Background: an optimization exercise with open tools, aiming at small area, a short achievable clock period and few clock cycles. Do not read the settings as production practice.
In this exercise RTL edits were held to simulation tests only and were not proved equivalent to the original.
Power and IR drop assume default switching activity.

### I/O nets highlighted

Scale: 1 px per um.
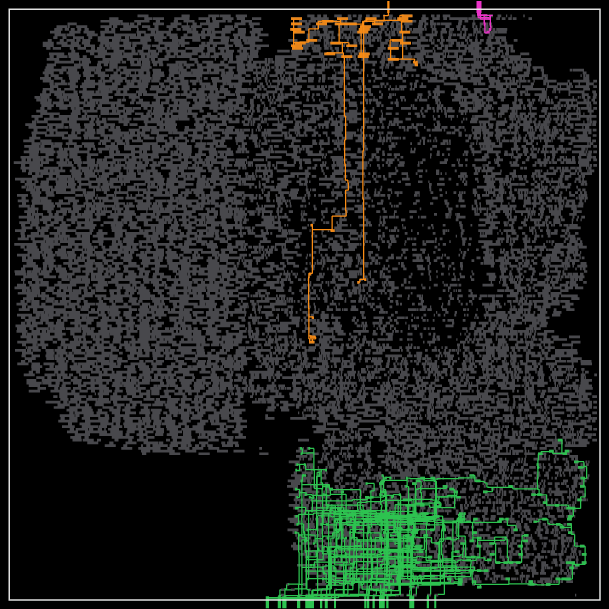
### Clock network drawn from the DEF

Scale: 1 px per um.
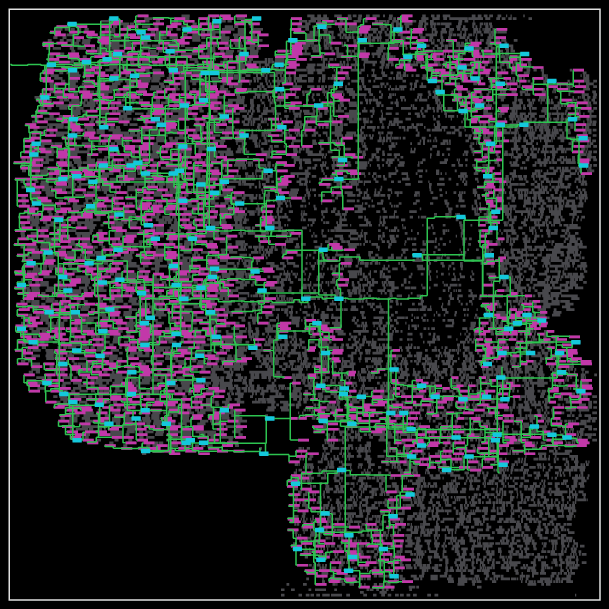
--- config.mk ---
export PLATFORM = sky130hd
export DESIGN_NAME = xrv1_core
export DESIGN_NICKNAME = xrv1_core
export VERILOG_FILES = /design/flow/design.v
export SDC_FILE = /design/flow/constraint.sdc
export NUM_CORES = 8
export LEC_CHECK = 0
export CAP_MARGIN = 20
export CORE_MARGIN = 2
export CORE_UTILIZATION = 40
export SETUP_SLACK_MARGIN = 0.2
export SLEW_MARGIN = 20
--- constraint.sdc ---
create_clock -name core_clock -period 12.0 [get_ports {clk_i}]
set_input_delay 2.4000 -clock core_clock [delete_from_list [all_inputs] [get_ports {clk_i}]]
set_output_delay 2.4000 -clock core_clock [all_outputs]
set_load 0.01 [all_outputs]
--- design.v ---
package xrv1_pkg;
    localparam XRV_ALU_OPS_NUM = 20;
    localparam XRV_ALU_OP_WIDTH = $clog2(XRV_ALU_OPS_NUM);
    typedef enum bit [XRV_ALU_OP_WIDTH-1:0] {
        XRV_ALU_XOR = 'd0,
        XRV_ALU_OR  = 'd1,
        XRV_ALU_AND = 'd2,
        XRV_ALU_ADD = 'd3,
        XRV_ALU_SUB = 'd4,
        XRV_ALU_SRA = 'd5,
        XRV_ALU_SRL = 'd6,
        XRV_ALU_SLL = 'd7,
        XRV_ALU_LTS = 'd8,
        XRV_ALU_LTU = 'd9,
        XRV_ALU_LES = 'd10,
        XRV_ALU_LEU = 'd11,
        XRV_ALU_GTS = 'd12,
        XRV_ALU_GTU = 'd13,
        XRV_ALU_GES = 'd14,
        XRV_ALU_GEU = 'd15,
        XRV_ALU_EQ  = 'd16,
        XRV_ALU_NE  = 'd17,
        XRV_ALU_SLTS  = 'd18,
        XRV_ALU_SLTU  = 'd19
    } xrv_alu_op_e;
    typedef enum bit [1:0] {
        XRV_MUL_MUL    = 2'b00,
        XRV_MUL_MULH   = 2'b01,
        XRV_MUL_MULHSU = 2'b10,
        XRV_MUL_MULHU  = 2'b11
    } xrv_mul_op_e;
    typedef enum bit [1:0] {
        XRV_DIV_DIVU  = 2'b00,
        XRV_DIV_DIV   = 2'b01,
        XRV_DIV_REMU  = 2'b10,
        XRV_DIV_REM   = 2'b11
    } xrv_div_op_e;
    typedef enum bit [1:0] {
        XRV_CSR_READ  = 2'b00,
        XRV_CSR_WRITE = 2'b01,
        XRV_CSR_SET   = 2'b10,
        XRV_CSR_CLR   = 2'b11
    } xrv_csr_op_e;
    typedef enum bit [1:0] {
        LS_B = 2'b00,
        LS_H = 2'b01,
        LS_W = 2'b10
    } xrv_ls_data_size_e;
    typedef enum bit [2:0] {
        XRV_VEC_MODE32 = 3'b000,
        XRV_VEC_MODE16 = 3'b001,
        XRV_VEC_MODE8  = 3'b010,
        XRV_VEC_MODE4  = 3'b011,
        XRV_VEC_MODE2  = 3'b100
    } xrv_vec_mode_e;
    typedef enum bit [4:0] {
        XRV_LUI       = 5'b01101,
        XRV_AUIPC     = 5'b00101,
        XRV_JAL       = 5'b11011,
        XRV_JALR      = 5'b11001,
        XRV_BRANCH    = 5'b11000,
        XRV_LOAD      = 5'b00000,
        XRV_LOAD_FP   = 5'b00001,
        XRV_STORE     = 5'b01000,
        XRV_STORE_FP  = 5'b01001,  
        XRV_ARITH_IMM = 5'b00100,
        XRV_ARITH     = 5'b01100,  
        XRV_FENCE     = 5'b00011,
        XRV_AMO       = 5'b01011,
        XRV_SYSTEM    = 5'b11100,
        XRV_VECTOR    = 5'b10101,
        XRV_CUSTOM    = 5'b11110
    } xrv_opcode_e;
    typedef enum logic [1:0] {
        XRV_SRC0_RS0 = 'd0,
        XRV_SRC0_RS1,
        XRV_SRC0_PC,
        XRV_SRC0_IMM
    } xrv_exe_src0_sel_e;
    typedef enum logic [1:0] {
        XRV_SRC1_RS0 = 'd0,
        XRV_SRC1_RS1,
        XRV_SRC1_IMM
    } xrv_exe_src1_sel_e;
    typedef enum logic [1:0] {
        XRV_IMM0_Z = 'd0,
        XRV_IMM0_ZERO
    } xrv_imm0_sel_e;
    typedef enum logic [1:0] {
        XRV_IMM1_I = 'd0,
        XRV_IMM1_S,
        XRV_IMM1_U
    } xrv_imm1_sel_e;
    typedef enum bit [11:0] {
        XRV_CSR_MTVEC = 12'h305
    } xrv_csr_e;
endpackage
import xrv1_pkg::*;
module xrv1_rv16_expander
#(
    parameter fpu_en_p = 0
)
(
    input  logic [31:0]         insn_i,
    output logic [31:0]         insn_o,
    output logic                illegal_insn_o
);
    generate
    always_comb begin
        illegal_insn_o = 1'b0;
        insn_o         = '0;
        unique case (insn_i[1:0])
        2'b00: begin
            unique case (insn_i[15:13])
                3'b000: begin
                    insn_o = {
                        2'b0,
                        insn_i[10:7],
                        insn_i[12:11],
                        insn_i[5],
                        insn_i[6],
                        2'b00,
                        5'h02,
                        3'b000,
                        2'b01,
                        insn_i[4:2],
                        XRV_ARITH_IMM,
                        2'b11
                    };
                    if (insn_i[12:5] == 8'b0)
                        illegal_insn_o = 1'b1;
                end
                3'b001: begin
                    if (fpu_en_p == 1)  
                        insn_o = {
                            4'b0,
                            insn_i[6:5],
                            insn_i[12:10],
                            3'b000,
                            2'b01,
                            insn_i[9:7],
                            3'b011,
                            2'b01,
                            insn_i[4:2],
                            XRV_LOAD_FP,
                            2'b11
                        };
                    else
                        illegal_insn_o = 1'b1;
                end
                3'b010: begin
                    insn_o = {
                        5'b0,
                        insn_i[5],
                        insn_i[12:10],
                        insn_i[6],
                        2'b00,
                        2'b01,
                        insn_i[9:7],
                        3'b010,
                        2'b01,
                        insn_i[4:2],
                        XRV_LOAD,
                        2'b11
                    };
                end
                3'b011: begin
                    if (fpu_en_p == 1)
                        insn_o = {
                            5'b0,
                            insn_i[5],
                            insn_i[12:10],
                            insn_i[6],
                            2'b00, 2'b01,
                            insn_i[9:7],
                            3'b010,
                            2'b01,
                            insn_i[4:2],
                            XRV_LOAD_FP,
                            2'b11
                        };
                    else
                        illegal_insn_o = 1'b1;
                end
                3'b101: begin
                    if (fpu_en_p == 1)  
                        insn_o = {
                            4'b0,
                            insn_i[6:5],
                            insn_i[12],
                            2'b01,
                            insn_i[4:2],
                            2'b01,
                            insn_i[9:7],
                            3'b011,
                            insn_i[11:10],
                            3'b000,
                            XRV_STORE_FP,
                            2'b11
                        };
                    else
                        illegal_insn_o = 1'b1;
                end
                3'b110: begin
                    insn_o = {
                        5'b0,
                        insn_i[5],
                        insn_i[12],
                        2'b01,
                        insn_i[4:2],
                        2'b01,
                        insn_i[9:7],
                        3'b010,
                        insn_i[11:10],
                        insn_i[6],
                        2'b00,
                        XRV_STORE,
                        2'b11
                    };
                end
                3'b111: begin
                    if (fpu_en_p == 1)
                        insn_o = {
                            5'b0,
                            insn_i[5],
                            insn_i[12],
                            2'b01,
                            insn_i[4:2],
                            2'b01,
                            insn_i[9:7],
                            3'b010,
                            insn_i[11:10],
                            insn_i[6],
                            2'b00,
                            XRV_STORE_FP,
                            2'b11
                        };
                    else
                        illegal_insn_o = 1'b1;
                    end
                default: begin
                    illegal_insn_o = 1'b1;
                end
            endcase
        end
        2'b01: begin
            unique case (insn_i[15:13])
                3'b000: begin
                    insn_o = {
                        {6{insn_i[12]}},
                        insn_i[12],
                        insn_i[6:2],
                        insn_i[11:7],
                        3'b0,
                        insn_i[11:7],
                        XRV_ARITH_IMM,
                        2'b11
                    };
                end
                3'b001, 3'b101: begin
                    insn_o = {
                        insn_i[12],
                        insn_i[8],
                        insn_i[10:9],
                        insn_i[6],
                        insn_i[7],
                        insn_i[2],
                        insn_i[11],
                        insn_i[5:3],
                        {9{insn_i[12]}},
                        4'b0,
                        ~insn_i[15],
                        XRV_JAL,
                        2'b11
                    };
                end
                3'b010: begin
                    if (insn_i[11:7] == 5'b0) begin
                        insn_o = {
                            {6{insn_i[12]}},
                            insn_i[12],
                            insn_i[6:2],
                            5'b0,
                            3'b0,
                            insn_i[11:7],
                            XRV_ARITH_IMM,
                            2'b11
                        };
                    end else begin
                        insn_o = {
                            {6{insn_i[12]}},
                            insn_i[12],
                            insn_i[6:2],
                            5'b0,
                            3'b0,
                            insn_i[11:7],
                            XRV_ARITH_IMM,
                            2'b11
                        };
                    end
                end
                3'b011: begin
                    if ({insn_i[12], insn_i[6:2]} == 6'b0) begin
                        illegal_insn_o = 1'b1;
                    end else begin
                        if (insn_i[11:7] == 5'h02) begin
                            insn_o = {
                                {3{insn_i[12]}},
                                insn_i[4:3],
                                insn_i[5],
                                insn_i[2],
                                insn_i[6],
                                4'b0,
                                5'h02,
                                3'b000,
                                5'h02,
                                XRV_ARITH_IMM,
                                2'b11
                            };
                        end else if (insn_i[11:7] == 5'b0) begin
                            insn_o = {
                                {15 {insn_i[12]}},
                                insn_i[6:2],
                                insn_i[11:7],
                                XRV_LUI,
                                2'b11
                            };
                        end else begin
                            insn_o = {
                                {15 {insn_i[12]}},
                                insn_i[6:2],
                                insn_i[11:7],
                                XRV_LUI,
                                2'b11
                            };
                        end
                    end
                end
                3'b100: begin
                    unique case (insn_i[11:10])
                        2'b00,
                        2'b01: begin
                            if (insn_i[12] == 1'b1) begin
                                insn_o = {
                                    1'b0,
                                    insn_i[10],
                                    5'b0,
                                    insn_i[6:2],
                                    2'b01,
                                    insn_i[9:7],
                                    3'b101,
                                    2'b01,
                                    insn_i[9:7],
                                    XRV_ARITH_IMM,
                                    2'b11
                                };
                                illegal_insn_o = 1'b1;
                            end else begin
                                if (insn_i[6:2] == 5'b0) begin
                                    insn_o = {
                                        1'b0,
                                        insn_i[10],
                                        5'b0,
                                        insn_i[6:2],
                                        2'b01,
                                        insn_i[9:7],
                                        3'b101,
                                        2'b01,
                                        insn_i[9:7],
                                        XRV_ARITH_IMM,
                                        2'b11
                                    };
                                end else begin
                                    insn_o = {
                                        1'b0,
                                        insn_i[10],
                                        5'b0,
                                        insn_i[6:2],
                                        2'b01,
                                        insn_i[9:7],
                                        3'b101,
                                        2'b01,
                                        insn_i[9:7],
                                        XRV_ARITH_IMM,
                                        2'b11
                                    };
                                end
                            end
                        end
                        2'b10: begin
                            insn_o = {
                                {6{insn_i[12]}},
                                insn_i[12],
                                insn_i[6:2],
                                2'b01,
                                insn_i[9:7],
                                3'b111,
                                2'b01,
                                insn_i[9:7],
                                XRV_ARITH_IMM,
                                2'b11
                            };
                        end
                        2'b11: begin
                            unique case ({insn_i[12], insn_i[6:5]})
                                3'b000: begin
                                    insn_o = {
                                        2'b01,
                                        5'b0,
                                        2'b01,
                                        insn_i[4:2],
                                        2'b01,
                                        insn_i[9:7],
                                        3'b000,
                                        2'b01,
                                        insn_i[9:7],
                                        XRV_ARITH,
                                        2'b11
                                    };
                                end
                                3'b001: begin
                                    insn_o = {
                                        7'b0,
                                        2'b01,
                                        insn_i[4:2],
                                        2'b01,
                                        insn_i[9:7],
                                        3'b100,
                                        2'b01,
                                        insn_i[9:7],
                                        XRV_ARITH,
                                        2'b11
                                    };
                                end
                                3'b010: begin
                                    insn_o = {
                                        7'b0,
                                        2'b01,
                                        insn_i[4:2],
                                        2'b01,
                                        insn_i[9:7],
                                        3'b110,
                                        2'b01,
                                        insn_i[9:7],
                                        XRV_ARITH,
                                        2'b11
                                    };
                                end
                                3'b011: begin
                                    insn_o = {
                                        7'b0,
                                        2'b01,
                                        insn_i[4:2],
                                        2'b01,
                                        insn_i[9:7],
                                        3'b111,
                                        2'b01,
                                        insn_i[9:7],
                                        XRV_ARITH,
                                        2'b11
                                    };
                                end
                                3'b100, 3'b101, 3'b110, 3'b111: begin
                                    illegal_insn_o = 1'b1;
                                end
                            endcase
                        end
                    endcase
                end
                3'b110, 3'b111: begin
                    insn_o = {
                        {4{insn_i[12]}},
                        insn_i[6:5],
                        insn_i[2],
                        5'b0,
                        2'b01,
                        insn_i[9:7],
                        2'b00,
                        insn_i[13],
                        insn_i[11:10],
                        insn_i[4:3],
                        insn_i[12],
                        XRV_BRANCH,
                        2'b11
                    };
                end
            endcase
        end
        2'b10: begin
            unique case (insn_i[15:13])
                3'b000: begin
                    if (insn_i[12] == 1'b1) begin
                        insn_o = {
                            7'b0,
                            insn_i[6:2],
                            insn_i[11:7],
                            3'b001,
                            insn_i[11:7],
                            XRV_ARITH_IMM,
                            2'b11
                        };
                        illegal_insn_o = 1'b1;
                    end else begin
                        if ((insn_i[6:2] == 5'b0) || (insn_i[11:7] == 5'b0)) begin
                            insn_o = {
                                7'b0,
                                insn_i[6:2],
                                insn_i[11:7],
                                3'b001,
                                insn_i[11:7],
                                XRV_ARITH_IMM,
                                2'b11
                            };
                        end else begin
                            insn_o = {
                                7'b0,
                                insn_i[6:2],
                                insn_i[11:7],
                                3'b001,
                                insn_i[11:7],
                                XRV_ARITH_IMM,
                                2'b11
                            };
                        end
                    end
                end
                3'b001: begin
                    if (fpu_en_p == 1)  
                        insn_o = {
                            3'b0,
                            insn_i[4:2],
                            insn_i[12],
                            insn_i[6:5],
                            3'b000,
                            5'h02,
                            3'b011,
                            insn_i[11:7],
                            XRV_LOAD_FP,
                            2'b11
                        };
                    else
                        illegal_insn_o = 1'b1;
                    end
                3'b010: begin
                    insn_o = {
                        4'b0,
                        insn_i[3:2],
                        insn_i[12],
                        insn_i[6:4],
                        2'b00,
                        5'h02,
                        3'b010,
                        insn_i[11:7],
                        XRV_LOAD,
                        2'b11
                    };
                    if (insn_i[11:7] == 5'b0)
                        illegal_insn_o = 1'b1;
                end
                3'b011: begin
                    if (fpu_en_p == 1)
                        insn_o = {
                            4'b0,
                            insn_i[3:2],
                            insn_i[12],
                            insn_i[6:4],
                            2'b00,
                            5'h02,
                            3'b010,
                            insn_i[11:7],
                            XRV_LOAD_FP,
                            2'b11
                        };
                    else
                        illegal_insn_o = 1'b1;
                end
                3'b100: begin
                    if (insn_i[12] == 1'b0) begin
                        if (insn_i[6:2] == 5'b0) begin
                            insn_o = {
                                12'b0,
                                insn_i[11:7],
                                3'b0,
                                5'b0,
                                XRV_JALR,
                                2'b11
                            };
                            if (insn_i[11:7] == 5'b0)
                                illegal_insn_o = 1'b1;
                        end else begin
                            if (insn_i[11:7] == 5'b0) begin
                                insn_o = {
                                    7'b0,
                                    insn_i[6:2],
                                    5'b0,
                                    3'b0,
                                    insn_i[11:7],
                                    XRV_ARITH,
                                    2'b11
                                };
                            end else begin
                                insn_o = {
                                    7'b0,
                                    insn_i[6:2],
                                    5'b0,
                                    3'b0,
                                    insn_i[11:7],
                                    XRV_ARITH,
                                    2'b11
                                };
                            end
                        end
                    end else begin
                        if (insn_i[6:2] == 5'b0) begin
                            if (insn_i[11:7] == 5'b0) begin
                                insn_o = {32'h00_10_00_73};
                            end else begin
                                insn_o = {
                                    12'b0,
                                    insn_i[11:7],
                                    3'b000,
                                    5'b00001,
                                    XRV_JALR,
                                    2'b11
                                };
                            end
                        end else begin
                            if (insn_i[11:7] == 5'b0) begin
                                insn_o = {
                                    7'b0,
                                    insn_i[6:2],
                                    insn_i[11:7],
                                    3'b0,
                                    insn_i[11:7],
                                    XRV_ARITH,
                                    2'b11
                                };
                            end else begin
                                insn_o = {
                                    7'b0,
                                    insn_i[6:2],
                                    insn_i[11:7],
                                    3'b0,
                                    insn_i[11:7],
                                    XRV_ARITH,
                                    2'b11
                                };
                            end
                        end
                    end
                end
                3'b101: begin
                    if (fpu_en_p == 1)  
                        insn_o = {
                            3'b0,
                            insn_i[9:7],
                            insn_i[12],
                            insn_i[6:2],
                            5'h02,
                            3'b011,
                            insn_i[11:10],
                            3'b000,
                            XRV_STORE_FP,
                            2'b11
                        };
                    else
                        illegal_insn_o = 1'b1;
                    end
                3'b110: begin
                    insn_o = {
                        4'b0,
                        insn_i[8:7],
                        insn_i[12],
                        insn_i[6:2],
                        5'h02,
                        3'b010,
                        insn_i[11:9],
                        2'b00,
                        XRV_STORE,
                        2'b11
                    };
                end
                3'b111: begin
                if (fpu_en_p == 1)
                    insn_o = {
                        4'b0,
                        insn_i[8:7],
                        insn_i[12],
                        insn_i[6:2],
                        5'h02,
                        3'b010,
                        insn_i[11:9],
                        2'b00,
                        XRV_STORE_FP,
                        2'b11
                    };
                else
                    illegal_insn_o = 1'b1;
                end
            endcase
        end
        default: begin
            insn_o = insn_i;
        end
        endcase
    end
    endgenerate
endmodule
module xrv1_shifter
#(
    parameter DATA_WIDTH_P = 32
) (
    input logic [DATA_WIDTH_P-1:0]              data_i,
    input logic [4:0]                           shamt_i,
    input logic                                 arith_i,
    input logic                                 lshift_i,
    output logic [DATA_WIDTH_P-1:0]             rshf_data_o,
    output logic [DATA_WIDTH_P-1:0]             lshf_data_o
);
    logic [DATA_WIDTH_P-1:0] shiftx8, shiftx2, shiftx1;
    wire fill_w = arith_i & data_i[DATA_WIDTH_P-1];
    logic [DATA_WIDTH_P-1:0] rev_data_r;
    always_comb begin
        for (int i = 0; i < DATA_WIDTH_P; i++)
            rev_data_r[i] = data_i[31-i];
    end
    always_comb begin 
        case ({lshift_i, shamt_i[0]})
            0: shiftx1 = data_i[31:0];
            1: shiftx1 = {{1{fill_w}},data_i[31:1]};
            2: shiftx1 = rev_data_r[31:0];
            3: shiftx1 = {{1{fill_w}}, rev_data_r[31:1]};
        endcase
    end
    always_comb begin 
        case (shamt_i[2:1])
            0: shiftx2 = shiftx1[31:0];
            1: shiftx2 = {{2{fill_w}},shiftx1[31:2]};
            2: shiftx2 = {{4{fill_w}},shiftx1[31:4]};
            3: shiftx2 = {{6{fill_w}},shiftx1[31:6]};
        endcase
    end
    always_comb begin 
        case (shamt_i[4:3])
            0: shiftx8 = shiftx2[31:0];
            1: shiftx8 = {{8{fill_w}},shiftx2[31:8]};
            2: shiftx8 = {{16{fill_w}},shiftx2[31:16]};
            3: shiftx8 = {{24{fill_w}},shiftx2[31:24]};
        endcase
    end
    assign rshf_data_o = shiftx8;
    always_comb begin
        for (int i = 0; i < DATA_WIDTH_P; i++)
            lshf_data_o[i] = shiftx8[31-i];
    end
endmodule
import xrv1_pkg::*;
module xrv1_alu
#(
    parameter DATA_WIDTH_P = 32,
    parameter ITAG_WIDTH_P = 2
) (
    input logic                                     alu_req_i,
    output logic                                    alu_rdy_o,
    input logic [XRV_ALU_OP_WIDTH-1:0]              alu_opc_i,
    input logic [DATA_WIDTH_P-1:0]                  alu_src0_i,
    input logic [DATA_WIDTH_P-1:0]                  alu_src1_i,
    output logic                                    alu_done_o,
    output logic [DATA_WIDTH_P-1:0]                 alu_res_o,
    input logic [ITAG_WIDTH_P-1:0]                  alu_itag_i,
    output logic [ITAG_WIDTH_P-1:0]                 alu_itag_o,
    output logic                                    alu_cmp_res_o
);
    assign alu_rdy_o     = 1'b1;
    assign alu_done_o    = alu_req_i;
    assign alu_itag_o    = alu_itag_i;
    wire sub_w =
        (alu_opc_i == XRV_ALU_SUB) |
        (alu_opc_i == XRV_ALU_LTU) | (alu_opc_i == XRV_ALU_LTS) |
        (alu_opc_i == XRV_ALU_GEU) | (alu_opc_i == XRV_ALU_GES) |
        (alu_opc_i == XRV_ALU_SLTU) | (alu_opc_i == XRV_ALU_SLTS);
    wire unsigned_w = (alu_opc_i == XRV_ALU_SLTU) | (alu_opc_i == XRV_ALU_LTU) | (alu_opc_i == XRV_ALU_GEU);
    wire [32:0] adder_op0_w = {~unsigned_w & alu_src0_i[31], alu_src0_i};
    wire [32:0] tmp_adder_op1_w = {~unsigned_w & alu_src1_i[31], alu_src1_i};
    wire [32:0] adder_op1_w = sub_w ? ~tmp_adder_op1_w : tmp_adder_op1_w;
    wire [32:0] add_sub_res_w = adder_op0_w + adder_op1_w + {32'b0, sub_w};
    logic [31:0] lshf_data_lo;
    logic [31:0] rshf_data_lo;
    xrv1_shifter shifter_i (
        .data_i         (alu_src0_i),
        .shamt_i        (alu_src1_i[4:0]),
        .arith_i        (alu_opc_i == XRV_ALU_SRA),
        .lshift_i       (alu_opc_i == XRV_ALU_SLL),
        .lshf_data_o    (lshf_data_lo),
        .rshf_data_o    (rshf_data_lo)
    );
    wire [31:0] alu_or_w  = alu_src0_i | alu_src1_i;
    wire [31:0] alu_xor_w = alu_src0_i ^ alu_src1_i;
    wire [31:0] alu_and_w = alu_src0_i & alu_src1_i;
    wire alu_neq_w  = (|alu_xor_w);
        always_comb begin
        case (alu_opc_i)
            XRV_ALU_EQ:  alu_cmp_res_o = ~alu_neq_w;
            XRV_ALU_NE:  alu_cmp_res_o = alu_neq_w;
            XRV_ALU_LTS: alu_cmp_res_o = add_sub_res_w[32];
            XRV_ALU_LTU: alu_cmp_res_o = add_sub_res_w[32];
            XRV_ALU_GES: alu_cmp_res_o = ~add_sub_res_w[32] | ~alu_neq_w;
            XRV_ALU_GEU: alu_cmp_res_o = ~add_sub_res_w[32] | ~alu_neq_w;
            default: alu_cmp_res_o = '0;
        endcase
    end
    always_comb begin
        case (alu_opc_i)
            XRV_ALU_ADD:     alu_res_o = add_sub_res_w[31:0];
            XRV_ALU_SUB:     alu_res_o = add_sub_res_w[31:0];
            XRV_ALU_SLTS:    alu_res_o = {31'b0, add_sub_res_w[32]};
            XRV_ALU_SLTU:    alu_res_o = {31'b0, add_sub_res_w[32]};
            XRV_ALU_AND:     alu_res_o = alu_and_w;
            XRV_ALU_OR:      alu_res_o = alu_or_w;
            XRV_ALU_XOR:     alu_res_o = alu_xor_w;
            XRV_ALU_SLL:     alu_res_o = lshf_data_lo;
            XRV_ALU_SRA:     alu_res_o = rshf_data_lo;
            XRV_ALU_SRL:     alu_res_o = rshf_data_lo;
            default:         alu_res_o = '0;
        endcase
    end
endmodule
module xrv1_branch
#(
    parameter pc_width_p = 32,
    parameter data_width_p = 32,
    parameter ITAG_WIDTH_P = 2
) (
    input logic                             b_req_i,
    output logic                            b_rdy_o,
    input logic                             b_is_branch_i,
    input logic                             b_is_jump_i,
    input logic [31:0]                      next_pc_i,
    output logic                            exec_b_pc_vld_o,
    output logic [31:0]                     exec_b_pc_o,
    input logic                             alu_cmp_res_i,
    output logic                            b_done_o,
    output logic [31:0]                     b_wb_data_o,
    input logic [ITAG_WIDTH_P-1:0]          b_itag_i,
    output logic [ITAG_WIDTH_P-1:0]         b_itag_o
);
    assign b_rdy_o          = 1'b1;
    assign b_done_o         = b_req_i;
    assign b_itag_o         = b_itag_i;
    assign exec_b_pc_vld_o = b_req_i & b_is_branch_i & ~alu_cmp_res_i;
    assign exec_b_pc_o = next_pc_i;
    assign b_wb_data_o = next_pc_i;
endmodule
import xrv1_pkg::*;
module xrv1_branch_spec
(
    input logic [31:0]              insn_i,
    input logic [31:0]              insn_pc_i,
    input logic                     insn_rv16_i,
    output logic                    spec_pc_vld_o,
    output logic [31:0]             spec_pc_o
);
    wire c01_w              = insn_i[1:0] == 2'b01;
    wire [2:0] rv16_func3_w = insn_i[15:13];
    wire rv16_beqz_w = c01_w & rv16_func3_w == 3'b110;
    wire rv16_bnez_w = c01_w & rv16_func3_w == 3'b111;
    wire rv16_jal_w  = c01_w & rv16_func3_w == 3'b001;
    wire rv16_j_w    = c01_w & rv16_func3_w == 3'b101;
    wire [6:0] opcode_w = insn_i[6:0];
    wire rv16_is_branch_w = rv16_beqz_w | rv16_bnez_w;
    wire rv16_is_jump_w   = rv16_jal_w | rv16_j_w;
    wire rv32_is_branch_w = opcode_w == {XRV_BRANCH, 2'b11};
    wire rv32_is_jump_w   = opcode_w == {XRV_JAL,    2'b11};
    wire rv16_spec_pc_vld_w = rv16_is_branch_w | rv16_is_jump_w;
    wire rv32_spec_pc_vld_w = rv32_is_branch_w | rv32_is_jump_w;
    wire [31:0] imm_cj_type_w = {
        {20{insn_i[12]}},
        insn_i[12],
        insn_i[8],
        insn_i[10:9],
        insn_i[6],
        insn_i[7],
        insn_i[2],
        insn_i[11],
        insn_i[5:3],
        1'b0
    };
    wire [31:0] imm_cb_type_w = {
        {23{insn_i[12]}},
        insn_i[12],
        insn_i[6:5],
        insn_i[2],
        insn_i[11:10],
        insn_i[4:3],
        1'b0
    };
    wire [31:0] imm_b_type_w = {
        {19{insn_i[31]}},
        insn_i[31],
        insn_i[7],
        insn_i[30:25],
        insn_i[11:8],
        1'b0
    };
    wire [31:0] imm_j_type_w = {
        {12{insn_i[31]}},
        insn_i[19:12],
        insn_i[20],
        insn_i[30:21],
        1'b0
    };
    logic [31:0] spec_branch_tgt_r;
    always_comb begin
        if (rv16_is_branch_w)
            spec_branch_tgt_r = insn_pc_i + imm_cb_type_w;
        else if (rv16_is_jump_w)
            spec_branch_tgt_r = insn_pc_i + imm_cj_type_w;
        else if (rv32_is_branch_w)
            spec_branch_tgt_r = insn_pc_i + imm_b_type_w;
        else if (rv32_is_jump_w)
            spec_branch_tgt_r = insn_pc_i + imm_j_type_w;
        else
            spec_branch_tgt_r = insn_pc_i + 'd4;
    end
    assign spec_pc_o = spec_branch_tgt_r;
    assign spec_pc_vld_o = (rv32_spec_pc_vld_w & ~insn_rv16_i) | rv16_spec_pc_vld_w;
endmodule
module xrv1_ialigner
(
    input logic [31:0]      i_data_0_i,
    input logic             i_data_0_vld_i,
    input logic [31:0]      i_data_1_i,
    input logic             i_data_1_vld_i,
    input logic             unalgn_pc_i,
    output logic [31:0]     i_data_o,
    output logic            i_data_vld_o
);
    always_comb begin
        if (unalgn_pc_i) begin
            i_data_o = { i_data_1_i[15:0], i_data_0_i[31:16] };
            if (i_data_0_i[17:16] == 2'b11)
                i_data_vld_o = i_data_0_vld_i & i_data_1_vld_i;
            else
                i_data_vld_o = i_data_0_vld_i;
        end
        else begin
            i_data_o = i_data_0_i;
            i_data_vld_o = i_data_0_vld_i;
        end
    end
endmodule
module xrv1_ifq
#(
    parameter ifq_size_p = 3,
    parameter ifq_addr_width_lp = $clog2(ifq_size_p)
) (
    input logic                 clk_i,
    input logic                 rst_i,
    input logic                 enqueue_i,
    input logic                 dequeue_i,
    input logic [31:0]          fetch_data_i,
    input logic [31:0]          fetch_pc_i,
    output logic                fetch_data_vld_o,
    output logic [31:0]         fetch_data_o,
    output logic [31:0]         fetch_pc_o,
    output logic                empty_o,
    output logic                full_o,
    output logic                almost_full_o
);
    logic [ifq_size_p-1:0][31:0]                ifq_insn_data_q;
    logic [ifq_size_p-1:0][31:0]                ifq_insn_pc_q;
    logic [ifq_size_p-1:0]                      ifq_insn_vld_q;
    logic [ifq_addr_width_lp:0]                 ifq_size_q;
    logic [ifq_addr_width_lp:0]                 ifq_size_n_r;
    logic [ifq_addr_width_lp-1:0]               ifq_w_ptr_q;
    logic [ifq_addr_width_lp-1:0]               ifq_r_ptr_q;
    wire [ifq_addr_width_lp:0] ifq_w_ptr_p1_w = ifq_w_ptr_q + 1'b1;
    wire [ifq_addr_width_lp:0] ifq_r_ptr_p1_w = ifq_r_ptr_q + 1'b1;
    wire [ifq_addr_width_lp-1:0] ifq_w_ptr_n_wrp_w = (ifq_w_ptr_p1_w == ifq_size_p ? '0 : ifq_addr_width_lp'(ifq_w_ptr_p1_w));
    wire [ifq_addr_width_lp-1:0] ifq_r_ptr_n_wrp_w = (ifq_r_ptr_p1_w == ifq_size_p ? '0 : ifq_addr_width_lp'(ifq_r_ptr_p1_w));
    wire [ifq_addr_width_lp-1:0] ifq_w_ptr_n_w = enqueue_i ? ifq_w_ptr_n_wrp_w : ifq_w_ptr_q;
    wire [ifq_addr_width_lp-1:0] ifq_r_ptr_n_w = dequeue_i ? ifq_r_ptr_n_wrp_w : ifq_r_ptr_q;
    always_comb begin
        if (enqueue_i & ~dequeue_i)
            ifq_size_n_r = ifq_size_q + 1'b1;
        else if (~enqueue_i & dequeue_i)
            ifq_size_n_r = ifq_size_q - 1'b1;
        else
            ifq_size_n_r = ifq_size_q;
    end
    always_ff @(posedge clk_i) begin
        if (rst_i) begin
            ifq_size_q     <= 'b0;
            ifq_w_ptr_q    <= 'b0;
            ifq_r_ptr_q    <= 'b0;
        end
        else begin
            ifq_size_q  <= ifq_size_n_r;
            ifq_w_ptr_q <= ifq_w_ptr_n_w;
            ifq_r_ptr_q <= ifq_r_ptr_n_w;
        end
    end
    always_ff @(posedge clk_i) begin
        if (rst_i) begin
            ifq_insn_vld_q <= 'b0;
        end
        else begin
            if (dequeue_i & ~(full_o & enqueue_i)) begin
                ifq_insn_vld_q[ifq_r_ptr_q]  <= 1'b0;
            end
            if (enqueue_i) begin
                ifq_insn_data_q[ifq_w_ptr_q] <= fetch_data_i;
                ifq_insn_pc_q[ifq_w_ptr_q]   <= fetch_pc_i;
                ifq_insn_vld_q[ifq_w_ptr_q]  <= 1'b1;
            end
        end
    end
    assign fetch_pc_o = ifq_insn_pc_q[ifq_r_ptr_q];
    wire [31:0] fetch_data_0_w = ifq_insn_data_q[ifq_r_ptr_q];
    wire [31:0] fetch_data_1_w = ifq_insn_data_q[ifq_r_ptr_n_wrp_w];
    wire fetch_data_0_vld_w = ifq_insn_vld_q[ifq_r_ptr_q];
    wire fetch_data_1_vld_w = ifq_insn_vld_q[ifq_r_ptr_n_wrp_w];
    xrv1_ialigner ialigner_i (
        .i_data_0_i             (fetch_data_0_w),
        .i_data_0_vld_i         (fetch_data_0_vld_w),
        .i_data_1_i             (fetch_data_1_w),
        .i_data_1_vld_i         (fetch_data_1_vld_w),
        .unalgn_pc_i            (fetch_pc_o[1]),
        .i_data_o               (fetch_data_o),
        .i_data_vld_o           (fetch_data_vld_o)
    );
    assign empty_o       = ifq_size_q == '0;
    assign full_o        = ifq_size_q == 'd3;
    assign almost_full_o = ifq_size_q == 'd2;
endmodule
module xrv1_ifetch
#(
    parameter ifq_size_p = 3,
    parameter ifq_addr_width_lp = $clog2(ifq_size_p),
    parameter ifq_default_reset_addr
) (
    input logic                                 clk_i,
    input logic                                 rst_i,
    input logic                                 rst_down_i,
    input logic                                 decode_rdy_i,
    input logic                                 exec_b_pc_vld_i,
    input logic [31:0]                          exec_b_pc_i,
    input logic                                 dec_j_pc_vld_i,
    input logic [31:0]                          dec_j_pc_i,
    output logic                                ifetch_insn_vld_o,
    output logic [31:0]                         ifetch_insn_data_o,
    output logic [31:0]                         ifetch_insn_pc_o,
    output logic                                ifetch_insn_compressed_o,
    output logic                                ifetch_insn_illegal_o,
    output logic                                imem_req_vld_o,
    input  logic                                imem_req_rdy_i,
    output logic [31:0]                         imem_req_addr_o,
    input  logic                                imem_resp_vld_i,
    input  logic [31:0]                         imem_resp_data_i
);
    logic [31:0] rv16_insn_expanded_lo;
    logic        insn_is_rv16_lo;
    logic        rv16_insn_illegal_lo;
    logic [31:0] fetch_addr_q;
    logic [31:0] fetch_addr_r;
    logic fetch_next;
    wire [31:0]  fetch_addr_n_w = {fetch_addr_q [31:2], 2'b00} + 'd4;
    logic           spec_pc_vld_0_lo, spec_pc_vld_1_lo;
    logic [31:0]    spec_pc_0_lo, spec_pc_1_lo;
    xrv1_branch_spec b_spec_0 (
        .insn_i                 (imem_resp_data_i),
        .insn_pc_i              ({fetch_addr_q[31:2], 2'b00}),
        .insn_rv16_i            (1'b0),
        .spec_pc_vld_o          (spec_pc_vld_0_lo),
        .spec_pc_o              (spec_pc_0_lo)
    );
    xrv1_branch_spec b_spec_1 (
        .insn_i                 ({16'b0, imem_resp_data_i[31:16]}),
        .insn_pc_i              ({fetch_addr_q[31:1], 1'b0}),
        .insn_rv16_i            (1'b1),
        .spec_pc_vld_o          (spec_pc_vld_1_lo),
        .spec_pc_o              (spec_pc_1_lo)
    );
    wire rv16_high_w = imem_resp_data_i[17:16] != 2'b11;
    wire spec_pc_vld_w = (~fetch_addr_q[1] & spec_pc_vld_0_lo) |
        (fetch_addr_q[1] & rv16_high_w & spec_pc_vld_1_lo);
    wire [31:0] spec_pc_w = fetch_addr_q[1] ? spec_pc_1_lo : spec_pc_0_lo;
    always_comb begin
        if (rst_down_i)
            fetch_addr_r = ifq_default_reset_addr;
        else if (exec_b_pc_vld_i)
            fetch_addr_r = exec_b_pc_i;
        else if (dec_j_pc_vld_i)
            fetch_addr_r = dec_j_pc_i;
        else if (fetch_next)
            fetch_addr_r = (spec_pc_vld_w & imem_resp_vld_i) ?  spec_pc_w : fetch_addr_n_w;
        else
            fetch_addr_r = fetch_addr_q;
    end
    always_ff @(posedge clk_i) begin
        if (rst_i)
            fetch_addr_q <= ifq_default_reset_addr;
        else if (exec_b_pc_vld_i)
            fetch_addr_q <= exec_b_pc_i;
        else if (dec_j_pc_vld_i)
            fetch_addr_q <= dec_j_pc_i;
        else
            fetch_addr_q <= fetch_addr_r;
    end
    logic                       ifq_byp_en;
    logic                       ifq_empty_lo;
    logic                       ifq_full_lo;
    logic                       ifq_almost_full_lo;
    logic                       ifq_enqueue_li;
    logic                       ifq_dequeue_li;
    logic [31:0]                ifq_i_data_lo;
    logic                       ifq_i_data_vld_lo;
    logic [31:0]                ifq_pc_lo;
    xrv1_ifq ifq_i (
        .clk_i                  (clk_i),
        .rst_i                  (rst_i | dec_j_pc_vld_i | exec_b_pc_vld_i),
        .enqueue_i              (ifq_enqueue_li),
        .dequeue_i              (ifq_dequeue_li),
        .fetch_data_i           (imem_resp_data_i),
        .fetch_pc_i             (fetch_addr_q),
        .fetch_data_vld_o       (ifq_i_data_vld_lo),
        .fetch_data_o           (ifq_i_data_lo),
        .fetch_pc_o             (ifq_pc_lo),
        .empty_o                (ifq_empty_lo),
        .full_o                 (ifq_full_lo),
        .almost_full_o          (ifq_almost_full_lo)
    );
    assign ifq_enqueue_li = imem_resp_vld_i & ~ifq_byp_en & ~ifq_full_lo;
    assign ifq_dequeue_li = decode_rdy_i & ifq_i_data_vld_lo;
    assign fetch_next = ifq_enqueue_li | ifq_byp_en;
    logic [31:0]                byp_algn_i_data_lo;
    logic                       byp_algn_i_data_vld_lo;
    xrv1_ialigner ialigner_i (
        .i_data_0_i             (imem_resp_data_i),
        .i_data_0_vld_i         (imem_resp_vld_i),
        .i_data_1_i             ('0),
        .i_data_1_vld_i         ('0),
        .unalgn_pc_i            (fetch_addr_q[1]),
        .i_data_o               (byp_algn_i_data_lo),
        .i_data_vld_o           (byp_algn_i_data_vld_lo)
    );
    assign ifq_byp_en = decode_rdy_i & byp_algn_i_data_vld_lo & ifq_empty_lo;
    logic [31:0] algn_i_data_r;
    always_comb begin
        if (ifq_byp_en) begin
            algn_i_data_r     = byp_algn_i_data_lo;
            ifetch_insn_vld_o = byp_algn_i_data_vld_lo;
            ifetch_insn_pc_o  = fetch_addr_q;
        end
        else begin
            algn_i_data_r     = ifq_i_data_lo;
            ifetch_insn_vld_o = ifq_i_data_vld_lo;
            ifetch_insn_pc_o  = ifq_pc_lo;
        end
    end
    xrv1_rv16_expander rv16_expander_i (
        .insn_i             (algn_i_data_r),
        .insn_o             (ifetch_insn_data_o),
        .illegal_insn_o     (ifetch_insn_illegal_o)
    );
    assign ifetch_insn_compressed_o = algn_i_data_r[1:0] != 2'b11;
    assign imem_req_vld_o = ~(ifq_full_lo & ~ifq_dequeue_li);
    assign imem_req_addr_o = {fetch_addr_r[31:2], 2'b00};
endmodule
import xrv1_pkg::*;
module xrv1_idecode
#(
    parameter rf_addr_width_p = 5,
    parameter DATA_WIDTH_P = 32,
    parameter ITAG_WIDTH_P = 2,
    parameter num_rs_lp = 2
) (
    input logic                                 clk_i,
    input logic                                 rst_i,
    output logic                                decode_rdy_o,
    input logic [31:0]                          insn_i,
    input logic [31:0]                          insn_pc_i,
    input logic                                 insn_vld_i,
    input logic                                 insn_is_rv16_i,
    input logic                                 insn_illegal_i,
    output logic                                insn_illegal_o,
    output logic                                j_pc_vld_o,
    output logic [31:0]                         j_pc_o,
    output logic [31:0]                         insn_next_pc_o,
    input logic                                 retire_vld_i,
    input logic                                 retire_rd_addr_vld_i,
    input logic [rf_addr_width_p-1:0]           retire_rd_addr_i,
    output logic [rf_addr_width_p-1:0]          rs0_addr_o,
    input logic [DATA_WIDTH_P-1:0]              rs0_data_i,
    output logic [rf_addr_width_p-1:0]          rs1_addr_o,
    input logic [DATA_WIDTH_P-1:0]              rs1_data_i,
    output logic [rf_addr_width_p-1:0]          rd_addr_o,
    input logic                                 issue_rdy_i,
    input logic [ITAG_WIDTH_P-1:0]              issue_itag_i,
    output logic                                issue_vld_o,
    input logic                                 exec_b_flush_i,
    output logic                                rs0_vld_o,
    output logic                                rs1_vld_o,
    output logic                                rd_vld_o,
    input logic [num_rs_lp-1:0]                 rs_conflict_i,
    input logic                                 rs0_byp_en_i,
    input logic                                 rs1_byp_en_i,
    input logic [DATA_WIDTH_P-1:0]              rs0_byp_data_i,
    input logic [DATA_WIDTH_P-1:0]              rs1_byp_data_i,
    output logic [DATA_WIDTH_P-1:0]             exec_src0_o,
    output logic [DATA_WIDTH_P-1:0]             exec_src1_o,
    output logic [DATA_WIDTH_P-1:0]             exec_src2_o,
    output logic [ITAG_WIDTH_P-1:0]             exec_itag_o,
    input logic                                 alu_rdy_i,
    output logic                                alu_req_vld_o,
    output logic [XRV_ALU_OP_WIDTH-1:0]         alu_opc_o,
    input logic                                 b_rdy_i,
    output logic                                b_req_vld_o,
    output logic                                b_is_branch_o,
    output logic                                b_is_jump_o,
    input logic                                 csr_rdy_i,
    output logic                                csr_req_vld_o,
    output logic [1:0]                          csr_opc_o,
    output logic [11:0]                         csr_addr_o,
    input logic                                 lsu_rdy_i,
    output logic                                lsu_req_vld_o,
    output logic                                lsu_req_w_en_o,
    output logic [1:0]                          lsu_req_size_o,
    output logic                                lsu_req_signed_o,
    input logic                                 mul_rdy_i,
    output logic                                mul_req_vld_o,
    output logic [1:0]                          mul_opc_o,
    input logic                                 div_rdy_i,
    output logic                                div_req_vld_o,
    output logic [1:0]                          div_opc_o
);
    xrv1_pkg::xrv_exe_src0_sel_e src0_sel_r;
    xrv1_pkg::xrv_exe_src1_sel_e src1_sel_r;
    xrv1_pkg::xrv_imm0_sel_e     imm0_sel_r;
    xrv1_pkg::xrv_imm1_sel_e     imm1_sel_r;
    logic [31:0]       imm0_r;
    logic [31:0]       imm1_r;
    logic              j_pc_vld_r;
    wire [6:0] func7_w = insn_i[31:25];
    wire [2:0] func3_w = insn_i[14:12];
    wire [4:0] opcode_w = insn_i[6:2];
    assign rs0_addr_o = insn_i[19:15];
    assign rs1_addr_o = insn_i[24:20];
    assign rd_addr_o  = insn_i[11:7];
    wire rs0_x0_o   = rs0_addr_o == '0;
    wire rs1_x0_o   = rs1_addr_o == '0;
    wire [2:0] pc_incr_w = insn_is_rv16_i ? 3'd2 : 3'd4;
    assign insn_next_pc_o = insn_pc_i + 32'(pc_incr_w);
    wire [DATA_WIDTH_P-1:0] rs0_data_w = (rs0_byp_en_i & ~rs0_x0_o) ? rs0_byp_data_i : rs0_data_i;
    wire [DATA_WIDTH_P-1:0] rs1_data_w = (rs1_byp_en_i & ~rs1_x0_o) ? rs1_byp_data_i : rs1_data_i;
    wire [31:0] imm_i_type_w = {{20 {insn_i[31]}}, insn_i[31:20]};
    wire [31:0] imm_z_type_w = {27'b0, insn_i[19:15]};
    wire [31:0] imm_s_type_w = {{20 {insn_i[31]}}, insn_i[31:25], insn_i[11:7]};
    wire [31:0] imm_b_type_w = {{19 {insn_i[31]}}, insn_i[31], insn_i[7], insn_i[30:25], insn_i[11:8], 1'b0};
    wire [31:0] imm_u_type_w = {insn_i[31:12], 12'b0};
    wire [31:0] imm_j_type_w = {{12{insn_i[31]}}, insn_i[19:12], insn_i[20], insn_i[30:21], 1'b0};
    always_comb begin
        case (imm0_sel_r)
            XRV_IMM0_Z:    imm0_r = imm_z_type_w;
            XRV_IMM0_ZERO: imm0_r = 'd0;
            default:       imm0_r = 'd0;
        endcase
    end
    always_comb begin
        case (imm1_sel_r)
            XRV_IMM1_I:       imm1_r = imm_i_type_w;
            XRV_IMM1_S:       imm1_r = imm_s_type_w;
            XRV_IMM1_U:       imm1_r = imm_u_type_w;
            default:          imm1_r = imm_i_type_w;
        endcase
    end
    always_comb begin
        case (src0_sel_r)
            XRV_SRC0_RS0: exec_src0_o = rs0_data_w;
            XRV_SRC0_RS1: exec_src0_o = rs1_data_w;
            XRV_SRC0_PC:  exec_src0_o = insn_pc_i;
            XRV_SRC0_IMM: exec_src0_o = imm0_r;
            default:      exec_src0_o = rs0_data_w;
        endcase
    end
    always_comb begin
        case (src1_sel_r)
            XRV_SRC1_RS0: exec_src1_o = rs0_data_w;
            XRV_SRC1_RS1: exec_src1_o = rs1_data_w;
            XRV_SRC1_IMM: exec_src1_o = imm1_r;
            default:      exec_src1_o = rs0_data_w;
        endcase
    end
    assign exec_src2_o = rs1_data_w;
    always_comb begin
        src0_sel_r = XRV_SRC0_RS0;
        src1_sel_r = XRV_SRC1_RS1;
        imm1_sel_r = XRV_IMM1_I;
        rs0_vld_o     = 1'b0;
        rs1_vld_o     = 1'b0;
        rd_vld_o      = 1'b1;
        alu_req_vld_o = 1'b0;
        alu_opc_o     = 'b0;
        b_req_vld_o   = 'b0;
        b_is_branch_o = 'b0;
        b_is_jump_o    = 'b0;
        j_pc_vld_r     = 1'b0;
        csr_req_vld_o = 'b0;
        lsu_req_vld_o    = 'b0;
        lsu_req_w_en_o   = 'b0;
        lsu_req_size_o   = 'b0;
        lsu_req_signed_o = 'b0;
        mul_req_vld_o    = 'b0;
        mul_opc_o        = 'b0;
        div_req_vld_o    = 'b0;
        div_opc_o        = 'b0;
        insn_illegal_o   = 'b0;
        imm0_sel_r = XRV_IMM0_ZERO;
        csr_opc_o = XRV_CSR_READ;
        csr_addr_o = 'b0;
        case (opcode_w)
            XRV_LUI: begin
                src0_sel_r    = XRV_SRC0_IMM;
                src1_sel_r    = XRV_SRC1_IMM;
                imm0_sel_r    = XRV_IMM0_ZERO;
                imm1_sel_r    = XRV_IMM1_U;
                alu_req_vld_o = 1'b1;
                alu_opc_o     = XRV_ALU_ADD;
            end
            XRV_AUIPC: begin
                src0_sel_r    = XRV_SRC0_PC;
                src1_sel_r    = XRV_SRC1_IMM;
                imm1_sel_r    = XRV_IMM1_U;
                alu_req_vld_o = 1'b1;
                alu_opc_o     = XRV_ALU_ADD;
            end
            XRV_ARITH_IMM: begin
                src0_sel_r    = XRV_SRC0_RS0;
                src1_sel_r    = XRV_SRC1_IMM;
                imm1_sel_r    = XRV_IMM1_I;
                rs0_vld_o     = 1'b1;
                alu_req_vld_o = 1'b1;
                case (func3_w)
                    3'b000: alu_opc_o = XRV_ALU_ADD;
                    3'b010: alu_opc_o = XRV_ALU_SLTS;
                    3'b011: alu_opc_o = XRV_ALU_SLTU;
                    3'b100: alu_opc_o = XRV_ALU_XOR;
                    3'b110: alu_opc_o = XRV_ALU_OR;
                    3'b111: alu_opc_o = XRV_ALU_AND;
                    3'b001: begin
                        alu_opc_o = XRV_ALU_SLL;   
                        insn_illegal_o = func7_w != 7'b0;
                    end
                    3'b101: begin
                        if (func7_w == 7'b0)
                            alu_opc_o = XRV_ALU_SRL;   
                        else if (func7_w == 7'b0100000)
                            alu_opc_o = XRV_ALU_SRA;   
                        else
                            insn_illegal_o = 1'b1;
                    end
                endcase
            end
            XRV_ARITH: begin
                rs0_vld_o = 1'b1;
                rs1_vld_o = 1'b1;
                alu_req_vld_o = 1'b1;
                if (func7_w == 7'd0) begin
                    case (func3_w)
                        3'b000: alu_opc_o = XRV_ALU_ADD;
                        3'b001: alu_opc_o = XRV_ALU_SLL;
                        3'b010: alu_opc_o = XRV_ALU_SLTS;
                        3'b011: alu_opc_o = XRV_ALU_SLTU;
                        3'b100: alu_opc_o = XRV_ALU_XOR;
                        3'b101: alu_opc_o = XRV_ALU_SRL;
                        3'b110: alu_opc_o = XRV_ALU_OR;
                        3'b111: alu_opc_o = XRV_ALU_AND;
                    endcase
                end
                else if (func7_w == 7'd32) begin
                    if (func3_w == 3'b000)
                        alu_opc_o = XRV_ALU_SUB;
                    else if (func3_w == 3'b101)
                        alu_opc_o = XRV_ALU_SRA;
                    else
                        insn_illegal_o = 1'b1;
                end
                else if (func7_w == 7'd1) begin
                    if (func3_w[2]) begin
                        div_req_vld_o = 1'b1;
                        div_opc_o     = func3_w[1:0];
                    end
                    else begin
                        mul_req_vld_o = 1'b1;
                        mul_opc_o     = func3_w[1:0];
                    end
                end
                else begin
                end
            end
            XRV_JAL: begin
                b_req_vld_o = 1'b1;
                b_is_jump_o  = 1'b1;
            end
            XRV_JALR: begin
                rs0_vld_o   = 1'b1;
                b_req_vld_o = 1'b1;
                b_is_jump_o = 1'b1;
                j_pc_vld_r  = 1'b1;
            end
            XRV_BRANCH: begin
                rs0_vld_o     = 1'b1;
                rs1_vld_o     = 1'b1;
                rd_vld_o      = 1'b0;
                b_req_vld_o   = 1'b1;
                b_is_branch_o = 1'b1;
                case (func3_w)
                    3'b000: alu_opc_o = XRV_ALU_EQ;
                    3'b001: alu_opc_o = XRV_ALU_NE;
                    3'b100: alu_opc_o = XRV_ALU_LTS;
                    3'b101: alu_opc_o = XRV_ALU_GES;
                    3'b110: alu_opc_o = XRV_ALU_LTU;
                    3'b111: alu_opc_o = XRV_ALU_GEU;
                    default: alu_opc_o = XRV_ALU_EQ;
                endcase
            end
            XRV_LOAD: begin
                rs0_vld_o  = 1'b1;
                src1_sel_r = XRV_SRC1_IMM;
                imm1_sel_r = XRV_IMM1_I;
                lsu_req_vld_o    = 1'b1;
                lsu_req_w_en_o   = 1'b0;
                lsu_req_size_o   = func3_w[1:0];
                lsu_req_signed_o = ~func3_w[2];
            end
            XRV_STORE: begin
                rs0_vld_o  = 1'b1;
                rs1_vld_o  = 1'b1;
                rd_vld_o   = 1'b0;
                src1_sel_r = XRV_SRC1_IMM;
                imm1_sel_r = XRV_IMM1_S;
                lsu_req_vld_o  = 1'b1;
                lsu_req_w_en_o = 1'b1;
                lsu_req_size_o = func3_w[1:0];
            end
            XRV_FENCE: begin
            end
            XRV_SYSTEM: begin
                if (insn_i[14:12] == 3'b000) begin
                end
                else begin
                    csr_req_vld_o = 1'b1;
                    imm0_sel_r = XRV_IMM0_Z;
                    imm1_sel_r = XRV_IMM1_I;
                    src0_sel_r = func3_w[2] ? XRV_SRC0_IMM : XRV_SRC0_RS0;
                    rs0_vld_o  = ~func3_w[2];
                    if (func3_w[1:0] == 2'b01)
                        csr_opc_o = XRV_CSR_WRITE;
                    else if (func3_w[1:0] == 2'b10 & ~rs0_x0_o)
                        csr_opc_o = XRV_CSR_SET;
                    else if (func3_w[1:0] == 2'b11 & ~rs0_x0_o)
                        csr_opc_o = XRV_CSR_CLR;
                    else
                        csr_opc_o = XRV_CSR_READ;
                    csr_addr_o = insn_i[31:20];
                end
            end
            default: insn_illegal_o = 1'b1;
        endcase
    end
    assign j_pc_o = rs0_data_w + imm_i_type_w;
    assign j_pc_vld_o = j_pc_vld_r & issue_vld_o;
    wire issue_alu_w = alu_req_vld_o & alu_rdy_i;
    wire issue_b_w   = b_req_vld_o & b_rdy_i;
    wire issue_lsu_w = lsu_req_vld_o & lsu_rdy_i;
    wire issue_mul_w = mul_req_vld_o & mul_rdy_i;
    wire issue_div_w = div_req_vld_o & div_rdy_i;
    wire issue_csr_w = csr_req_vld_o & csr_rdy_i;
    wire issue_fu_w =
        issue_alu_w |
        issue_b_w |
        issue_lsu_w |
        issue_mul_w |
        issue_div_w |
        issue_csr_w;
    assign issue_vld_o  = insn_vld_i
        & issue_fu_w
        & ~(|rs_conflict_i)
        & issue_rdy_i
        & ~exec_b_flush_i;
    assign decode_rdy_o = ~insn_vld_i | issue_vld_o;
    assign exec_itag_o = issue_itag_i;
endmodule
module xrv1_iqueue
#(
    parameter rf_addr_width_p = 5,
    parameter ITAG_WIDTH_P = 2,
    parameter iqueue_size_lp = (1 << ITAG_WIDTH_P),
    parameter num_rs_lp = 2
) (
    input logic                                             clk_i,
    input logic                                             rst_i,
    output logic                                            issue_rdy_o,
    input logic                                             issue_vld_i,
    output logic                                            retire_rdy_o,
    input logic [ITAG_WIDTH_P-1:0]                          retire_cnt_i,
    input logic [num_rs_lp-1:0][rf_addr_width_p-1:0]        issue_rs_addr_i,
    input logic [num_rs_lp-1:0]                             issue_rs_vld_i,
    input logic [rf_addr_width_p-1:0]                       issue_rd_addr_i,
    input logic                                             issue_rd_vld_i,
    output logic [ITAG_WIDTH_P-1:0]                         issue_itag_o,
    output logic [ITAG_WIDTH_P-1:0]                         retire_itag_o,
    output logic                                            retire_rd_addr_vld_o,
    output logic [rf_addr_width_p-1:0]                      retire_rd_addr_o,
    output logic [num_rs_lp-1:0][iqueue_size_lp-1:0]        rs_conflict_o,
    output logic [iqueue_size_lp-1:0]                       iqueue_vld_o,
    output logic [iqueue_size_lp-1:0]                       iqueue_rd_vld_o,
    output logic [iqueue_size_lp-1:0][rf_addr_width_p-1:0]  iqueue_rd_addr_o
);
    logic [iqueue_size_lp-1:0]                              iqueue_vld_r;
    logic [iqueue_size_lp-1:0]                              iqueue_rd_vld_r;
    logic [iqueue_size_lp-1:0][rf_addr_width_p-1:0]         iqueue_rd_addr_r;
    assign iqueue_vld_o     = iqueue_vld_r;
    assign iqueue_rd_vld_o  = iqueue_rd_vld_r;
    assign iqueue_rd_addr_o = iqueue_rd_addr_r;
    logic [ITAG_WIDTH_P:0] iq_sz_q, iq_sz_n_r;
    logic [ITAG_WIDTH_P-1:0] issue_ptr_r, issue_ptr_n;
    logic [ITAG_WIDTH_P-1:0] retire_ptr_r, retire_ptr_n;
    wire iqueue_full = iq_sz_q == iqueue_size_lp;
    wire iqueue_empty = iq_sz_q == 'b0;
    assign retire_rdy_o = ~iqueue_empty;
    always_ff @(posedge clk_i) begin
        if (rst_i) begin
            issue_ptr_r         <= 'b0;
            retire_ptr_r        <= 'b0;
            iq_sz_q             <= 'b0;
            iqueue_vld_r        <= 'b0;
            iqueue_rd_vld_r     <= 'b0;
            iqueue_rd_addr_r    <= 'b0;
        end
        else begin
            issue_ptr_r       <= issue_ptr_n;
            retire_ptr_r      <= retire_ptr_n;
            iq_sz_q           <= iq_sz_n_r;
            iqueue_vld_r      <= iqueue_vld_n_r;
            iqueue_rd_vld_r   <= iqueue_rd_vld_n_r;
            if (issue_vld_i) begin
                iqueue_rd_addr_r[issue_ptr_r] <= issue_rd_addr_i;
            end
        end
    end
    logic [iqueue_size_lp-1:0] iqueue_vld_n_r;
    logic [iqueue_size_lp-1:0] iqueue_rd_vld_n_r;
    logic [ITAG_WIDTH_P-1:0] tmp_r;
    always_comb begin
        iq_sz_n_r = iq_sz_q;
        issue_ptr_n = issue_ptr_r;
        retire_ptr_n = retire_ptr_r;
        iqueue_vld_n_r = iqueue_vld_r;
        iqueue_rd_vld_n_r = iqueue_rd_vld_r;
        for (int i = 0; i < iqueue_size_lp; i = i + 1) begin
            if (i < retire_cnt_i) begin
                iqueue_vld_n_r[retire_ptr_n] = 1'b0;
                iqueue_rd_vld_n_r[retire_ptr_n] = 1'b0;
                retire_ptr_n = retire_ptr_n + 1'b1;
                iq_sz_n_r = iq_sz_n_r - 1'b1;
            end
        end
        if (issue_vld_i) begin
            iqueue_vld_n_r[issue_ptr_r] = 1'b1;
            iqueue_rd_vld_n_r[issue_ptr_r] = issue_rd_vld_i;
            issue_ptr_n = issue_ptr_r + 1'b1;
            iq_sz_n_r = iq_sz_n_r + 1'b1;
        end
    end
    genvar i, j;
    generate
        for (j=0; j < num_rs_lp; j=j+1) begin
            for (i=0; i < iqueue_size_lp; i=i+1) begin
                assign rs_conflict_o[j][i] = issue_rs_vld_i[j]
                    & iqueue_vld_r[i]
                    & iqueue_rd_vld_r[i]
                    & issue_rs_addr_i[j] == iqueue_rd_addr_r[i];
            end
        end
    endgenerate
    assign issue_rdy_o   = ~iqueue_full;
    assign issue_itag_o  = issue_ptr_r;
    assign retire_itag_o = retire_ptr_r;
    assign retire_rd_addr_vld_o = iqueue_rd_vld_r[retire_ptr_r];
    assign retire_rd_addr_o     = iqueue_rd_addr_r[retire_ptr_r];
endmodule
module xrv1_rf
#(
    parameter DATA_WIDTH_P = 32,
    parameter rf_addr_width_p = 5,
    parameter rf_size_lp = (1 << rf_addr_width_p)
) (
    input logic                             clk_i,
    input logic                             rst_i,
    input logic [rf_addr_width_p-1:0]       rs0_addr_i,
    output logic [DATA_WIDTH_P-1:0]         rs0_data_o,
    input logic [rf_addr_width_p-1:0]       rs1_addr_i,
    output logic [DATA_WIDTH_P-1:0]         rs1_data_o,
    input logic                             rd_w_en_i,
    input logic [rf_addr_width_p-1:0]       rd_addr_i,
    input logic [DATA_WIDTH_P-1:0]          rd_data_i
);
    logic [rf_size_lp-1:0][DATA_WIDTH_P-1:0] rf_mem;
    assign rs0_data_o = rs0_addr_i == 'b0 ? 'b0 : rf_mem[rs0_addr_i];
    assign rs1_data_o = rs1_addr_i == 'b0 ? 'b0 : rf_mem[rs1_addr_i];
    always_ff @(posedge clk_i) begin
        if (rd_w_en_i)
            rf_mem[rd_addr_i] <= rd_data_i;
    end
endmodule
import xrv1_pkg::*;
module xrv1_csrf
(
    input logic                                 clk_i,
    input logic                                 rst_i,
    input  logic [11:0]                         csr_addr_i,
    output logic [31:0]                         csr_r_data_o,
    input  logic                                csr_w_en_i,
    input  logic [31:0]                         csr_w_data_i
);
    logic [31:0]        mstatus_q, mstatus_n_r;
    logic [31:0]        mtvec_q, mtvec_n_r;
    logic [31:0]        mepc_q, mepc_n_r;
    logic [31:0]        mcause_q, mcause_n_r;
    logic [31:0]        mscratch_q, msratch_n_r;
    logic [31:0]        mtval_q, mtval_n_r;
    logic [63:0]        mcycle_q;
    always_ff @(posedge clk_i) begin
        if (rst_i) begin
            mtvec_q <= 'b0;
        end
        else if (csr_w_en_i) begin
            unique case (csr_addr_i)
                XRV_CSR_MTVEC: mtvec_q <= csr_w_data_i;
                'h7b2: mscratch_q <= csr_w_data_i;
                default:;
            endcase
        end
    end
    always_comb begin
        unique case (csr_addr_i)
            XRV_CSR_MTVEC: csr_r_data_o = mtvec_q;
            'h7b2: csr_r_data_o = mscratch_q;
            default: csr_r_data_o = '0;
        endcase
    end
endmodule
import xrv1_pkg::*;
module xrv1_csr
#(
    parameter ITAG_WIDTH_P = 2
) (
    input logic                                 clk_i,
    input logic                                 rst_i,
    output logic                                csr_rdy_o,
    input logic                                 csr_req_vld_i,
    input logic [1:0]                           csr_opc_i,
    input logic [31:0]                          csr_src0_i,
    input logic [11:0]                          csr_addr_i,
    output logic                                csr_done_o,
    output logic [31:0]                         csr_data_o,
    input logic [ITAG_WIDTH_P-1:0]              csr_itag_i,
    output logic [ITAG_WIDTH_P-1:0]             csr_itag_o
);
    assign csr_rdy_o  = 1'b1;
    assign csr_done_o = csr_req_vld_i;
    assign csr_itag_o = csr_itag_i;
    logic [31:0] csr_w_data_r;
    logic [31:0] csr_r_data_lo;
    always_comb begin
        unique case (csr_opc_i)
            XRV_CSR_WRITE: csr_w_data_r = csr_src0_i;
            XRV_CSR_SET:   csr_w_data_r = csr_src0_i | csr_r_data_lo;
            XRV_CSR_CLR:   csr_w_data_r = ~csr_src0_i & csr_r_data_lo;
            /*verilator lint_off MULTIDRIVEN*/
            XRV_CSR_READ:  csr_w_data_r = csr_src0_i;
        endcase
    end
    wire csr_w_en_li = csr_req_vld_i & (csr_opc_i != XRV_CSR_READ);
    xrv1_csrf csrf (
        .clk_i                  (clk_i),
        .rst_i                  (rst_i),
        .csr_addr_i             (csr_addr_i),
        .csr_r_data_o           (csr_r_data_lo),
        .csr_w_en_i             (csr_w_en_li),
        .csr_w_data_i           (csr_w_data_r)
    );
    assign csr_data_o = csr_r_data_lo;
endmodule
module xrv1_mul
#(
    parameter DATA_WIDTH_P = 32,
    parameter ITAG_WIDTH_P = 2
) (
    input logic                             clk_i,
    input logic                             rst_i,
    input logic                             mul_req_i,
    output logic                            mul_rdy_o,
    input logic [1:0]                       mul_opc_i,
    input logic [31:0]                      mul_src0_i,
    input logic [31:0]                      mul_src1_i,
    output logic                            mul_res_vld_o,
    output logic [31:0]                     mul_res_o,
    input logic [ITAG_WIDTH_P-1:0]          mul_itag_i,
    output logic [ITAG_WIDTH_P-1:0]         mul_itag_o
);
    assign mul_rdy_o     = 1'b0;
    assign mul_res_vld_o = 1'b0;
    assign mul_res_o     = '0;
    assign mul_itag_o    = '0;
endmodule
module xrv1_div
#(
    parameter data_width_p = 32,
    parameter ITAG_WIDTH_P = 2
)(
    input logic                         clk_i,
    input logic                         rst_i,
    input logic                         div_req_i,
    output logic                        div_rdy_o,
    input logic [1:0]                   div_opc_i,
    input logic [data_width_p-1:0]      div_src0_i,
    input logic [data_width_p-1:0]      div_src1_i,
    output logic                        div_res_vld_o,
    output logic [data_width_p-1:0]     div_res_o,
    input logic [ITAG_WIDTH_P-1:0]      div_itag_i,
    output logic [ITAG_WIDTH_P-1:0]     div_itag_o
);
    assign div_rdy_o     = 1'b0;
    assign div_res_vld_o = 1'b0;
    assign div_res_o     = '0;
    assign div_itag_o    = '0;
endmodule
import xrv1_pkg::*;
module xrv1_lsu
#(
    parameter ITAG_WIDTH_P = 2
) (
    input  logic                        clk_i,
    input  logic                        rst_i,
    output logic                        lsu_rdy_o,
    output logic                        dmem_req_vld_o,
    input  logic                        dmem_req_rdy_i,
    input  logic                        dmem_resp_err_i,
    output logic [31:0]                 dmem_req_addr_o,
    output logic                        dmem_req_w_en_o,
    output logic [3:0]                  dmem_req_w_be_o,
    output logic [31:0]                 dmem_req_w_data_o,
    input  logic                        dmem_resp_vld_i,
    input  logic [31:0]                 dmem_resp_r_data_i,
    input  logic                        lsu_req_vld_i,
    input  logic                        lsu_req_w_en_i,
    input  logic [31:0]                 lsu_req_addr_base_i,
    input  logic [31:0]                 lsu_req_addr_offset_i,
    input  logic [1:0]                  lsu_req_size_i,
    input  logic                        lsu_req_signed_i,
    input  logic [31:0]                 lsu_req_w_data_i,
    output logic                        lsu_done_o,
    output logic [31:0]                 lsu_wb_data_o,
    input logic [ITAG_WIDTH_P-1:0]      lsu_itag_i,
    output logic [ITAG_WIDTH_P-1:0]     lsu_itag_o
);
    wire dmem_req_accept_w = dmem_req_rdy_i & dmem_req_vld_o;
    wire lsu_accept_w = lsu_req_vld_i & lsu_rdy_o;
    wire [31:0] lsu_req_addr_w = lsu_req_addr_base_i + lsu_req_addr_offset_i;
    wire [31:0] lsu_req_addr_algn_w = {lsu_req_addr_w[31:2], 2'b00};
    wire [1:0]  lsu_req_offset_w = lsu_req_addr_w[1:0];
    wire         w_ls_acc_w = lsu_req_size_i == LS_W;
    wire         h_ls_acc_w = lsu_req_size_i == LS_H;
    wire         b_ls_acc_w = lsu_req_size_i == LS_B;
    wire         unaligned_w_acc_w = w_ls_acc_w & lsu_req_addr_w[1:0] != 2'b00;
    wire         unaligned_h_acc_w = h_ls_acc_w & lsu_req_addr_w[1:0] == 2'b11;
    wire         unaligned_acc_w = unaligned_w_acc_w | unaligned_h_acc_w;
    wire [1:0]   num_sub_resp_w = unaligned_acc_w ? 2'b10 : 2'b01;
    wire [1:0]   num_sub_req_w = num_sub_resp_w - dmem_req_accept_w;
    logic                       req_w_en_0_q;
    logic [31:0]                req_w_data_0_q;
    logic [1:0]                 req_size_0_q;
    logic                       req_signed_0_q;
    logic [31:0]                req_addr_0_q;
    logic [1:0]                 req_offset_0_q;
    logic                       req_unalgn_0_q;
    logic [ITAG_WIDTH_P-1:0]    req_itag_0_q;
    logic                       req_w_en_1_q;
    logic [1:0]                 req_size_1_q;
    logic                       req_signed_1_q;
    logic [1:0]                 req_offset_1_q;
    logic                       req_unalgn_1_q;
    logic [ITAG_WIDTH_P-1:0]    req_itag_1_q;
    logic [1:0]                 n_req_q, n_req_n_r;
    logic [1:0]                 n_resp_q, n_resp_n_r;
    always_ff @(posedge clk_i) begin
        if (lsu_accept_w & num_sub_req_w == '0) begin
            req_w_en_1_q   <= lsu_req_w_en_i;
            req_size_1_q   <= lsu_req_size_i;
            req_signed_1_q <= lsu_req_signed_i;
            req_offset_1_q <= lsu_req_offset_w;
            req_unalgn_1_q <= unaligned_acc_w;
            req_itag_1_q   <= lsu_itag_i;
        end
        else if (lsu_accept_w) begin
            req_w_en_0_q   <= lsu_req_w_en_i;
            req_w_data_0_q <= lsu_req_w_data_i;
            req_size_0_q   <= lsu_req_size_i;
            req_signed_0_q <= lsu_req_signed_i;
            req_addr_0_q   <= lsu_req_addr_algn_w;
            req_offset_0_q <= lsu_req_offset_w;
            req_unalgn_0_q <= unaligned_acc_w;
            req_itag_0_q   <= lsu_itag_i;
        end
        else if (n_req_q != '0 & n_req_n_r == '0) begin
            req_w_en_1_q   <= req_w_en_0_q;
            req_size_1_q   <= req_size_0_q;
            req_signed_1_q <= req_signed_0_q;
            req_offset_1_q <= req_offset_0_q;
            req_unalgn_1_q <= req_unalgn_0_q;
            req_itag_1_q   <= req_itag_0_q;
        end
    end
    always_ff @(posedge clk_i) begin
        if (rst_i) begin
            n_req_q  <= 'b0;
            n_resp_q <= 'b0;
        end
        else begin
            n_req_q  <= n_req_n_r;
            n_resp_q <= n_resp_n_r;
        end
    end
    always_comb begin
        n_req_n_r = n_req_q;
        n_resp_n_r = n_resp_q;
        if (lsu_accept_w) begin
            n_req_n_r  = num_sub_req_w;
            n_resp_n_r = num_sub_resp_w;
        end
        else begin
            if (dmem_req_accept_w)
                n_req_n_r = n_req_q - 1'b1;
            if (dmem_resp_vld_i)
                n_resp_n_r = n_resp_q - 1'b1;
        end
    end
    logic        req_w_en_r;
    logic [1:0]  req_size_r;
    logic [1:0]  req_offset_r;
    logic [31:0] req_w_data_r;
    always_comb begin
        if (lsu_accept_w) begin
            req_size_r   = lsu_req_size_i;
            req_offset_r = lsu_req_offset_w;
            req_w_data_r = lsu_req_w_data_i;
        end
        else begin
            req_size_r   = req_size_0_q;
            req_offset_r = req_offset_0_q;
            req_w_data_r = req_w_data_0_q;
        end
    end
    logic [31:0] dmem_resp_data_q;
    always_ff @(posedge clk_i) begin
        if (dmem_resp_vld_i) begin
            dmem_resp_data_q <= dmem_resp_r_data_i;
        end
    end
    wire [63:0]              dmem_unalgn_resp_data_w = {dmem_resp_r_data_i, dmem_resp_data_q};
    logic [31:0]             dmem_resp_data_r;
    always_comb begin
        if (req_unalgn_1_q) begin
            case (req_offset_1_q)
                2'b00: dmem_resp_data_r = dmem_unalgn_resp_data_w[31:0];
                2'b01: dmem_resp_data_r = dmem_unalgn_resp_data_w[39:8];
                2'b10: dmem_resp_data_r = dmem_unalgn_resp_data_w[47:16];
                2'b11: dmem_resp_data_r = dmem_unalgn_resp_data_w[55:24];
            endcase
        end
        else begin
            case (req_offset_1_q)
                2'b00: dmem_resp_data_r = 32'(dmem_resp_r_data_i[31:0]);
                2'b01: dmem_resp_data_r = 32'(dmem_resp_r_data_i[31:8]);
                2'b10: dmem_resp_data_r = 32'(dmem_resp_r_data_i[31:16]);
                2'b11: dmem_resp_data_r = 32'(dmem_resp_r_data_i[31:24]);
            endcase
        end
    end
    logic [31:0] wb_data_sext_r;
    logic [31:0] wb_data_zext_r;
    always_comb begin
        case (req_size_1_q)
            LS_B: wb_data_sext_r = {{24{dmem_resp_data_r[7]}}, dmem_resp_data_r[7:0]};
            LS_H: wb_data_sext_r = {{16{dmem_resp_data_r[15]}}, dmem_resp_data_r[15:0]};
            LS_W: wb_data_sext_r = dmem_resp_data_r;
            default: wb_data_sext_r = dmem_resp_data_r;
        endcase
    end
    always_comb begin
        case (req_size_1_q)
            LS_B: wb_data_zext_r = {24'd0, dmem_resp_data_r[7:0]};
            LS_H: wb_data_zext_r = {16'd0, dmem_resp_data_r[15:0]};
            LS_W: wb_data_zext_r = dmem_resp_data_r;
            default: wb_data_zext_r = dmem_resp_data_r;
        endcase
    end
    assign lsu_wb_data_o = req_signed_1_q ? wb_data_sext_r : wb_data_zext_r;
    logic [63:0] req_full_w_data_r;
    always_comb begin
        case (req_offset_r)
            2'b00:   req_full_w_data_r = {32'd0, req_w_data_r};
            2'b01:   req_full_w_data_r = {24'd0, req_w_data_r, 8'd0};
            2'b10:   req_full_w_data_r = {16'd0, req_w_data_r, 16'd0};
            2'b11:   req_full_w_data_r = {8'd0,  req_w_data_r, 24'd0};
            default: req_full_w_data_r = {32'd0, req_w_data_r};
        endcase
    end
    logic [3:0]  dmem_req_be_0_r;
    logic [3:0]  dmem_req_be_1_r;
    always_comb begin
        case ({req_offset_r, req_size_r})
            {2'b00, LS_W}: dmem_req_be_0_r = 4'b1111;
            {2'b01, LS_W}: dmem_req_be_0_r = 4'b1110;
            {2'b10, LS_W}: dmem_req_be_0_r = 4'b1100;
            {2'b11, LS_W}: dmem_req_be_0_r = 4'b1000;
            {2'b00, LS_H}: dmem_req_be_0_r = 4'b0011;
            {2'b01, LS_H}: dmem_req_be_0_r = 4'b0110;
            {2'b10, LS_H}: dmem_req_be_0_r = 4'b1100;
            {2'b11, LS_H}: dmem_req_be_0_r = 4'b1000;
            {2'b00, LS_B}: dmem_req_be_0_r = 4'b0001;
            {2'b01, LS_B}: dmem_req_be_0_r = 4'b0010;
            {2'b10, LS_B}: dmem_req_be_0_r = 4'b0100;
            {2'b11, LS_B}: dmem_req_be_0_r = 4'b1000;
            default: dmem_req_be_0_r       = 4'b0000;
        endcase
    end
    always_comb begin
        case ({req_offset_r, req_size_r})
            {2'b01, LS_W}: dmem_req_be_1_r = 4'b0001;
            {2'b10, LS_W}: dmem_req_be_1_r = 4'b0011;
            {2'b11, LS_W}: dmem_req_be_1_r = 4'b0111;
            {2'b11, LS_H}: dmem_req_be_1_r = 4'b0001;
            default: dmem_req_be_1_r       = 4'b0000;
        endcase
    end
    always_comb begin
        dmem_req_w_en_o = 1'b0;
        dmem_req_vld_o  = 1'b0;
        if (lsu_accept_w) begin
            dmem_req_addr_o   = lsu_req_addr_algn_w;
            dmem_req_w_be_o   = dmem_req_be_0_r;
            dmem_req_w_data_o = req_full_w_data_r[31:0];
            dmem_req_w_en_o   = lsu_req_w_en_i;
            dmem_req_vld_o    = 1'b1;
        end
        else if (req_unalgn_0_q & n_req_q == 2'b01) begin
            dmem_req_addr_o   = req_addr_0_q + 'd4;
            dmem_req_w_be_o   = dmem_req_be_1_r;
            dmem_req_w_data_o = req_full_w_data_r[63:32];
            dmem_req_w_en_o   = req_w_en_0_q;
            dmem_req_vld_o    = 1'b1;
        end
        else begin
            dmem_req_addr_o   = req_addr_0_q;
            dmem_req_w_be_o   = dmem_req_be_0_r;
            dmem_req_w_data_o = req_full_w_data_r[31:0];
            dmem_req_w_en_o   = req_w_en_0_q;
            dmem_req_vld_o    = n_req_q != '0;
        end
    end
    assign lsu_itag_o = req_itag_1_q;
    assign lsu_rdy_o  = (n_req_q == 2'b00) | ((n_req_q == 2'b01) & dmem_req_rdy_i);
    assign lsu_done_o = (n_resp_q == 2'b01) & dmem_resp_vld_i;
endmodule
module xrv1_retire
#(
    parameter DATA_WIDTH_P = 32,
    parameter rf_addr_width_p = 5,
    parameter ITAG_WIDTH_P = 2,
    parameter iqueue_size_lp = (1 << ITAG_WIDTH_P),
    parameter num_fu_lp = 6,
    parameter num_rs_lp = 2
) (
    input logic                                         clk_i,
    input logic                                         rst_i,
    input logic [num_fu_lp-1:0]                                 fu_done_i,
    input logic [num_fu_lp-1:0][31:0]                           fu_wb_data_i,
    input logic [num_fu_lp-1:0][ITAG_WIDTH_P-1:0]               fu_itag_i,
    input logic [ITAG_WIDTH_P-1:0]                              issue_itag_i,
    input logic [ITAG_WIDTH_P-1:0]                              retire_itag_i,
    input logic                                                 retire_rdy_i,
    output logic [ITAG_WIDTH_P-1:0]                             retire_cnt_o,
    input logic [rf_addr_width_p-1:0]                           retire_rd_addr_i,
    output logic [rf_addr_width_p-1:0]                          wb_rd_addr_o,
    output logic                                                wb_data_vld_o,
    output logic [DATA_WIDTH_P-1:0]                             wb_data_o,
    input  logic [num_rs_lp-1:0][iqueue_size_lp-1:0]            rs_conflict_i,
    output logic [num_rs_lp-1:0]                                rs_conflict_o,
    output logic [num_rs_lp-1:0]                                rs_byp_en_o,
    output logic [num_rs_lp-1:0][31:0]                          rs_byp_data_o,
    input logic [iqueue_size_lp-1:0]                            iqueue_vld_i,
    input logic [iqueue_size_lp-1:0]                            iqueue_rd_vld_i,
    input logic [iqueue_size_lp-1:0][rf_addr_width_p-1:0]       iqueue_rd_addr_i
);
    logic [iqueue_size_lp-1:0]          wb_mem_vld_q, wb_mem_vld_n;
    logic [iqueue_size_lp-1:0][31:0]    wb_mem_data_q, wb_mem_data_n;
    always_ff @(posedge clk_i) begin
        if (rst_i)
            wb_mem_vld_q <= '0;
        else begin
            wb_mem_vld_q  <= wb_mem_vld_n;
            wb_mem_data_q <= wb_mem_data_n;
        end
    end
    logic [ITAG_WIDTH_P-1:0] tmp0_ptr;
    logic [ITAG_WIDTH_P-1:0] ret_cnt_r;
    logic                    ret_stop_r;
    always_comb begin
        wb_mem_vld_n = wb_mem_vld_q;
        wb_mem_data_n = wb_mem_data_q;
        wb_data_vld_o = 1'b0;
        ret_cnt_r = 0;
        ret_stop_r = 1'b0;
        tmp0_ptr = '0;
        wb_rd_addr_o = 'b0;
        wb_data_o = 'b0;
        for (int i = 0; i < num_fu_lp; i = i + 1) begin
            if (fu_done_i[i]) begin
                wb_mem_vld_n[fu_itag_i[i]]  = 1'b1;
                wb_mem_data_n[fu_itag_i[i]] = fu_wb_data_i[i];
            end
        end
        for (int i = 0; i < iqueue_size_lp; i = i + 1) begin
            tmp0_ptr = retire_itag_i + i[ITAG_WIDTH_P-1:0];
            if (~wb_mem_vld_n[tmp0_ptr])
                ret_stop_r = 1'b1;
            if (~ret_stop_r & iqueue_rd_vld_i[tmp0_ptr]) begin
                if (~wb_data_vld_o) begin
                    wb_data_vld_o = 1'b1;
                    wb_rd_addr_o = iqueue_rd_addr_i[tmp0_ptr];
                    wb_data_o = wb_mem_data_n[tmp0_ptr];
                end
                else
                    ret_stop_r = 1'b1;
            end
            if (~ret_stop_r) begin
                ret_cnt_r = ret_cnt_r + 1'b1;
                wb_mem_vld_n[tmp0_ptr] = 1'b0;
            end
        end
    end
    assign retire_cnt_o = ret_cnt_r;
    genvar j;
    generate
        for (j = 0; j < num_rs_lp; j = j + 1) begin : g_byp
            logic [ITAG_WIDTH_P-1:0] tmp_ptr;
            logic                    found_r;
            always_comb begin
                rs_conflict_o[j] = (|rs_conflict_i[j]);
                rs_byp_en_o[j]   = 1'b0;
                rs_byp_data_o[j] = '0;
                found_r          = 1'b0;
                tmp_ptr          = '0;
                for (int i = 1; i < iqueue_size_lp; i = i + 1) begin
                    tmp_ptr = issue_itag_i - i[ITAG_WIDTH_P-1:0];
                    if (~found_r & rs_conflict_i[j][tmp_ptr]) begin
                        found_r = 1'b1;
                        for (int k = 0; k < num_fu_lp; k++) begin
                            if (~rs_byp_en_o[j] & fu_itag_i[k] == tmp_ptr & fu_done_i[k]) begin
                                rs_byp_en_o[j]   = 1'b1;
                                rs_byp_data_o[j] = fu_wb_data_i[k];
                            end
                        end
                        if (~rs_byp_en_o[j] & wb_mem_vld_q[tmp_ptr]) begin
                            rs_byp_en_o[j]   = 1'b1;
                            rs_byp_data_o[j] = wb_mem_data_q[tmp_ptr];
                        end
                        if (rs_byp_en_o[j])
                            rs_conflict_o[j] = 1'b0;
                    end
                end
            end
        end
    endgenerate
endmodule
import xrv1_pkg::*;
module xrv1_core
#(
    parameter ITAG_WIDTH_P = 2,
    parameter DATA_WIDTH_P = 32,
    parameter CORE_RESET_ADDR = 'h2000,
    parameter rf_addr_width_p = 5,
    parameter iqueue_size_lp = (1 << ITAG_WIDTH_P),
    parameter num_rs_lp = 2,
    parameter num_fu_lp = 6
) (
    input logic                     clk_i,
    input logic                     rst_i,
    output logic                    imem_req_vld_o,
    input logic                     imem_req_rdy_i,
    output logic [31:0]             imem_req_addr_o,
    input logic                     imem_resp_vld_i,
    input logic [31:0]              imem_resp_data_i,
    output logic                    dmem_req_vld_o,
    input  logic                    dmem_req_rdy_i,
    input  logic                    dmem_resp_err_i,
    output logic [31:0]             dmem_req_addr_o,
    output logic                    dmem_req_w_en_o,
    output logic [3:0]              dmem_req_w_be_o,
    output logic [31:0]             dmem_req_w_data_o,
    input  logic                    dmem_resp_vld_i,
    input  logic [31:0]             dmem_resp_r_data_i
);
    logic [31:0]                    ifetch_insn_data_lo;
    logic                           ifetch_insn_vld_lo;
    logic [31:0]                    ifetch_insn_pc_lo;
    logic                           ifetch_insn_compressed_lo;
    logic                           ifetch_insn_illegal_lo;
    logic [31:0]                    ifetch_insn_data_q;
    logic                           ifetch_insn_vld_q;
    logic [31:0]                    ifetch_insn_pc_q;
    logic                           ifetch_insn_compressed_q;
    logic                           ifetch_insn_illegal_q;
    logic                           idecode_rdy_lo;
    logic [31:0]                    idecode_insn_li;
    logic [31:0]                    idecode_insn_pc_li;
    logic                           idecode_insn_vld_li;
    logic                           idecode_insn_compressed_li;
    logic                           idecode_insn_illegal_li;
    logic                           idecode_j_pc_vld_lo;
    logic [31:0]                    idecode_j_pc_lo;
    logic [31:0]                    idecode_next_pc_lo;
    logic                           exec_b_pc_vld_lo;
    logic [31:0]                    exec_b_pc_lo;
    logic [rf_addr_width_p-1:0]     idecode_rs0_addr_lo;
    logic [rf_addr_width_p-1:0]     idecode_rs1_addr_lo;
    logic [rf_addr_width_p-1:0]     idecode_rd_addr_lo;
    logic                           idecode_rs0_vld_lo;
    logic                           idecode_rs1_vld_lo;
    logic                           idecode_rd_vld_lo;
    logic [DATA_WIDTH_P-1:0]        rf_rs0_data_lo;
    logic [DATA_WIDTH_P-1:0]        rf_rs1_data_lo;
    logic [DATA_WIDTH_P-1:0]        idecode_src0_data_lo;
    logic [DATA_WIDTH_P-1:0]        idecode_src1_data_lo;
    logic [DATA_WIDTH_P-1:0]        idecode_src2_data_lo;
    logic [ITAG_WIDTH_P-1:0]        idecode_itag_lo;
    logic                           idecode_issue_vld_lo;
    logic                           iq_issue_rdy_lo;
    logic                           iq_retire_rdy_lo;
    logic [ITAG_WIDTH_P-1:0]        iq_issue_itag_lo;
    logic [ITAG_WIDTH_P-1:0]        iq_retire_itag_lo;
    logic                           iq_retire_rd_addr_vld_lo;
    logic [rf_addr_width_p-1:0]     iq_retire_rd_addr_lo;
    logic [DATA_WIDTH_P-1:0]        exec_src0_data_q;
    logic [DATA_WIDTH_P-1:0]        exec_src1_data_q;
    logic [DATA_WIDTH_P-1:0]        exec_src2_data_q;
    logic [ITAG_WIDTH_P-1:0]        exec_itag_q;
    logic [31:0]                    exec_next_pc_q;
    logic [DATA_WIDTH_P-1:0]        exec_src0_data_li;
    logic [DATA_WIDTH_P-1:0]        exec_src1_data_li;
    logic [DATA_WIDTH_P-1:0]        exec_src2_data_li;
    logic [ITAG_WIDTH_P-1:0]        exec_itag_li;
    logic [31:0]                    exec_next_pc_li;
    logic                           alu_rdy_lo;
    logic                           idecode_alu_req_vld_lo;
    logic [XRV_ALU_OP_WIDTH-1:0]    idecode_alu_opc_lo;
    logic                           exec_alu_req_vld_q;
    logic [XRV_ALU_OP_WIDTH-1:0]    exec_alu_opc_q;
    logic                           alu_req_vld_li;
    logic [XRV_ALU_OP_WIDTH-1:0]    alu_opc_li;
    logic                           alu_done_lo;
    logic [DATA_WIDTH_P-1:0]        alu_res_lo;
    logic                           alu_cmp_res_lo;
    logic [ITAG_WIDTH_P-1:0]        alu_itag_lo;
    logic                           b_rdy_lo;
    logic                           b_done_lo;
    logic [ITAG_WIDTH_P-1:0]        b_itag_lo;
    logic [31:0]                    b_wb_data_lo;
    logic                           idecode_b_req_vld_lo;
    logic                           idecode_b_is_branch_lo;
    logic                           idecode_b_is_jump_lo;
    logic                           exec_b_req_vld_q;
    logic                           exec_b_is_branch_q;
    logic                           exec_b_is_jump_q;
    logic                           exec_b_req_vld_li;
    logic                           exec_b_is_branch_li;
    logic                           exec_b_is_jump_li;
    logic                           lsu_rdy_lo;
    logic                           idecode_lsu_req_vld_lo;
    logic                           idecode_lsu_req_w_en_lo;
    logic [1:0]                     idecode_lsu_req_size_lo;
    logic                           idecode_lsu_req_signed_lo;
    logic                           exec_lsu_req_vld_q;
    logic                           exec_lsu_req_w_en_q;
    logic [1:0]                     exec_lsu_req_size_q;
    logic                           exec_lsu_req_signed_q;
    logic                           exec_lsu_req_vld_li;
    logic                           exec_lsu_req_w_en_li;
    logic [1:0]                     exec_lsu_req_size_li;
    logic                           exec_lsu_req_signed_li;
    logic                           lsu_done_lo;
    logic [DATA_WIDTH_P-1:0]        lsu_wb_data_lo;
    logic [ITAG_WIDTH_P-1:0]        lsu_itag_lo;
    logic                           mul_rdy_lo;
    logic                           idecode_mul_req_vld_lo;
    logic [1:0]                     idecode_mul_opc_lo;
    logic                           exec_mul_req_vld_q;
    logic [1:0]                     exec_mul_opc_q;
    logic                           mul_req_vld_li;
    logic [1:0]                     mul_opc_li;
    logic                           mul_res_vld_lo;
    logic [DATA_WIDTH_P-1:0]        mul_res_lo;
    logic [ITAG_WIDTH_P-1:0]        mul_itag_lo;
    logic                           div_rdy_lo;
    logic                           idecode_div_req_vld_lo;
    logic [1:0]                     idecode_div_opc_lo;
    logic                           exec_div_req_vld_q;
    logic [1:0]                     exec_div_opc_q;
    logic                           div_req_vld_li;
    logic [1:0]                     div_opc_li;
    logic                           div_res_vld_lo;
    logic [DATA_WIDTH_P-1:0]        div_res_lo;
    logic [ITAG_WIDTH_P-1:0]        div_itag_lo;
    logic                           csr_rdy_lo;
    logic                           idecode_csr_req_vld_lo;
    logic [1:0]                     idecode_csr_opc_lo;
    logic [11:0]                    idecode_csr_addr_lo;
    logic                           exec_csr_req_vld_q;
    logic [1:0]                     exec_csr_opc_q;
    logic [11:0]                    exec_csr_addr_q;
    logic                           csr_req_vld_li;
    logic [1:0]                     csr_opc_li;
    logic [11:0]                    csr_addr_li;
    logic                           csr_done_lo;
    logic [31:0]                    csr_data_lo;
    logic [ITAG_WIDTH_P-1:0]        csr_itag_lo;
    logic [rf_addr_width_p-1:0]     wb_rd_addr_lo;
    logic                           wb_data_vld_lo;
    logic [DATA_WIDTH_P-1:0]        wb_data_lo;
    logic [ITAG_WIDTH_P-1:0]        ret_retire_cnt_lo;
    logic [num_rs_lp-1:0]           ret_rs_byp_en_lo;
    logic [num_rs_lp-1:0][31:0]     ret_rs_byp_data_lo;
    logic [num_rs_lp-1:0]           ret_rs_conflict_lo;
    logic rst_flag_q;
    always_ff @(posedge clk_i) begin
        if (rst_i)
            rst_flag_q <= 1'b1;
        else if (rst_flag_q)
            rst_flag_q <= 1'b0;
    end
    wire rst_down_w = rst_flag_q;
    xrv1_ifetch #(.ifq_default_reset_addr(CORE_RESET_ADDR)) ifetch (
        .clk_i                      (clk_i),
        .rst_i                      (rst_i),
        .rst_down_i                 (rst_down_w),
        .decode_rdy_i               (idecode_rdy_lo),
        .exec_b_pc_vld_i            (exec_b_pc_vld_lo),
        .exec_b_pc_i                (exec_b_pc_lo),
        .dec_j_pc_vld_i             (idecode_j_pc_vld_lo),
        .dec_j_pc_i                 (idecode_j_pc_lo),
        .ifetch_insn_vld_o          (ifetch_insn_vld_lo),
        .ifetch_insn_data_o         (ifetch_insn_data_lo),
        .ifetch_insn_pc_o           (ifetch_insn_pc_lo),
        .ifetch_insn_compressed_o   (ifetch_insn_compressed_lo),
        .ifetch_insn_illegal_o      (ifetch_insn_illegal_lo),
        .imem_req_vld_o             (imem_req_vld_o),
        .imem_req_rdy_i             (imem_req_rdy_i),
        .imem_req_addr_o            (imem_req_addr_o),
        .imem_resp_vld_i            (imem_resp_vld_i),
        .imem_resp_data_i           (imem_resp_data_i)
    );
    always_ff @(posedge clk_i) begin
        if (rst_down_w | idecode_j_pc_vld_lo | exec_b_pc_vld_lo) begin
            ifetch_insn_vld_q       <= 'b0;
        end
        else if (idecode_rdy_lo) begin
            ifetch_insn_data_q       <= ifetch_insn_data_lo;
            ifetch_insn_pc_q         <= ifetch_insn_pc_lo;
            ifetch_insn_vld_q        <= ifetch_insn_vld_lo;
            ifetch_insn_compressed_q <= ifetch_insn_compressed_lo;
            ifetch_insn_illegal_q    <= ifetch_insn_illegal_lo;
        end
    end
    assign idecode_insn_li            = ifetch_insn_data_q;
    assign idecode_insn_pc_li         = ifetch_insn_pc_q;
    assign idecode_insn_vld_li        = ifetch_insn_vld_q;
    assign idecode_insn_compressed_li = ifetch_insn_compressed_q;
    assign idecode_insn_illegal_li    = ifetch_insn_illegal_q;
    xrv1_idecode #(
        .ITAG_WIDTH_P (ITAG_WIDTH_P)
    ) idecode (
        .clk_i                      (clk_i),
        .rst_i                      (rst_i),
        .decode_rdy_o               (idecode_rdy_lo),
        .insn_i                     (idecode_insn_li),
        .insn_pc_i                  (idecode_insn_pc_li),
        .insn_vld_i                 (idecode_insn_vld_li),
        .insn_is_rv16_i             (idecode_insn_compressed_li),
        .insn_illegal_i             (idecode_insn_illegal_li),
        .insn_illegal_o             ( ),
        .j_pc_vld_o                 (idecode_j_pc_vld_lo),
        .j_pc_o                     (idecode_j_pc_lo),
        .insn_next_pc_o             (idecode_next_pc_lo),
        .issue_rdy_i                (iq_issue_rdy_lo),
        .issue_itag_i               (iq_issue_itag_lo),
        .issue_vld_o                (idecode_issue_vld_lo),
        .exec_b_flush_i             (exec_b_pc_vld_lo),
        .retire_vld_i               (wb_data_vld_lo),
        .retire_rd_addr_vld_i       (iq_retire_rd_addr_vld_lo),
        .retire_rd_addr_i           (iq_retire_rd_addr_lo),
        .rs0_addr_o                 (idecode_rs0_addr_lo),
        .rs0_data_i                 (rf_rs0_data_lo),
        .rs0_vld_o                  (idecode_rs0_vld_lo),
        .rs1_addr_o                 (idecode_rs1_addr_lo),
        .rs1_data_i                 (rf_rs1_data_lo),
        .rs1_vld_o                  (idecode_rs1_vld_lo),
        .rd_addr_o                  (idecode_rd_addr_lo),
        .rd_vld_o                   (idecode_rd_vld_lo),
        .rs_conflict_i              (ret_rs_conflict_lo),
        .rs0_byp_en_i               (ret_rs_byp_en_lo[0]),
        .rs1_byp_en_i               (ret_rs_byp_en_lo[1]),
        .rs0_byp_data_i             (ret_rs_byp_data_lo[0]),
        .rs1_byp_data_i             (ret_rs_byp_data_lo[1]),
        .exec_src0_o                (idecode_src0_data_lo),
        .exec_src1_o                (idecode_src1_data_lo),
        .exec_src2_o                (idecode_src2_data_lo),
        .exec_itag_o                (idecode_itag_lo),
        .alu_rdy_i                  (alu_rdy_lo),
        .alu_req_vld_o              (idecode_alu_req_vld_lo),
        .alu_opc_o                  (idecode_alu_opc_lo),
        .b_rdy_i                    (b_rdy_lo),
        .b_req_vld_o                (idecode_b_req_vld_lo),
        .b_is_branch_o              (idecode_b_is_branch_lo),
        .b_is_jump_o                (idecode_b_is_jump_lo),
        .csr_rdy_i                  (csr_rdy_lo),
        .csr_req_vld_o              (idecode_csr_req_vld_lo),
        .csr_opc_o                  (idecode_csr_opc_lo),
        .csr_addr_o                 (idecode_csr_addr_lo),
        .lsu_rdy_i                  (lsu_rdy_lo),
        .lsu_req_vld_o              (idecode_lsu_req_vld_lo),
        .lsu_req_w_en_o             (idecode_lsu_req_w_en_lo),
        .lsu_req_size_o             (idecode_lsu_req_size_lo),
        .lsu_req_signed_o           (idecode_lsu_req_signed_lo),
        .mul_rdy_i                  (mul_rdy_lo),
        .mul_req_vld_o              (idecode_mul_req_vld_lo),
        .mul_opc_o                  (idecode_mul_opc_lo),
        .div_rdy_i                  (div_rdy_lo),
        .div_req_vld_o              (idecode_div_req_vld_lo),
        .div_opc_o                  (idecode_div_opc_lo)
    );
    logic [num_rs_lp-1:0][rf_addr_width_p-1:0]      iq_issue_rs_addr_li;
    logic [num_rs_lp-1:0]                           iq_issue_rs_vld_li;
    logic [num_rs_lp-1:0][iqueue_size_lp-1:0]       iq_rs_conflict_lo;
    assign iq_issue_rs_addr_li[0] = idecode_rs0_addr_lo;
    assign iq_issue_rs_addr_li[1] = idecode_rs1_addr_lo;
    assign iq_issue_rs_vld_li[0] = idecode_rs0_vld_lo;
    assign iq_issue_rs_vld_li[1] = idecode_rs1_vld_lo;
    logic [iqueue_size_lp-1:0]                      iq_vld_lo;
    logic [iqueue_size_lp-1:0]                      iq_rd_vld_lo;
    logic [iqueue_size_lp-1:0][rf_addr_width_p-1:0] iq_rd_addr_lo;
    xrv1_iqueue #(
        .ITAG_WIDTH_P (ITAG_WIDTH_P)
    )iqueue (
        .clk_i                      (clk_i),
        .rst_i                      (rst_i | rst_down_w),
        .issue_rdy_o                (iq_issue_rdy_lo),
        .issue_vld_i                (idecode_issue_vld_lo),
        .retire_rdy_o               (iq_retire_rdy_lo),
        .retire_cnt_i               (ret_retire_cnt_lo),
        .issue_rs_addr_i            (iq_issue_rs_addr_li),
        .issue_rs_vld_i             (iq_issue_rs_vld_li),
        .issue_rd_addr_i            (idecode_rd_addr_lo),
        .issue_rd_vld_i             (idecode_rd_vld_lo),
        .issue_itag_o               (iq_issue_itag_lo),
        .retire_itag_o              (iq_retire_itag_lo),
        .retire_rd_addr_vld_o       (iq_retire_rd_addr_vld_lo),
        .retire_rd_addr_o           (iq_retire_rd_addr_lo),
        .rs_conflict_o              (iq_rs_conflict_lo),
        .iqueue_vld_o               (iq_vld_lo),
        .iqueue_rd_vld_o            (iq_rd_vld_lo),
        .iqueue_rd_addr_o           (iq_rd_addr_lo)
    );
    xrv1_rf #(
        .DATA_WIDTH_P (DATA_WIDTH_P)
    ) rf (
        .clk_i                      (clk_i),
        .rst_i                      (rst_i),
        .rs0_addr_i                 (idecode_rs0_addr_lo),
        .rs0_data_o                 (rf_rs0_data_lo),
        .rs1_addr_i                 (idecode_rs1_addr_lo),
        .rs1_data_o                 (rf_rs1_data_lo),
        .rd_w_en_i                  (wb_data_vld_lo),
        .rd_addr_i                  (wb_rd_addr_lo),
        .rd_data_i                  (wb_data_lo)
    );
    always_ff @(posedge clk_i) begin
        if (rst_down_w | exec_b_pc_vld_lo | ~idecode_issue_vld_lo) begin
            exec_alu_req_vld_q      <= 'b0;
            exec_b_req_vld_q        <= 'b0;
            exec_lsu_req_vld_q      <= 'b0;
            exec_mul_req_vld_q      <= 'b0;
            exec_div_req_vld_q      <= 'b0;
            exec_csr_req_vld_q      <= 'b0;
        end
        else if (idecode_issue_vld_lo) begin
            exec_alu_req_vld_q      <= idecode_alu_req_vld_lo;
            exec_b_req_vld_q        <= idecode_b_req_vld_lo;
            exec_lsu_req_vld_q      <= idecode_lsu_req_vld_lo;
            exec_mul_req_vld_q      <= idecode_mul_req_vld_lo;
            exec_div_req_vld_q      <= idecode_div_req_vld_lo;
            exec_itag_q             <= idecode_itag_lo;
            exec_csr_req_vld_q      <= idecode_csr_req_vld_lo;
        end
        exec_src0_data_q        <= idecode_src0_data_lo;
        exec_src1_data_q        <= idecode_src1_data_lo;
        exec_src2_data_q        <= idecode_src2_data_lo;
        exec_next_pc_q          <= idecode_next_pc_lo;
        exec_alu_opc_q          <= idecode_alu_opc_lo;
        exec_b_is_branch_q      <= idecode_b_is_branch_lo;
        exec_b_is_jump_q        <= idecode_b_is_jump_lo;
        exec_lsu_req_w_en_q     <= idecode_lsu_req_w_en_lo;
        exec_lsu_req_size_q     <= idecode_lsu_req_size_lo;
        exec_lsu_req_signed_q   <= idecode_lsu_req_signed_lo;
        exec_mul_opc_q          <= idecode_mul_opc_lo;
        exec_div_opc_q          <= idecode_div_opc_lo;
        exec_csr_opc_q          <= idecode_csr_opc_lo;
        exec_csr_addr_q         <= idecode_csr_addr_lo;
    end
    assign exec_src0_data_li        = exec_src0_data_q;
    assign exec_src1_data_li        = exec_src1_data_q;
    assign exec_src2_data_li        = exec_src2_data_q;
    assign exec_itag_li             = exec_itag_q;
    assign exec_next_pc_li          = exec_next_pc_q;
    assign alu_req_vld_li           = exec_alu_req_vld_q;
    assign alu_opc_li               = exec_alu_opc_q;
    assign exec_b_req_vld_li       = exec_b_req_vld_q;
    assign exec_b_is_branch_li     = exec_b_is_branch_q;
    assign exec_b_is_jump_li       = exec_b_is_jump_q;
    assign exec_lsu_req_vld_li      = exec_lsu_req_vld_q;
    assign exec_lsu_req_w_en_li     = exec_lsu_req_w_en_q;
    assign exec_lsu_req_size_li     = exec_lsu_req_size_q;
    assign exec_lsu_req_signed_li   = exec_lsu_req_signed_q;
    assign mul_req_vld_li           = exec_mul_req_vld_q;
    assign mul_opc_li               = exec_mul_opc_q;
    assign div_req_vld_li           = exec_div_req_vld_q;
    assign div_opc_li               = exec_div_opc_q;
    assign csr_req_vld_li           = exec_csr_req_vld_q;
    assign csr_opc_li               = exec_csr_opc_q;
    assign csr_addr_li              = exec_csr_addr_q;
    xrv1_alu #(
        .DATA_WIDTH_P (DATA_WIDTH_P),
        .ITAG_WIDTH_P (ITAG_WIDTH_P)
    ) alu_i (
        .alu_rdy_o    (alu_rdy_lo),
        .alu_req_i    (alu_req_vld_li),
        .alu_opc_i    (alu_opc_li),
        .alu_src0_i   (exec_src0_data_li),
        .alu_src1_i   (exec_src1_data_li),
        .alu_done_o   (alu_done_lo),
        .alu_res_o    (alu_res_lo),
        .alu_cmp_res_o(alu_cmp_res_lo),
        .alu_itag_i   (exec_itag_li),
        .alu_itag_o   (alu_itag_lo)
    );
    xrv1_branch #(
        .ITAG_WIDTH_P (ITAG_WIDTH_P)
    ) bu_i (
        .b_rdy_o                        (b_rdy_lo),
        .b_req_i                        (exec_b_req_vld_li),
        .b_done_o                       (b_done_lo),
        .b_is_branch_i                  (exec_b_is_branch_li),
        .b_is_jump_i                    (exec_b_is_jump_li),
        .next_pc_i                      (exec_next_pc_li),
        .exec_b_pc_vld_o                (exec_b_pc_vld_lo),
        .exec_b_pc_o                    (exec_b_pc_lo),
        .alu_cmp_res_i                  (alu_cmp_res_lo),
        .b_wb_data_o                    (b_wb_data_lo),
        .b_itag_i                       (exec_itag_li),
        .b_itag_o                       (b_itag_lo)
    );
    xrv1_mul #(
        .DATA_WIDTH_P (DATA_WIDTH_P),
        .ITAG_WIDTH_P (ITAG_WIDTH_P)
    )mul_i (
        .clk_i                          (clk_i),
        .rst_i                          (rst_i),
        .mul_rdy_o                      (mul_rdy_lo),
        .mul_req_i                      (idecode_mul_req_vld_lo),
        .mul_opc_i                      (idecode_mul_opc_lo),
        .mul_src0_i                     (exec_src0_data_li),
        .mul_src1_i                     (exec_src1_data_li),
        .mul_res_vld_o                  (mul_res_vld_lo),
        .mul_res_o                      (mul_res_lo),
        .mul_itag_i                     (exec_itag_li),
        .mul_itag_o                     (mul_itag_lo)
    );
    xrv1_div #(
        .ITAG_WIDTH_P (ITAG_WIDTH_P)
    )div_i (
        .clk_i                          (clk_i),
        .rst_i                          (rst_i),
        .div_rdy_o                      (div_rdy_lo),
        .div_req_i                      (idecode_div_req_vld_lo),
        .div_opc_i                      (idecode_div_opc_lo),
        .div_src0_i                     (exec_src0_data_li),
        .div_src1_i                     (exec_src1_data_li),
        .div_res_vld_o                  (div_res_vld_lo),
        .div_res_o                      (div_res_lo),
        .div_itag_i                     (exec_itag_li),
        .div_itag_o                     (div_itag_lo)
    );
    xrv1_lsu #(
        .ITAG_WIDTH_P (ITAG_WIDTH_P)
    ) lsu_i (
        .clk_i                          (clk_i),
        .rst_i                          (rst_i),
        .lsu_rdy_o                      (lsu_rdy_lo),
        .lsu_req_vld_i                  (exec_lsu_req_vld_li),
        .lsu_req_w_en_i                 (exec_lsu_req_w_en_li),
        .lsu_req_addr_base_i            (exec_src0_data_li),
        .lsu_req_addr_offset_i          (exec_src1_data_li),
        .lsu_req_size_i                 (exec_lsu_req_size_li),
        .lsu_req_signed_i               (exec_lsu_req_signed_li),
        .lsu_req_w_data_i               (exec_src2_data_li),
        .dmem_req_vld_o                 (dmem_req_vld_o),
        .dmem_req_rdy_i                 (dmem_req_rdy_i),
        .dmem_resp_err_i                ( ),
        .dmem_req_addr_o                (dmem_req_addr_o),
        .dmem_req_w_en_o                (dmem_req_w_en_o),
        .dmem_req_w_be_o                (dmem_req_w_be_o),
        .dmem_req_w_data_o              (dmem_req_w_data_o),
        .dmem_resp_vld_i                (dmem_resp_vld_i),
        .dmem_resp_r_data_i             (dmem_resp_r_data_i),
        .lsu_done_o                     (lsu_done_lo),
        .lsu_wb_data_o                  (lsu_wb_data_lo),
        .lsu_itag_i                     (exec_itag_li),
        .lsu_itag_o                     (lsu_itag_lo)
    );
    xrv1_csr csr_i (
        .clk_i                          (clk_i),
        .rst_i                          (rst_i),
        .csr_rdy_o                      (csr_rdy_lo),
        .csr_req_vld_i                  (csr_req_vld_li),
        .csr_opc_i                      (csr_opc_li),
        .csr_src0_i                     (exec_src0_data_li),
        .csr_addr_i                     (csr_addr_li),
        .csr_done_o                     (csr_done_lo),
        .csr_data_o                     (csr_data_lo),
        .csr_itag_i                     (exec_itag_li),
        .csr_itag_o                     (csr_itag_lo)
    );
    logic [num_fu_lp-1:0]                   fu_done_li;
    logic [num_fu_lp-1:0][ITAG_WIDTH_P-1:0] fu_wb_itag_li;
    logic [num_fu_lp-1:0][31:0]             fu_wb_data_li;
    assign fu_done_li[0] = alu_done_lo;
    assign fu_done_li[1] = b_done_lo;
    assign fu_done_li[2] = lsu_done_lo;
    assign fu_done_li[3] = csr_done_lo;
    assign fu_done_li[4] = 1'b0;  
    assign fu_done_li[5] = 1'b0;  
    assign fu_wb_itag_li[0] = alu_itag_lo;
    assign fu_wb_itag_li[1] = b_itag_lo;
    assign fu_wb_itag_li[2] = lsu_itag_lo;
    assign fu_wb_itag_li[3] = csr_itag_lo;
    assign fu_wb_itag_li[4] = '0;  
    assign fu_wb_itag_li[5] = '0;  
    assign fu_wb_data_li[0] = alu_res_lo;
    assign fu_wb_data_li[1] = b_wb_data_lo;
    assign fu_wb_data_li[2] = lsu_wb_data_lo;
    assign fu_wb_data_li[3] = csr_data_lo;
    assign fu_wb_data_li[4] = '0;  
    assign fu_wb_data_li[5] = '0;  
    xrv1_retire #(
        .DATA_WIDTH_P (DATA_WIDTH_P),
        .ITAG_WIDTH_P (ITAG_WIDTH_P)
    ) wback (
        .clk_i                          (clk_i),
        .rst_i                          (rst_i | rst_down_w),
        .fu_done_i                      (fu_done_li),
        .fu_wb_data_i                   (fu_wb_data_li),
        .fu_itag_i                      (fu_wb_itag_li),
        .issue_itag_i                   (iq_issue_itag_lo),
        .retire_rdy_i                   (iq_retire_rdy_lo),
        .retire_cnt_o                   (ret_retire_cnt_lo),
        .retire_itag_i                  (iq_retire_itag_lo),
        .retire_rd_addr_i               (iq_retire_rd_addr_lo),
        .wb_rd_addr_o                   (wb_rd_addr_lo),
        .wb_data_vld_o                  (wb_data_vld_lo),
        .wb_data_o                      (wb_data_lo),
        .rs_conflict_i                  (iq_rs_conflict_lo),
        .rs_conflict_o                  (ret_rs_conflict_lo),
        .rs_byp_en_o                    (ret_rs_byp_en_lo),
        .rs_byp_data_o                  (ret_rs_byp_data_lo),
        .iqueue_vld_i                   (iq_vld_lo),
        .iqueue_rd_vld_i                (iq_rd_vld_lo),
        .iqueue_rd_addr_i               (iq_rd_addr_lo)
    );
endmodule
--- run.sh ---
#!/bin/bash
# synth_recipe.tcl (not shown) runs the flow's synth.tcl, then flattens the netlist and writes it again
# the make line also repeats each setting of config.mk as NAME=value (left out here)
make -C /OpenROAD-flow-scripts/flow DESIGN_CONFIG=/design/flow/config.mk WORK_HOME=/design/flow/orfs CLKGATE_MAP_FILE= SYNTH_SCRIPT=/design/flow/synth_recipe.tcl finish
==> flow_summary.toml <==
[detailed_routing]
finalWirelength_um = 607000
wl_met3_um = 70100
m1WireLength_um = 231000
top_layer = "met5"
drc = 0
met2_length_um = 262000
avgRoutedWirePerCell_um = 34.3
initialDrtViolationCount = 18077
via_per_inst = 6.78
num_vias = 120234
first_pass_iters = 9

[yosys]
ys_ff_latch = 1831
async_flop_share_pct = 0
synthCells = 12974
ys_seq_area_share_pct = 38.1
yosysWarnings = 15
syn_area_per_cell_um2 = 10.6
synth_enable_flop_cells = 1552
synth-main-ff-cell = "edfxtp_1"
synth_cell_type_count = 99
syn_area_um2 = 137000

[setup_path]
slowest_delay_ps = 610
critPathMaxFanout = 37
critPathSlowestCell = "a21boi_0"
cpMostUsedCell = "buf_4"
critPathKind = "register to output port"
rrSetupSlack_ps = 2990
crit_arrival_ps = 9280
timing.rr.end = "rf.rf_mem[212]"
worstSetupEndpointType = "output port"
crit_start = "exec_alu_opc_q[0]"
cp.required_ps = 9600
endpoint = "imem_req_addr_o[31]"
reg2reg_depth = 20
crit_path_start_kind = "register"

[cts]
cts_resized = 44
postCtsSetupRepairBufs = 9
clock_latency_ps = 1000
path_clk_slew_ps = 60
ctsLongestPathBuffers = 4
cts.htree.levels = 4
cts_tree = "yes"
cts_hold_buffers = 0
cts_num_sinks = 1831
cts_buffers = 214
clockRootBuffer = "clkbuf_16"

[grt]
met3_usage_pct = 9.41
grt_pass1_wl_um = 847000
grt_max_degree = 180
busiest_layer = "met2"
antenna_found_initial = 25
grt-ovfl-total = 0
met2_usage_pct = 50.1
grt_pass1_vias = 111562
gr-usage-all-layers_pct = 33.7
met1_usage_pct = 43.5

[floorplanning]
core-area_um2 = 340000
die_area_um2 = 347000
fp.dieW_um = 589
pin_count = 174
start_util_pct = 40.3
rows = 214
die_y_um = 589

[place]
hpwl_um = 428000
post-place-cells = 17293
gp_congestion = 1.09
io_buffers = 167
dpl-instance-area_um2 = 147000
placement.setup.worst_slack_ps = -334

[sta]
fin_ws_ps = 319
setup_viol = 0
tns_ps = 0
relSlewSlack_pct = 12.6
worst_pin_slew_ps = 1270
fin_skew_ps = 118
rsz0062_at_grt = "true"
slew_viol_final = 0
whs_ps = 424
hold_viol_final = 0
fin_crit_ps = 11680
max_freq_mhz = 85.6
period_share_pct = 97.3

[final_layout]
layoutNonFillerInstCount = 17727
nNetsFinal = 13374
fill_cells = 31700
fin_area_um2 = 154000
final_cell_mix = "1,552 x edfxtp_1, 1,188 x nand2_1, 1,020 x mux2_2"
post-route-util_pct = 45.4
drive_gt1_share_pct = 24.8
layout_commonest_cell = "edfxtp_1"

[power]
clockPowerShare_pct = 20.4
switching_power_w = 0.0148
p_int_w = 0.0176
pg_clk_w = 0.00661
p_comb_share_pct = 53.6
ir_drop_v = 0.000194
power-top-group = "combinational logic"
p_per_area_nw_per_um2 = 209
seq-power_w = 0.00839
p_leak_nw = 48.8
p_seq_share_pct = 26.0
p_sw_share_pct = 45.7
comb_cell_power_w = 0.0173
p_total_w = 0.0323

[run]
max-cap-violations = 0

[hold_path]
hp-class = "register to register"
min-delay-start = "exec_lsu_req_signed_q"
hold_depth = 0
holdPathEnd = "lsu_i.req_signed_0_q"

[status]
status = "finished clean"
Testbench counts, summed over its fixed seeds: cycles 822,301.
## Picture notes: 'I/O nets highlighted'
| port | colour | bits | direction | end cells | buffers | wire |
|---|---|---|---|---|---|---|
| dmem_resp_vld_i | orange | 1 | input | 45 | 2 | 1,070 um |
| dmem_req_w_be_o | magenta | 4 | output | 4 | 4 | 114 um |
| imem_resp_data_i | green | 32 | input | 292 | 57 | 11,400 um |

## Picture notes: 'Clock network drawn from the DEF'
[clock wires] green | length: 27.2 mm
[flip-flops] magenta | count: 1,831
[clock-net drivers] cyan | count: 214
routed clock nets: 215
flops lie: all over the die

## cells by family (layout without fill, tap and decap cells)
logic type	Yosys count	after routing	synth area share [%]
AOI/OAI and AO/OA	3593	3593	17.0
xor gates and xnor gates	349	349	2.23
adders and majority gates	307	307	2.87
buffers and inverters	1634	1827	4.61
DFF	1831	1831	38.1
muxes	2295	2295	25.6
other	1	25	0.00274
and+or+nand+nor	2964	2964	9.59
## flip-flops by register name, indices dropped and copies added (netlist names), 12 cells and up, named ones only
signal / flops
exec_src2_data_q: 32
exec_src1_data_q: 32
csr_i.csrf.mtvec_q: 32
rf.rf_mem: 1024
lsu_i.req_addr_0_q: 30
wback.wb_mem_data_q: 128
exec_csr_addr_q: 12
ifetch_insn_data_q: 30
iqueue.iqueue_rd_addr_r: 20
exec_src0_data_q: 32
ifetch.fetch_addr_q: 32
ifetch_insn_pc_q: 32
ifetch.ifq_i.ifq_insn_data_q: 96
csr_i.csrf.mscratch_q: 32
lsu_i.dmem_resp_data_q: 32
exec_next_pc_q: 32
ifetch.ifq_i.ifq_insn_pc_q: 96
lsu_i.req_w_data_0_q: 32
## layout make-up
cell class / instances / area [um^2] / area share (%)
tap: 4536 / 5680 / 3.67
clock inverter: 122 / 1190 / 0.772
inverter: 492 / 1850 / 1.20
antenna: 21 / 52.6 / 0.0340
timing repair buffer: 946 / 7960 / 5.15
sequential: 1831 / 52200 / 33.8
multi-input combinational: 9512 / 79800 / 51.7
clock buffer: 267 / 5700 / 3.69
## cell usage after synthesis, drive strengths merged (183+ instances only)
cell type / n / area (um^2)
nand2: 1195 / 4490
ha: 294 / 3680
nor3: 184 / 946
xnor2: 215 / 1880
a22oi: 183 / 1370
edfxtp: 1552 / 46600
a21oi: 876 / 4380
dfxtp: 279 / 5590
nor2: 843 / 3170
buf: 264 / 1170
nand3: 191 / 956
mux4: 858 / 19300
inv: 490 / 1840
o22ai: 263 / 1650
o21ai: 922 / 4610
mux2i: 389 / 3890
mux2: 1048 / 11900
clkbuf: 878 / 3300
## worst max-delay path, delay by kind of cell, from the launching register on
family | cells | cell delay, ps
flip-flops | 1 | 340
AO/OA/AOI/OAI | 19 | 4720
multiplexers | 3 | 480
buffers and inverters | 8 | 1720
AND/OR/NAND/NOR | 3 | 550
XOR/XNOR | 2 | 280
adder cells (fa/ha/maj) | 1 | 240

-- what the ideal ports hide --
No port has a modelled driver above. Below, the same layout with a new extraction and two added sets of constraints. Step 1, drivers: a clkbuf_16 drives clk_i and a buf_2 each remaining input, both assumed. Step 2 also shifts input and output timing later by t, the mid clock arrival at the registers, as if the neighbouring blocks saw the same clock. a / b / c = ideal / step 1 / step 2; a / b = the first two.
t (ns): 1.060
setup slack, ns: 0.319 / 0.198 / 0.363
latest minus earliest clock arrival (ns): 0.119 / 0.119
slew at the worst register clock pin (ns): 0.07 / 0.07
cell pins on the clock port's net: 1
After both steps setup and hold are still met in this run. For this run, drivers alone change the setup slack by -0.121 ns; drivers and shift together by +0.044 ns.
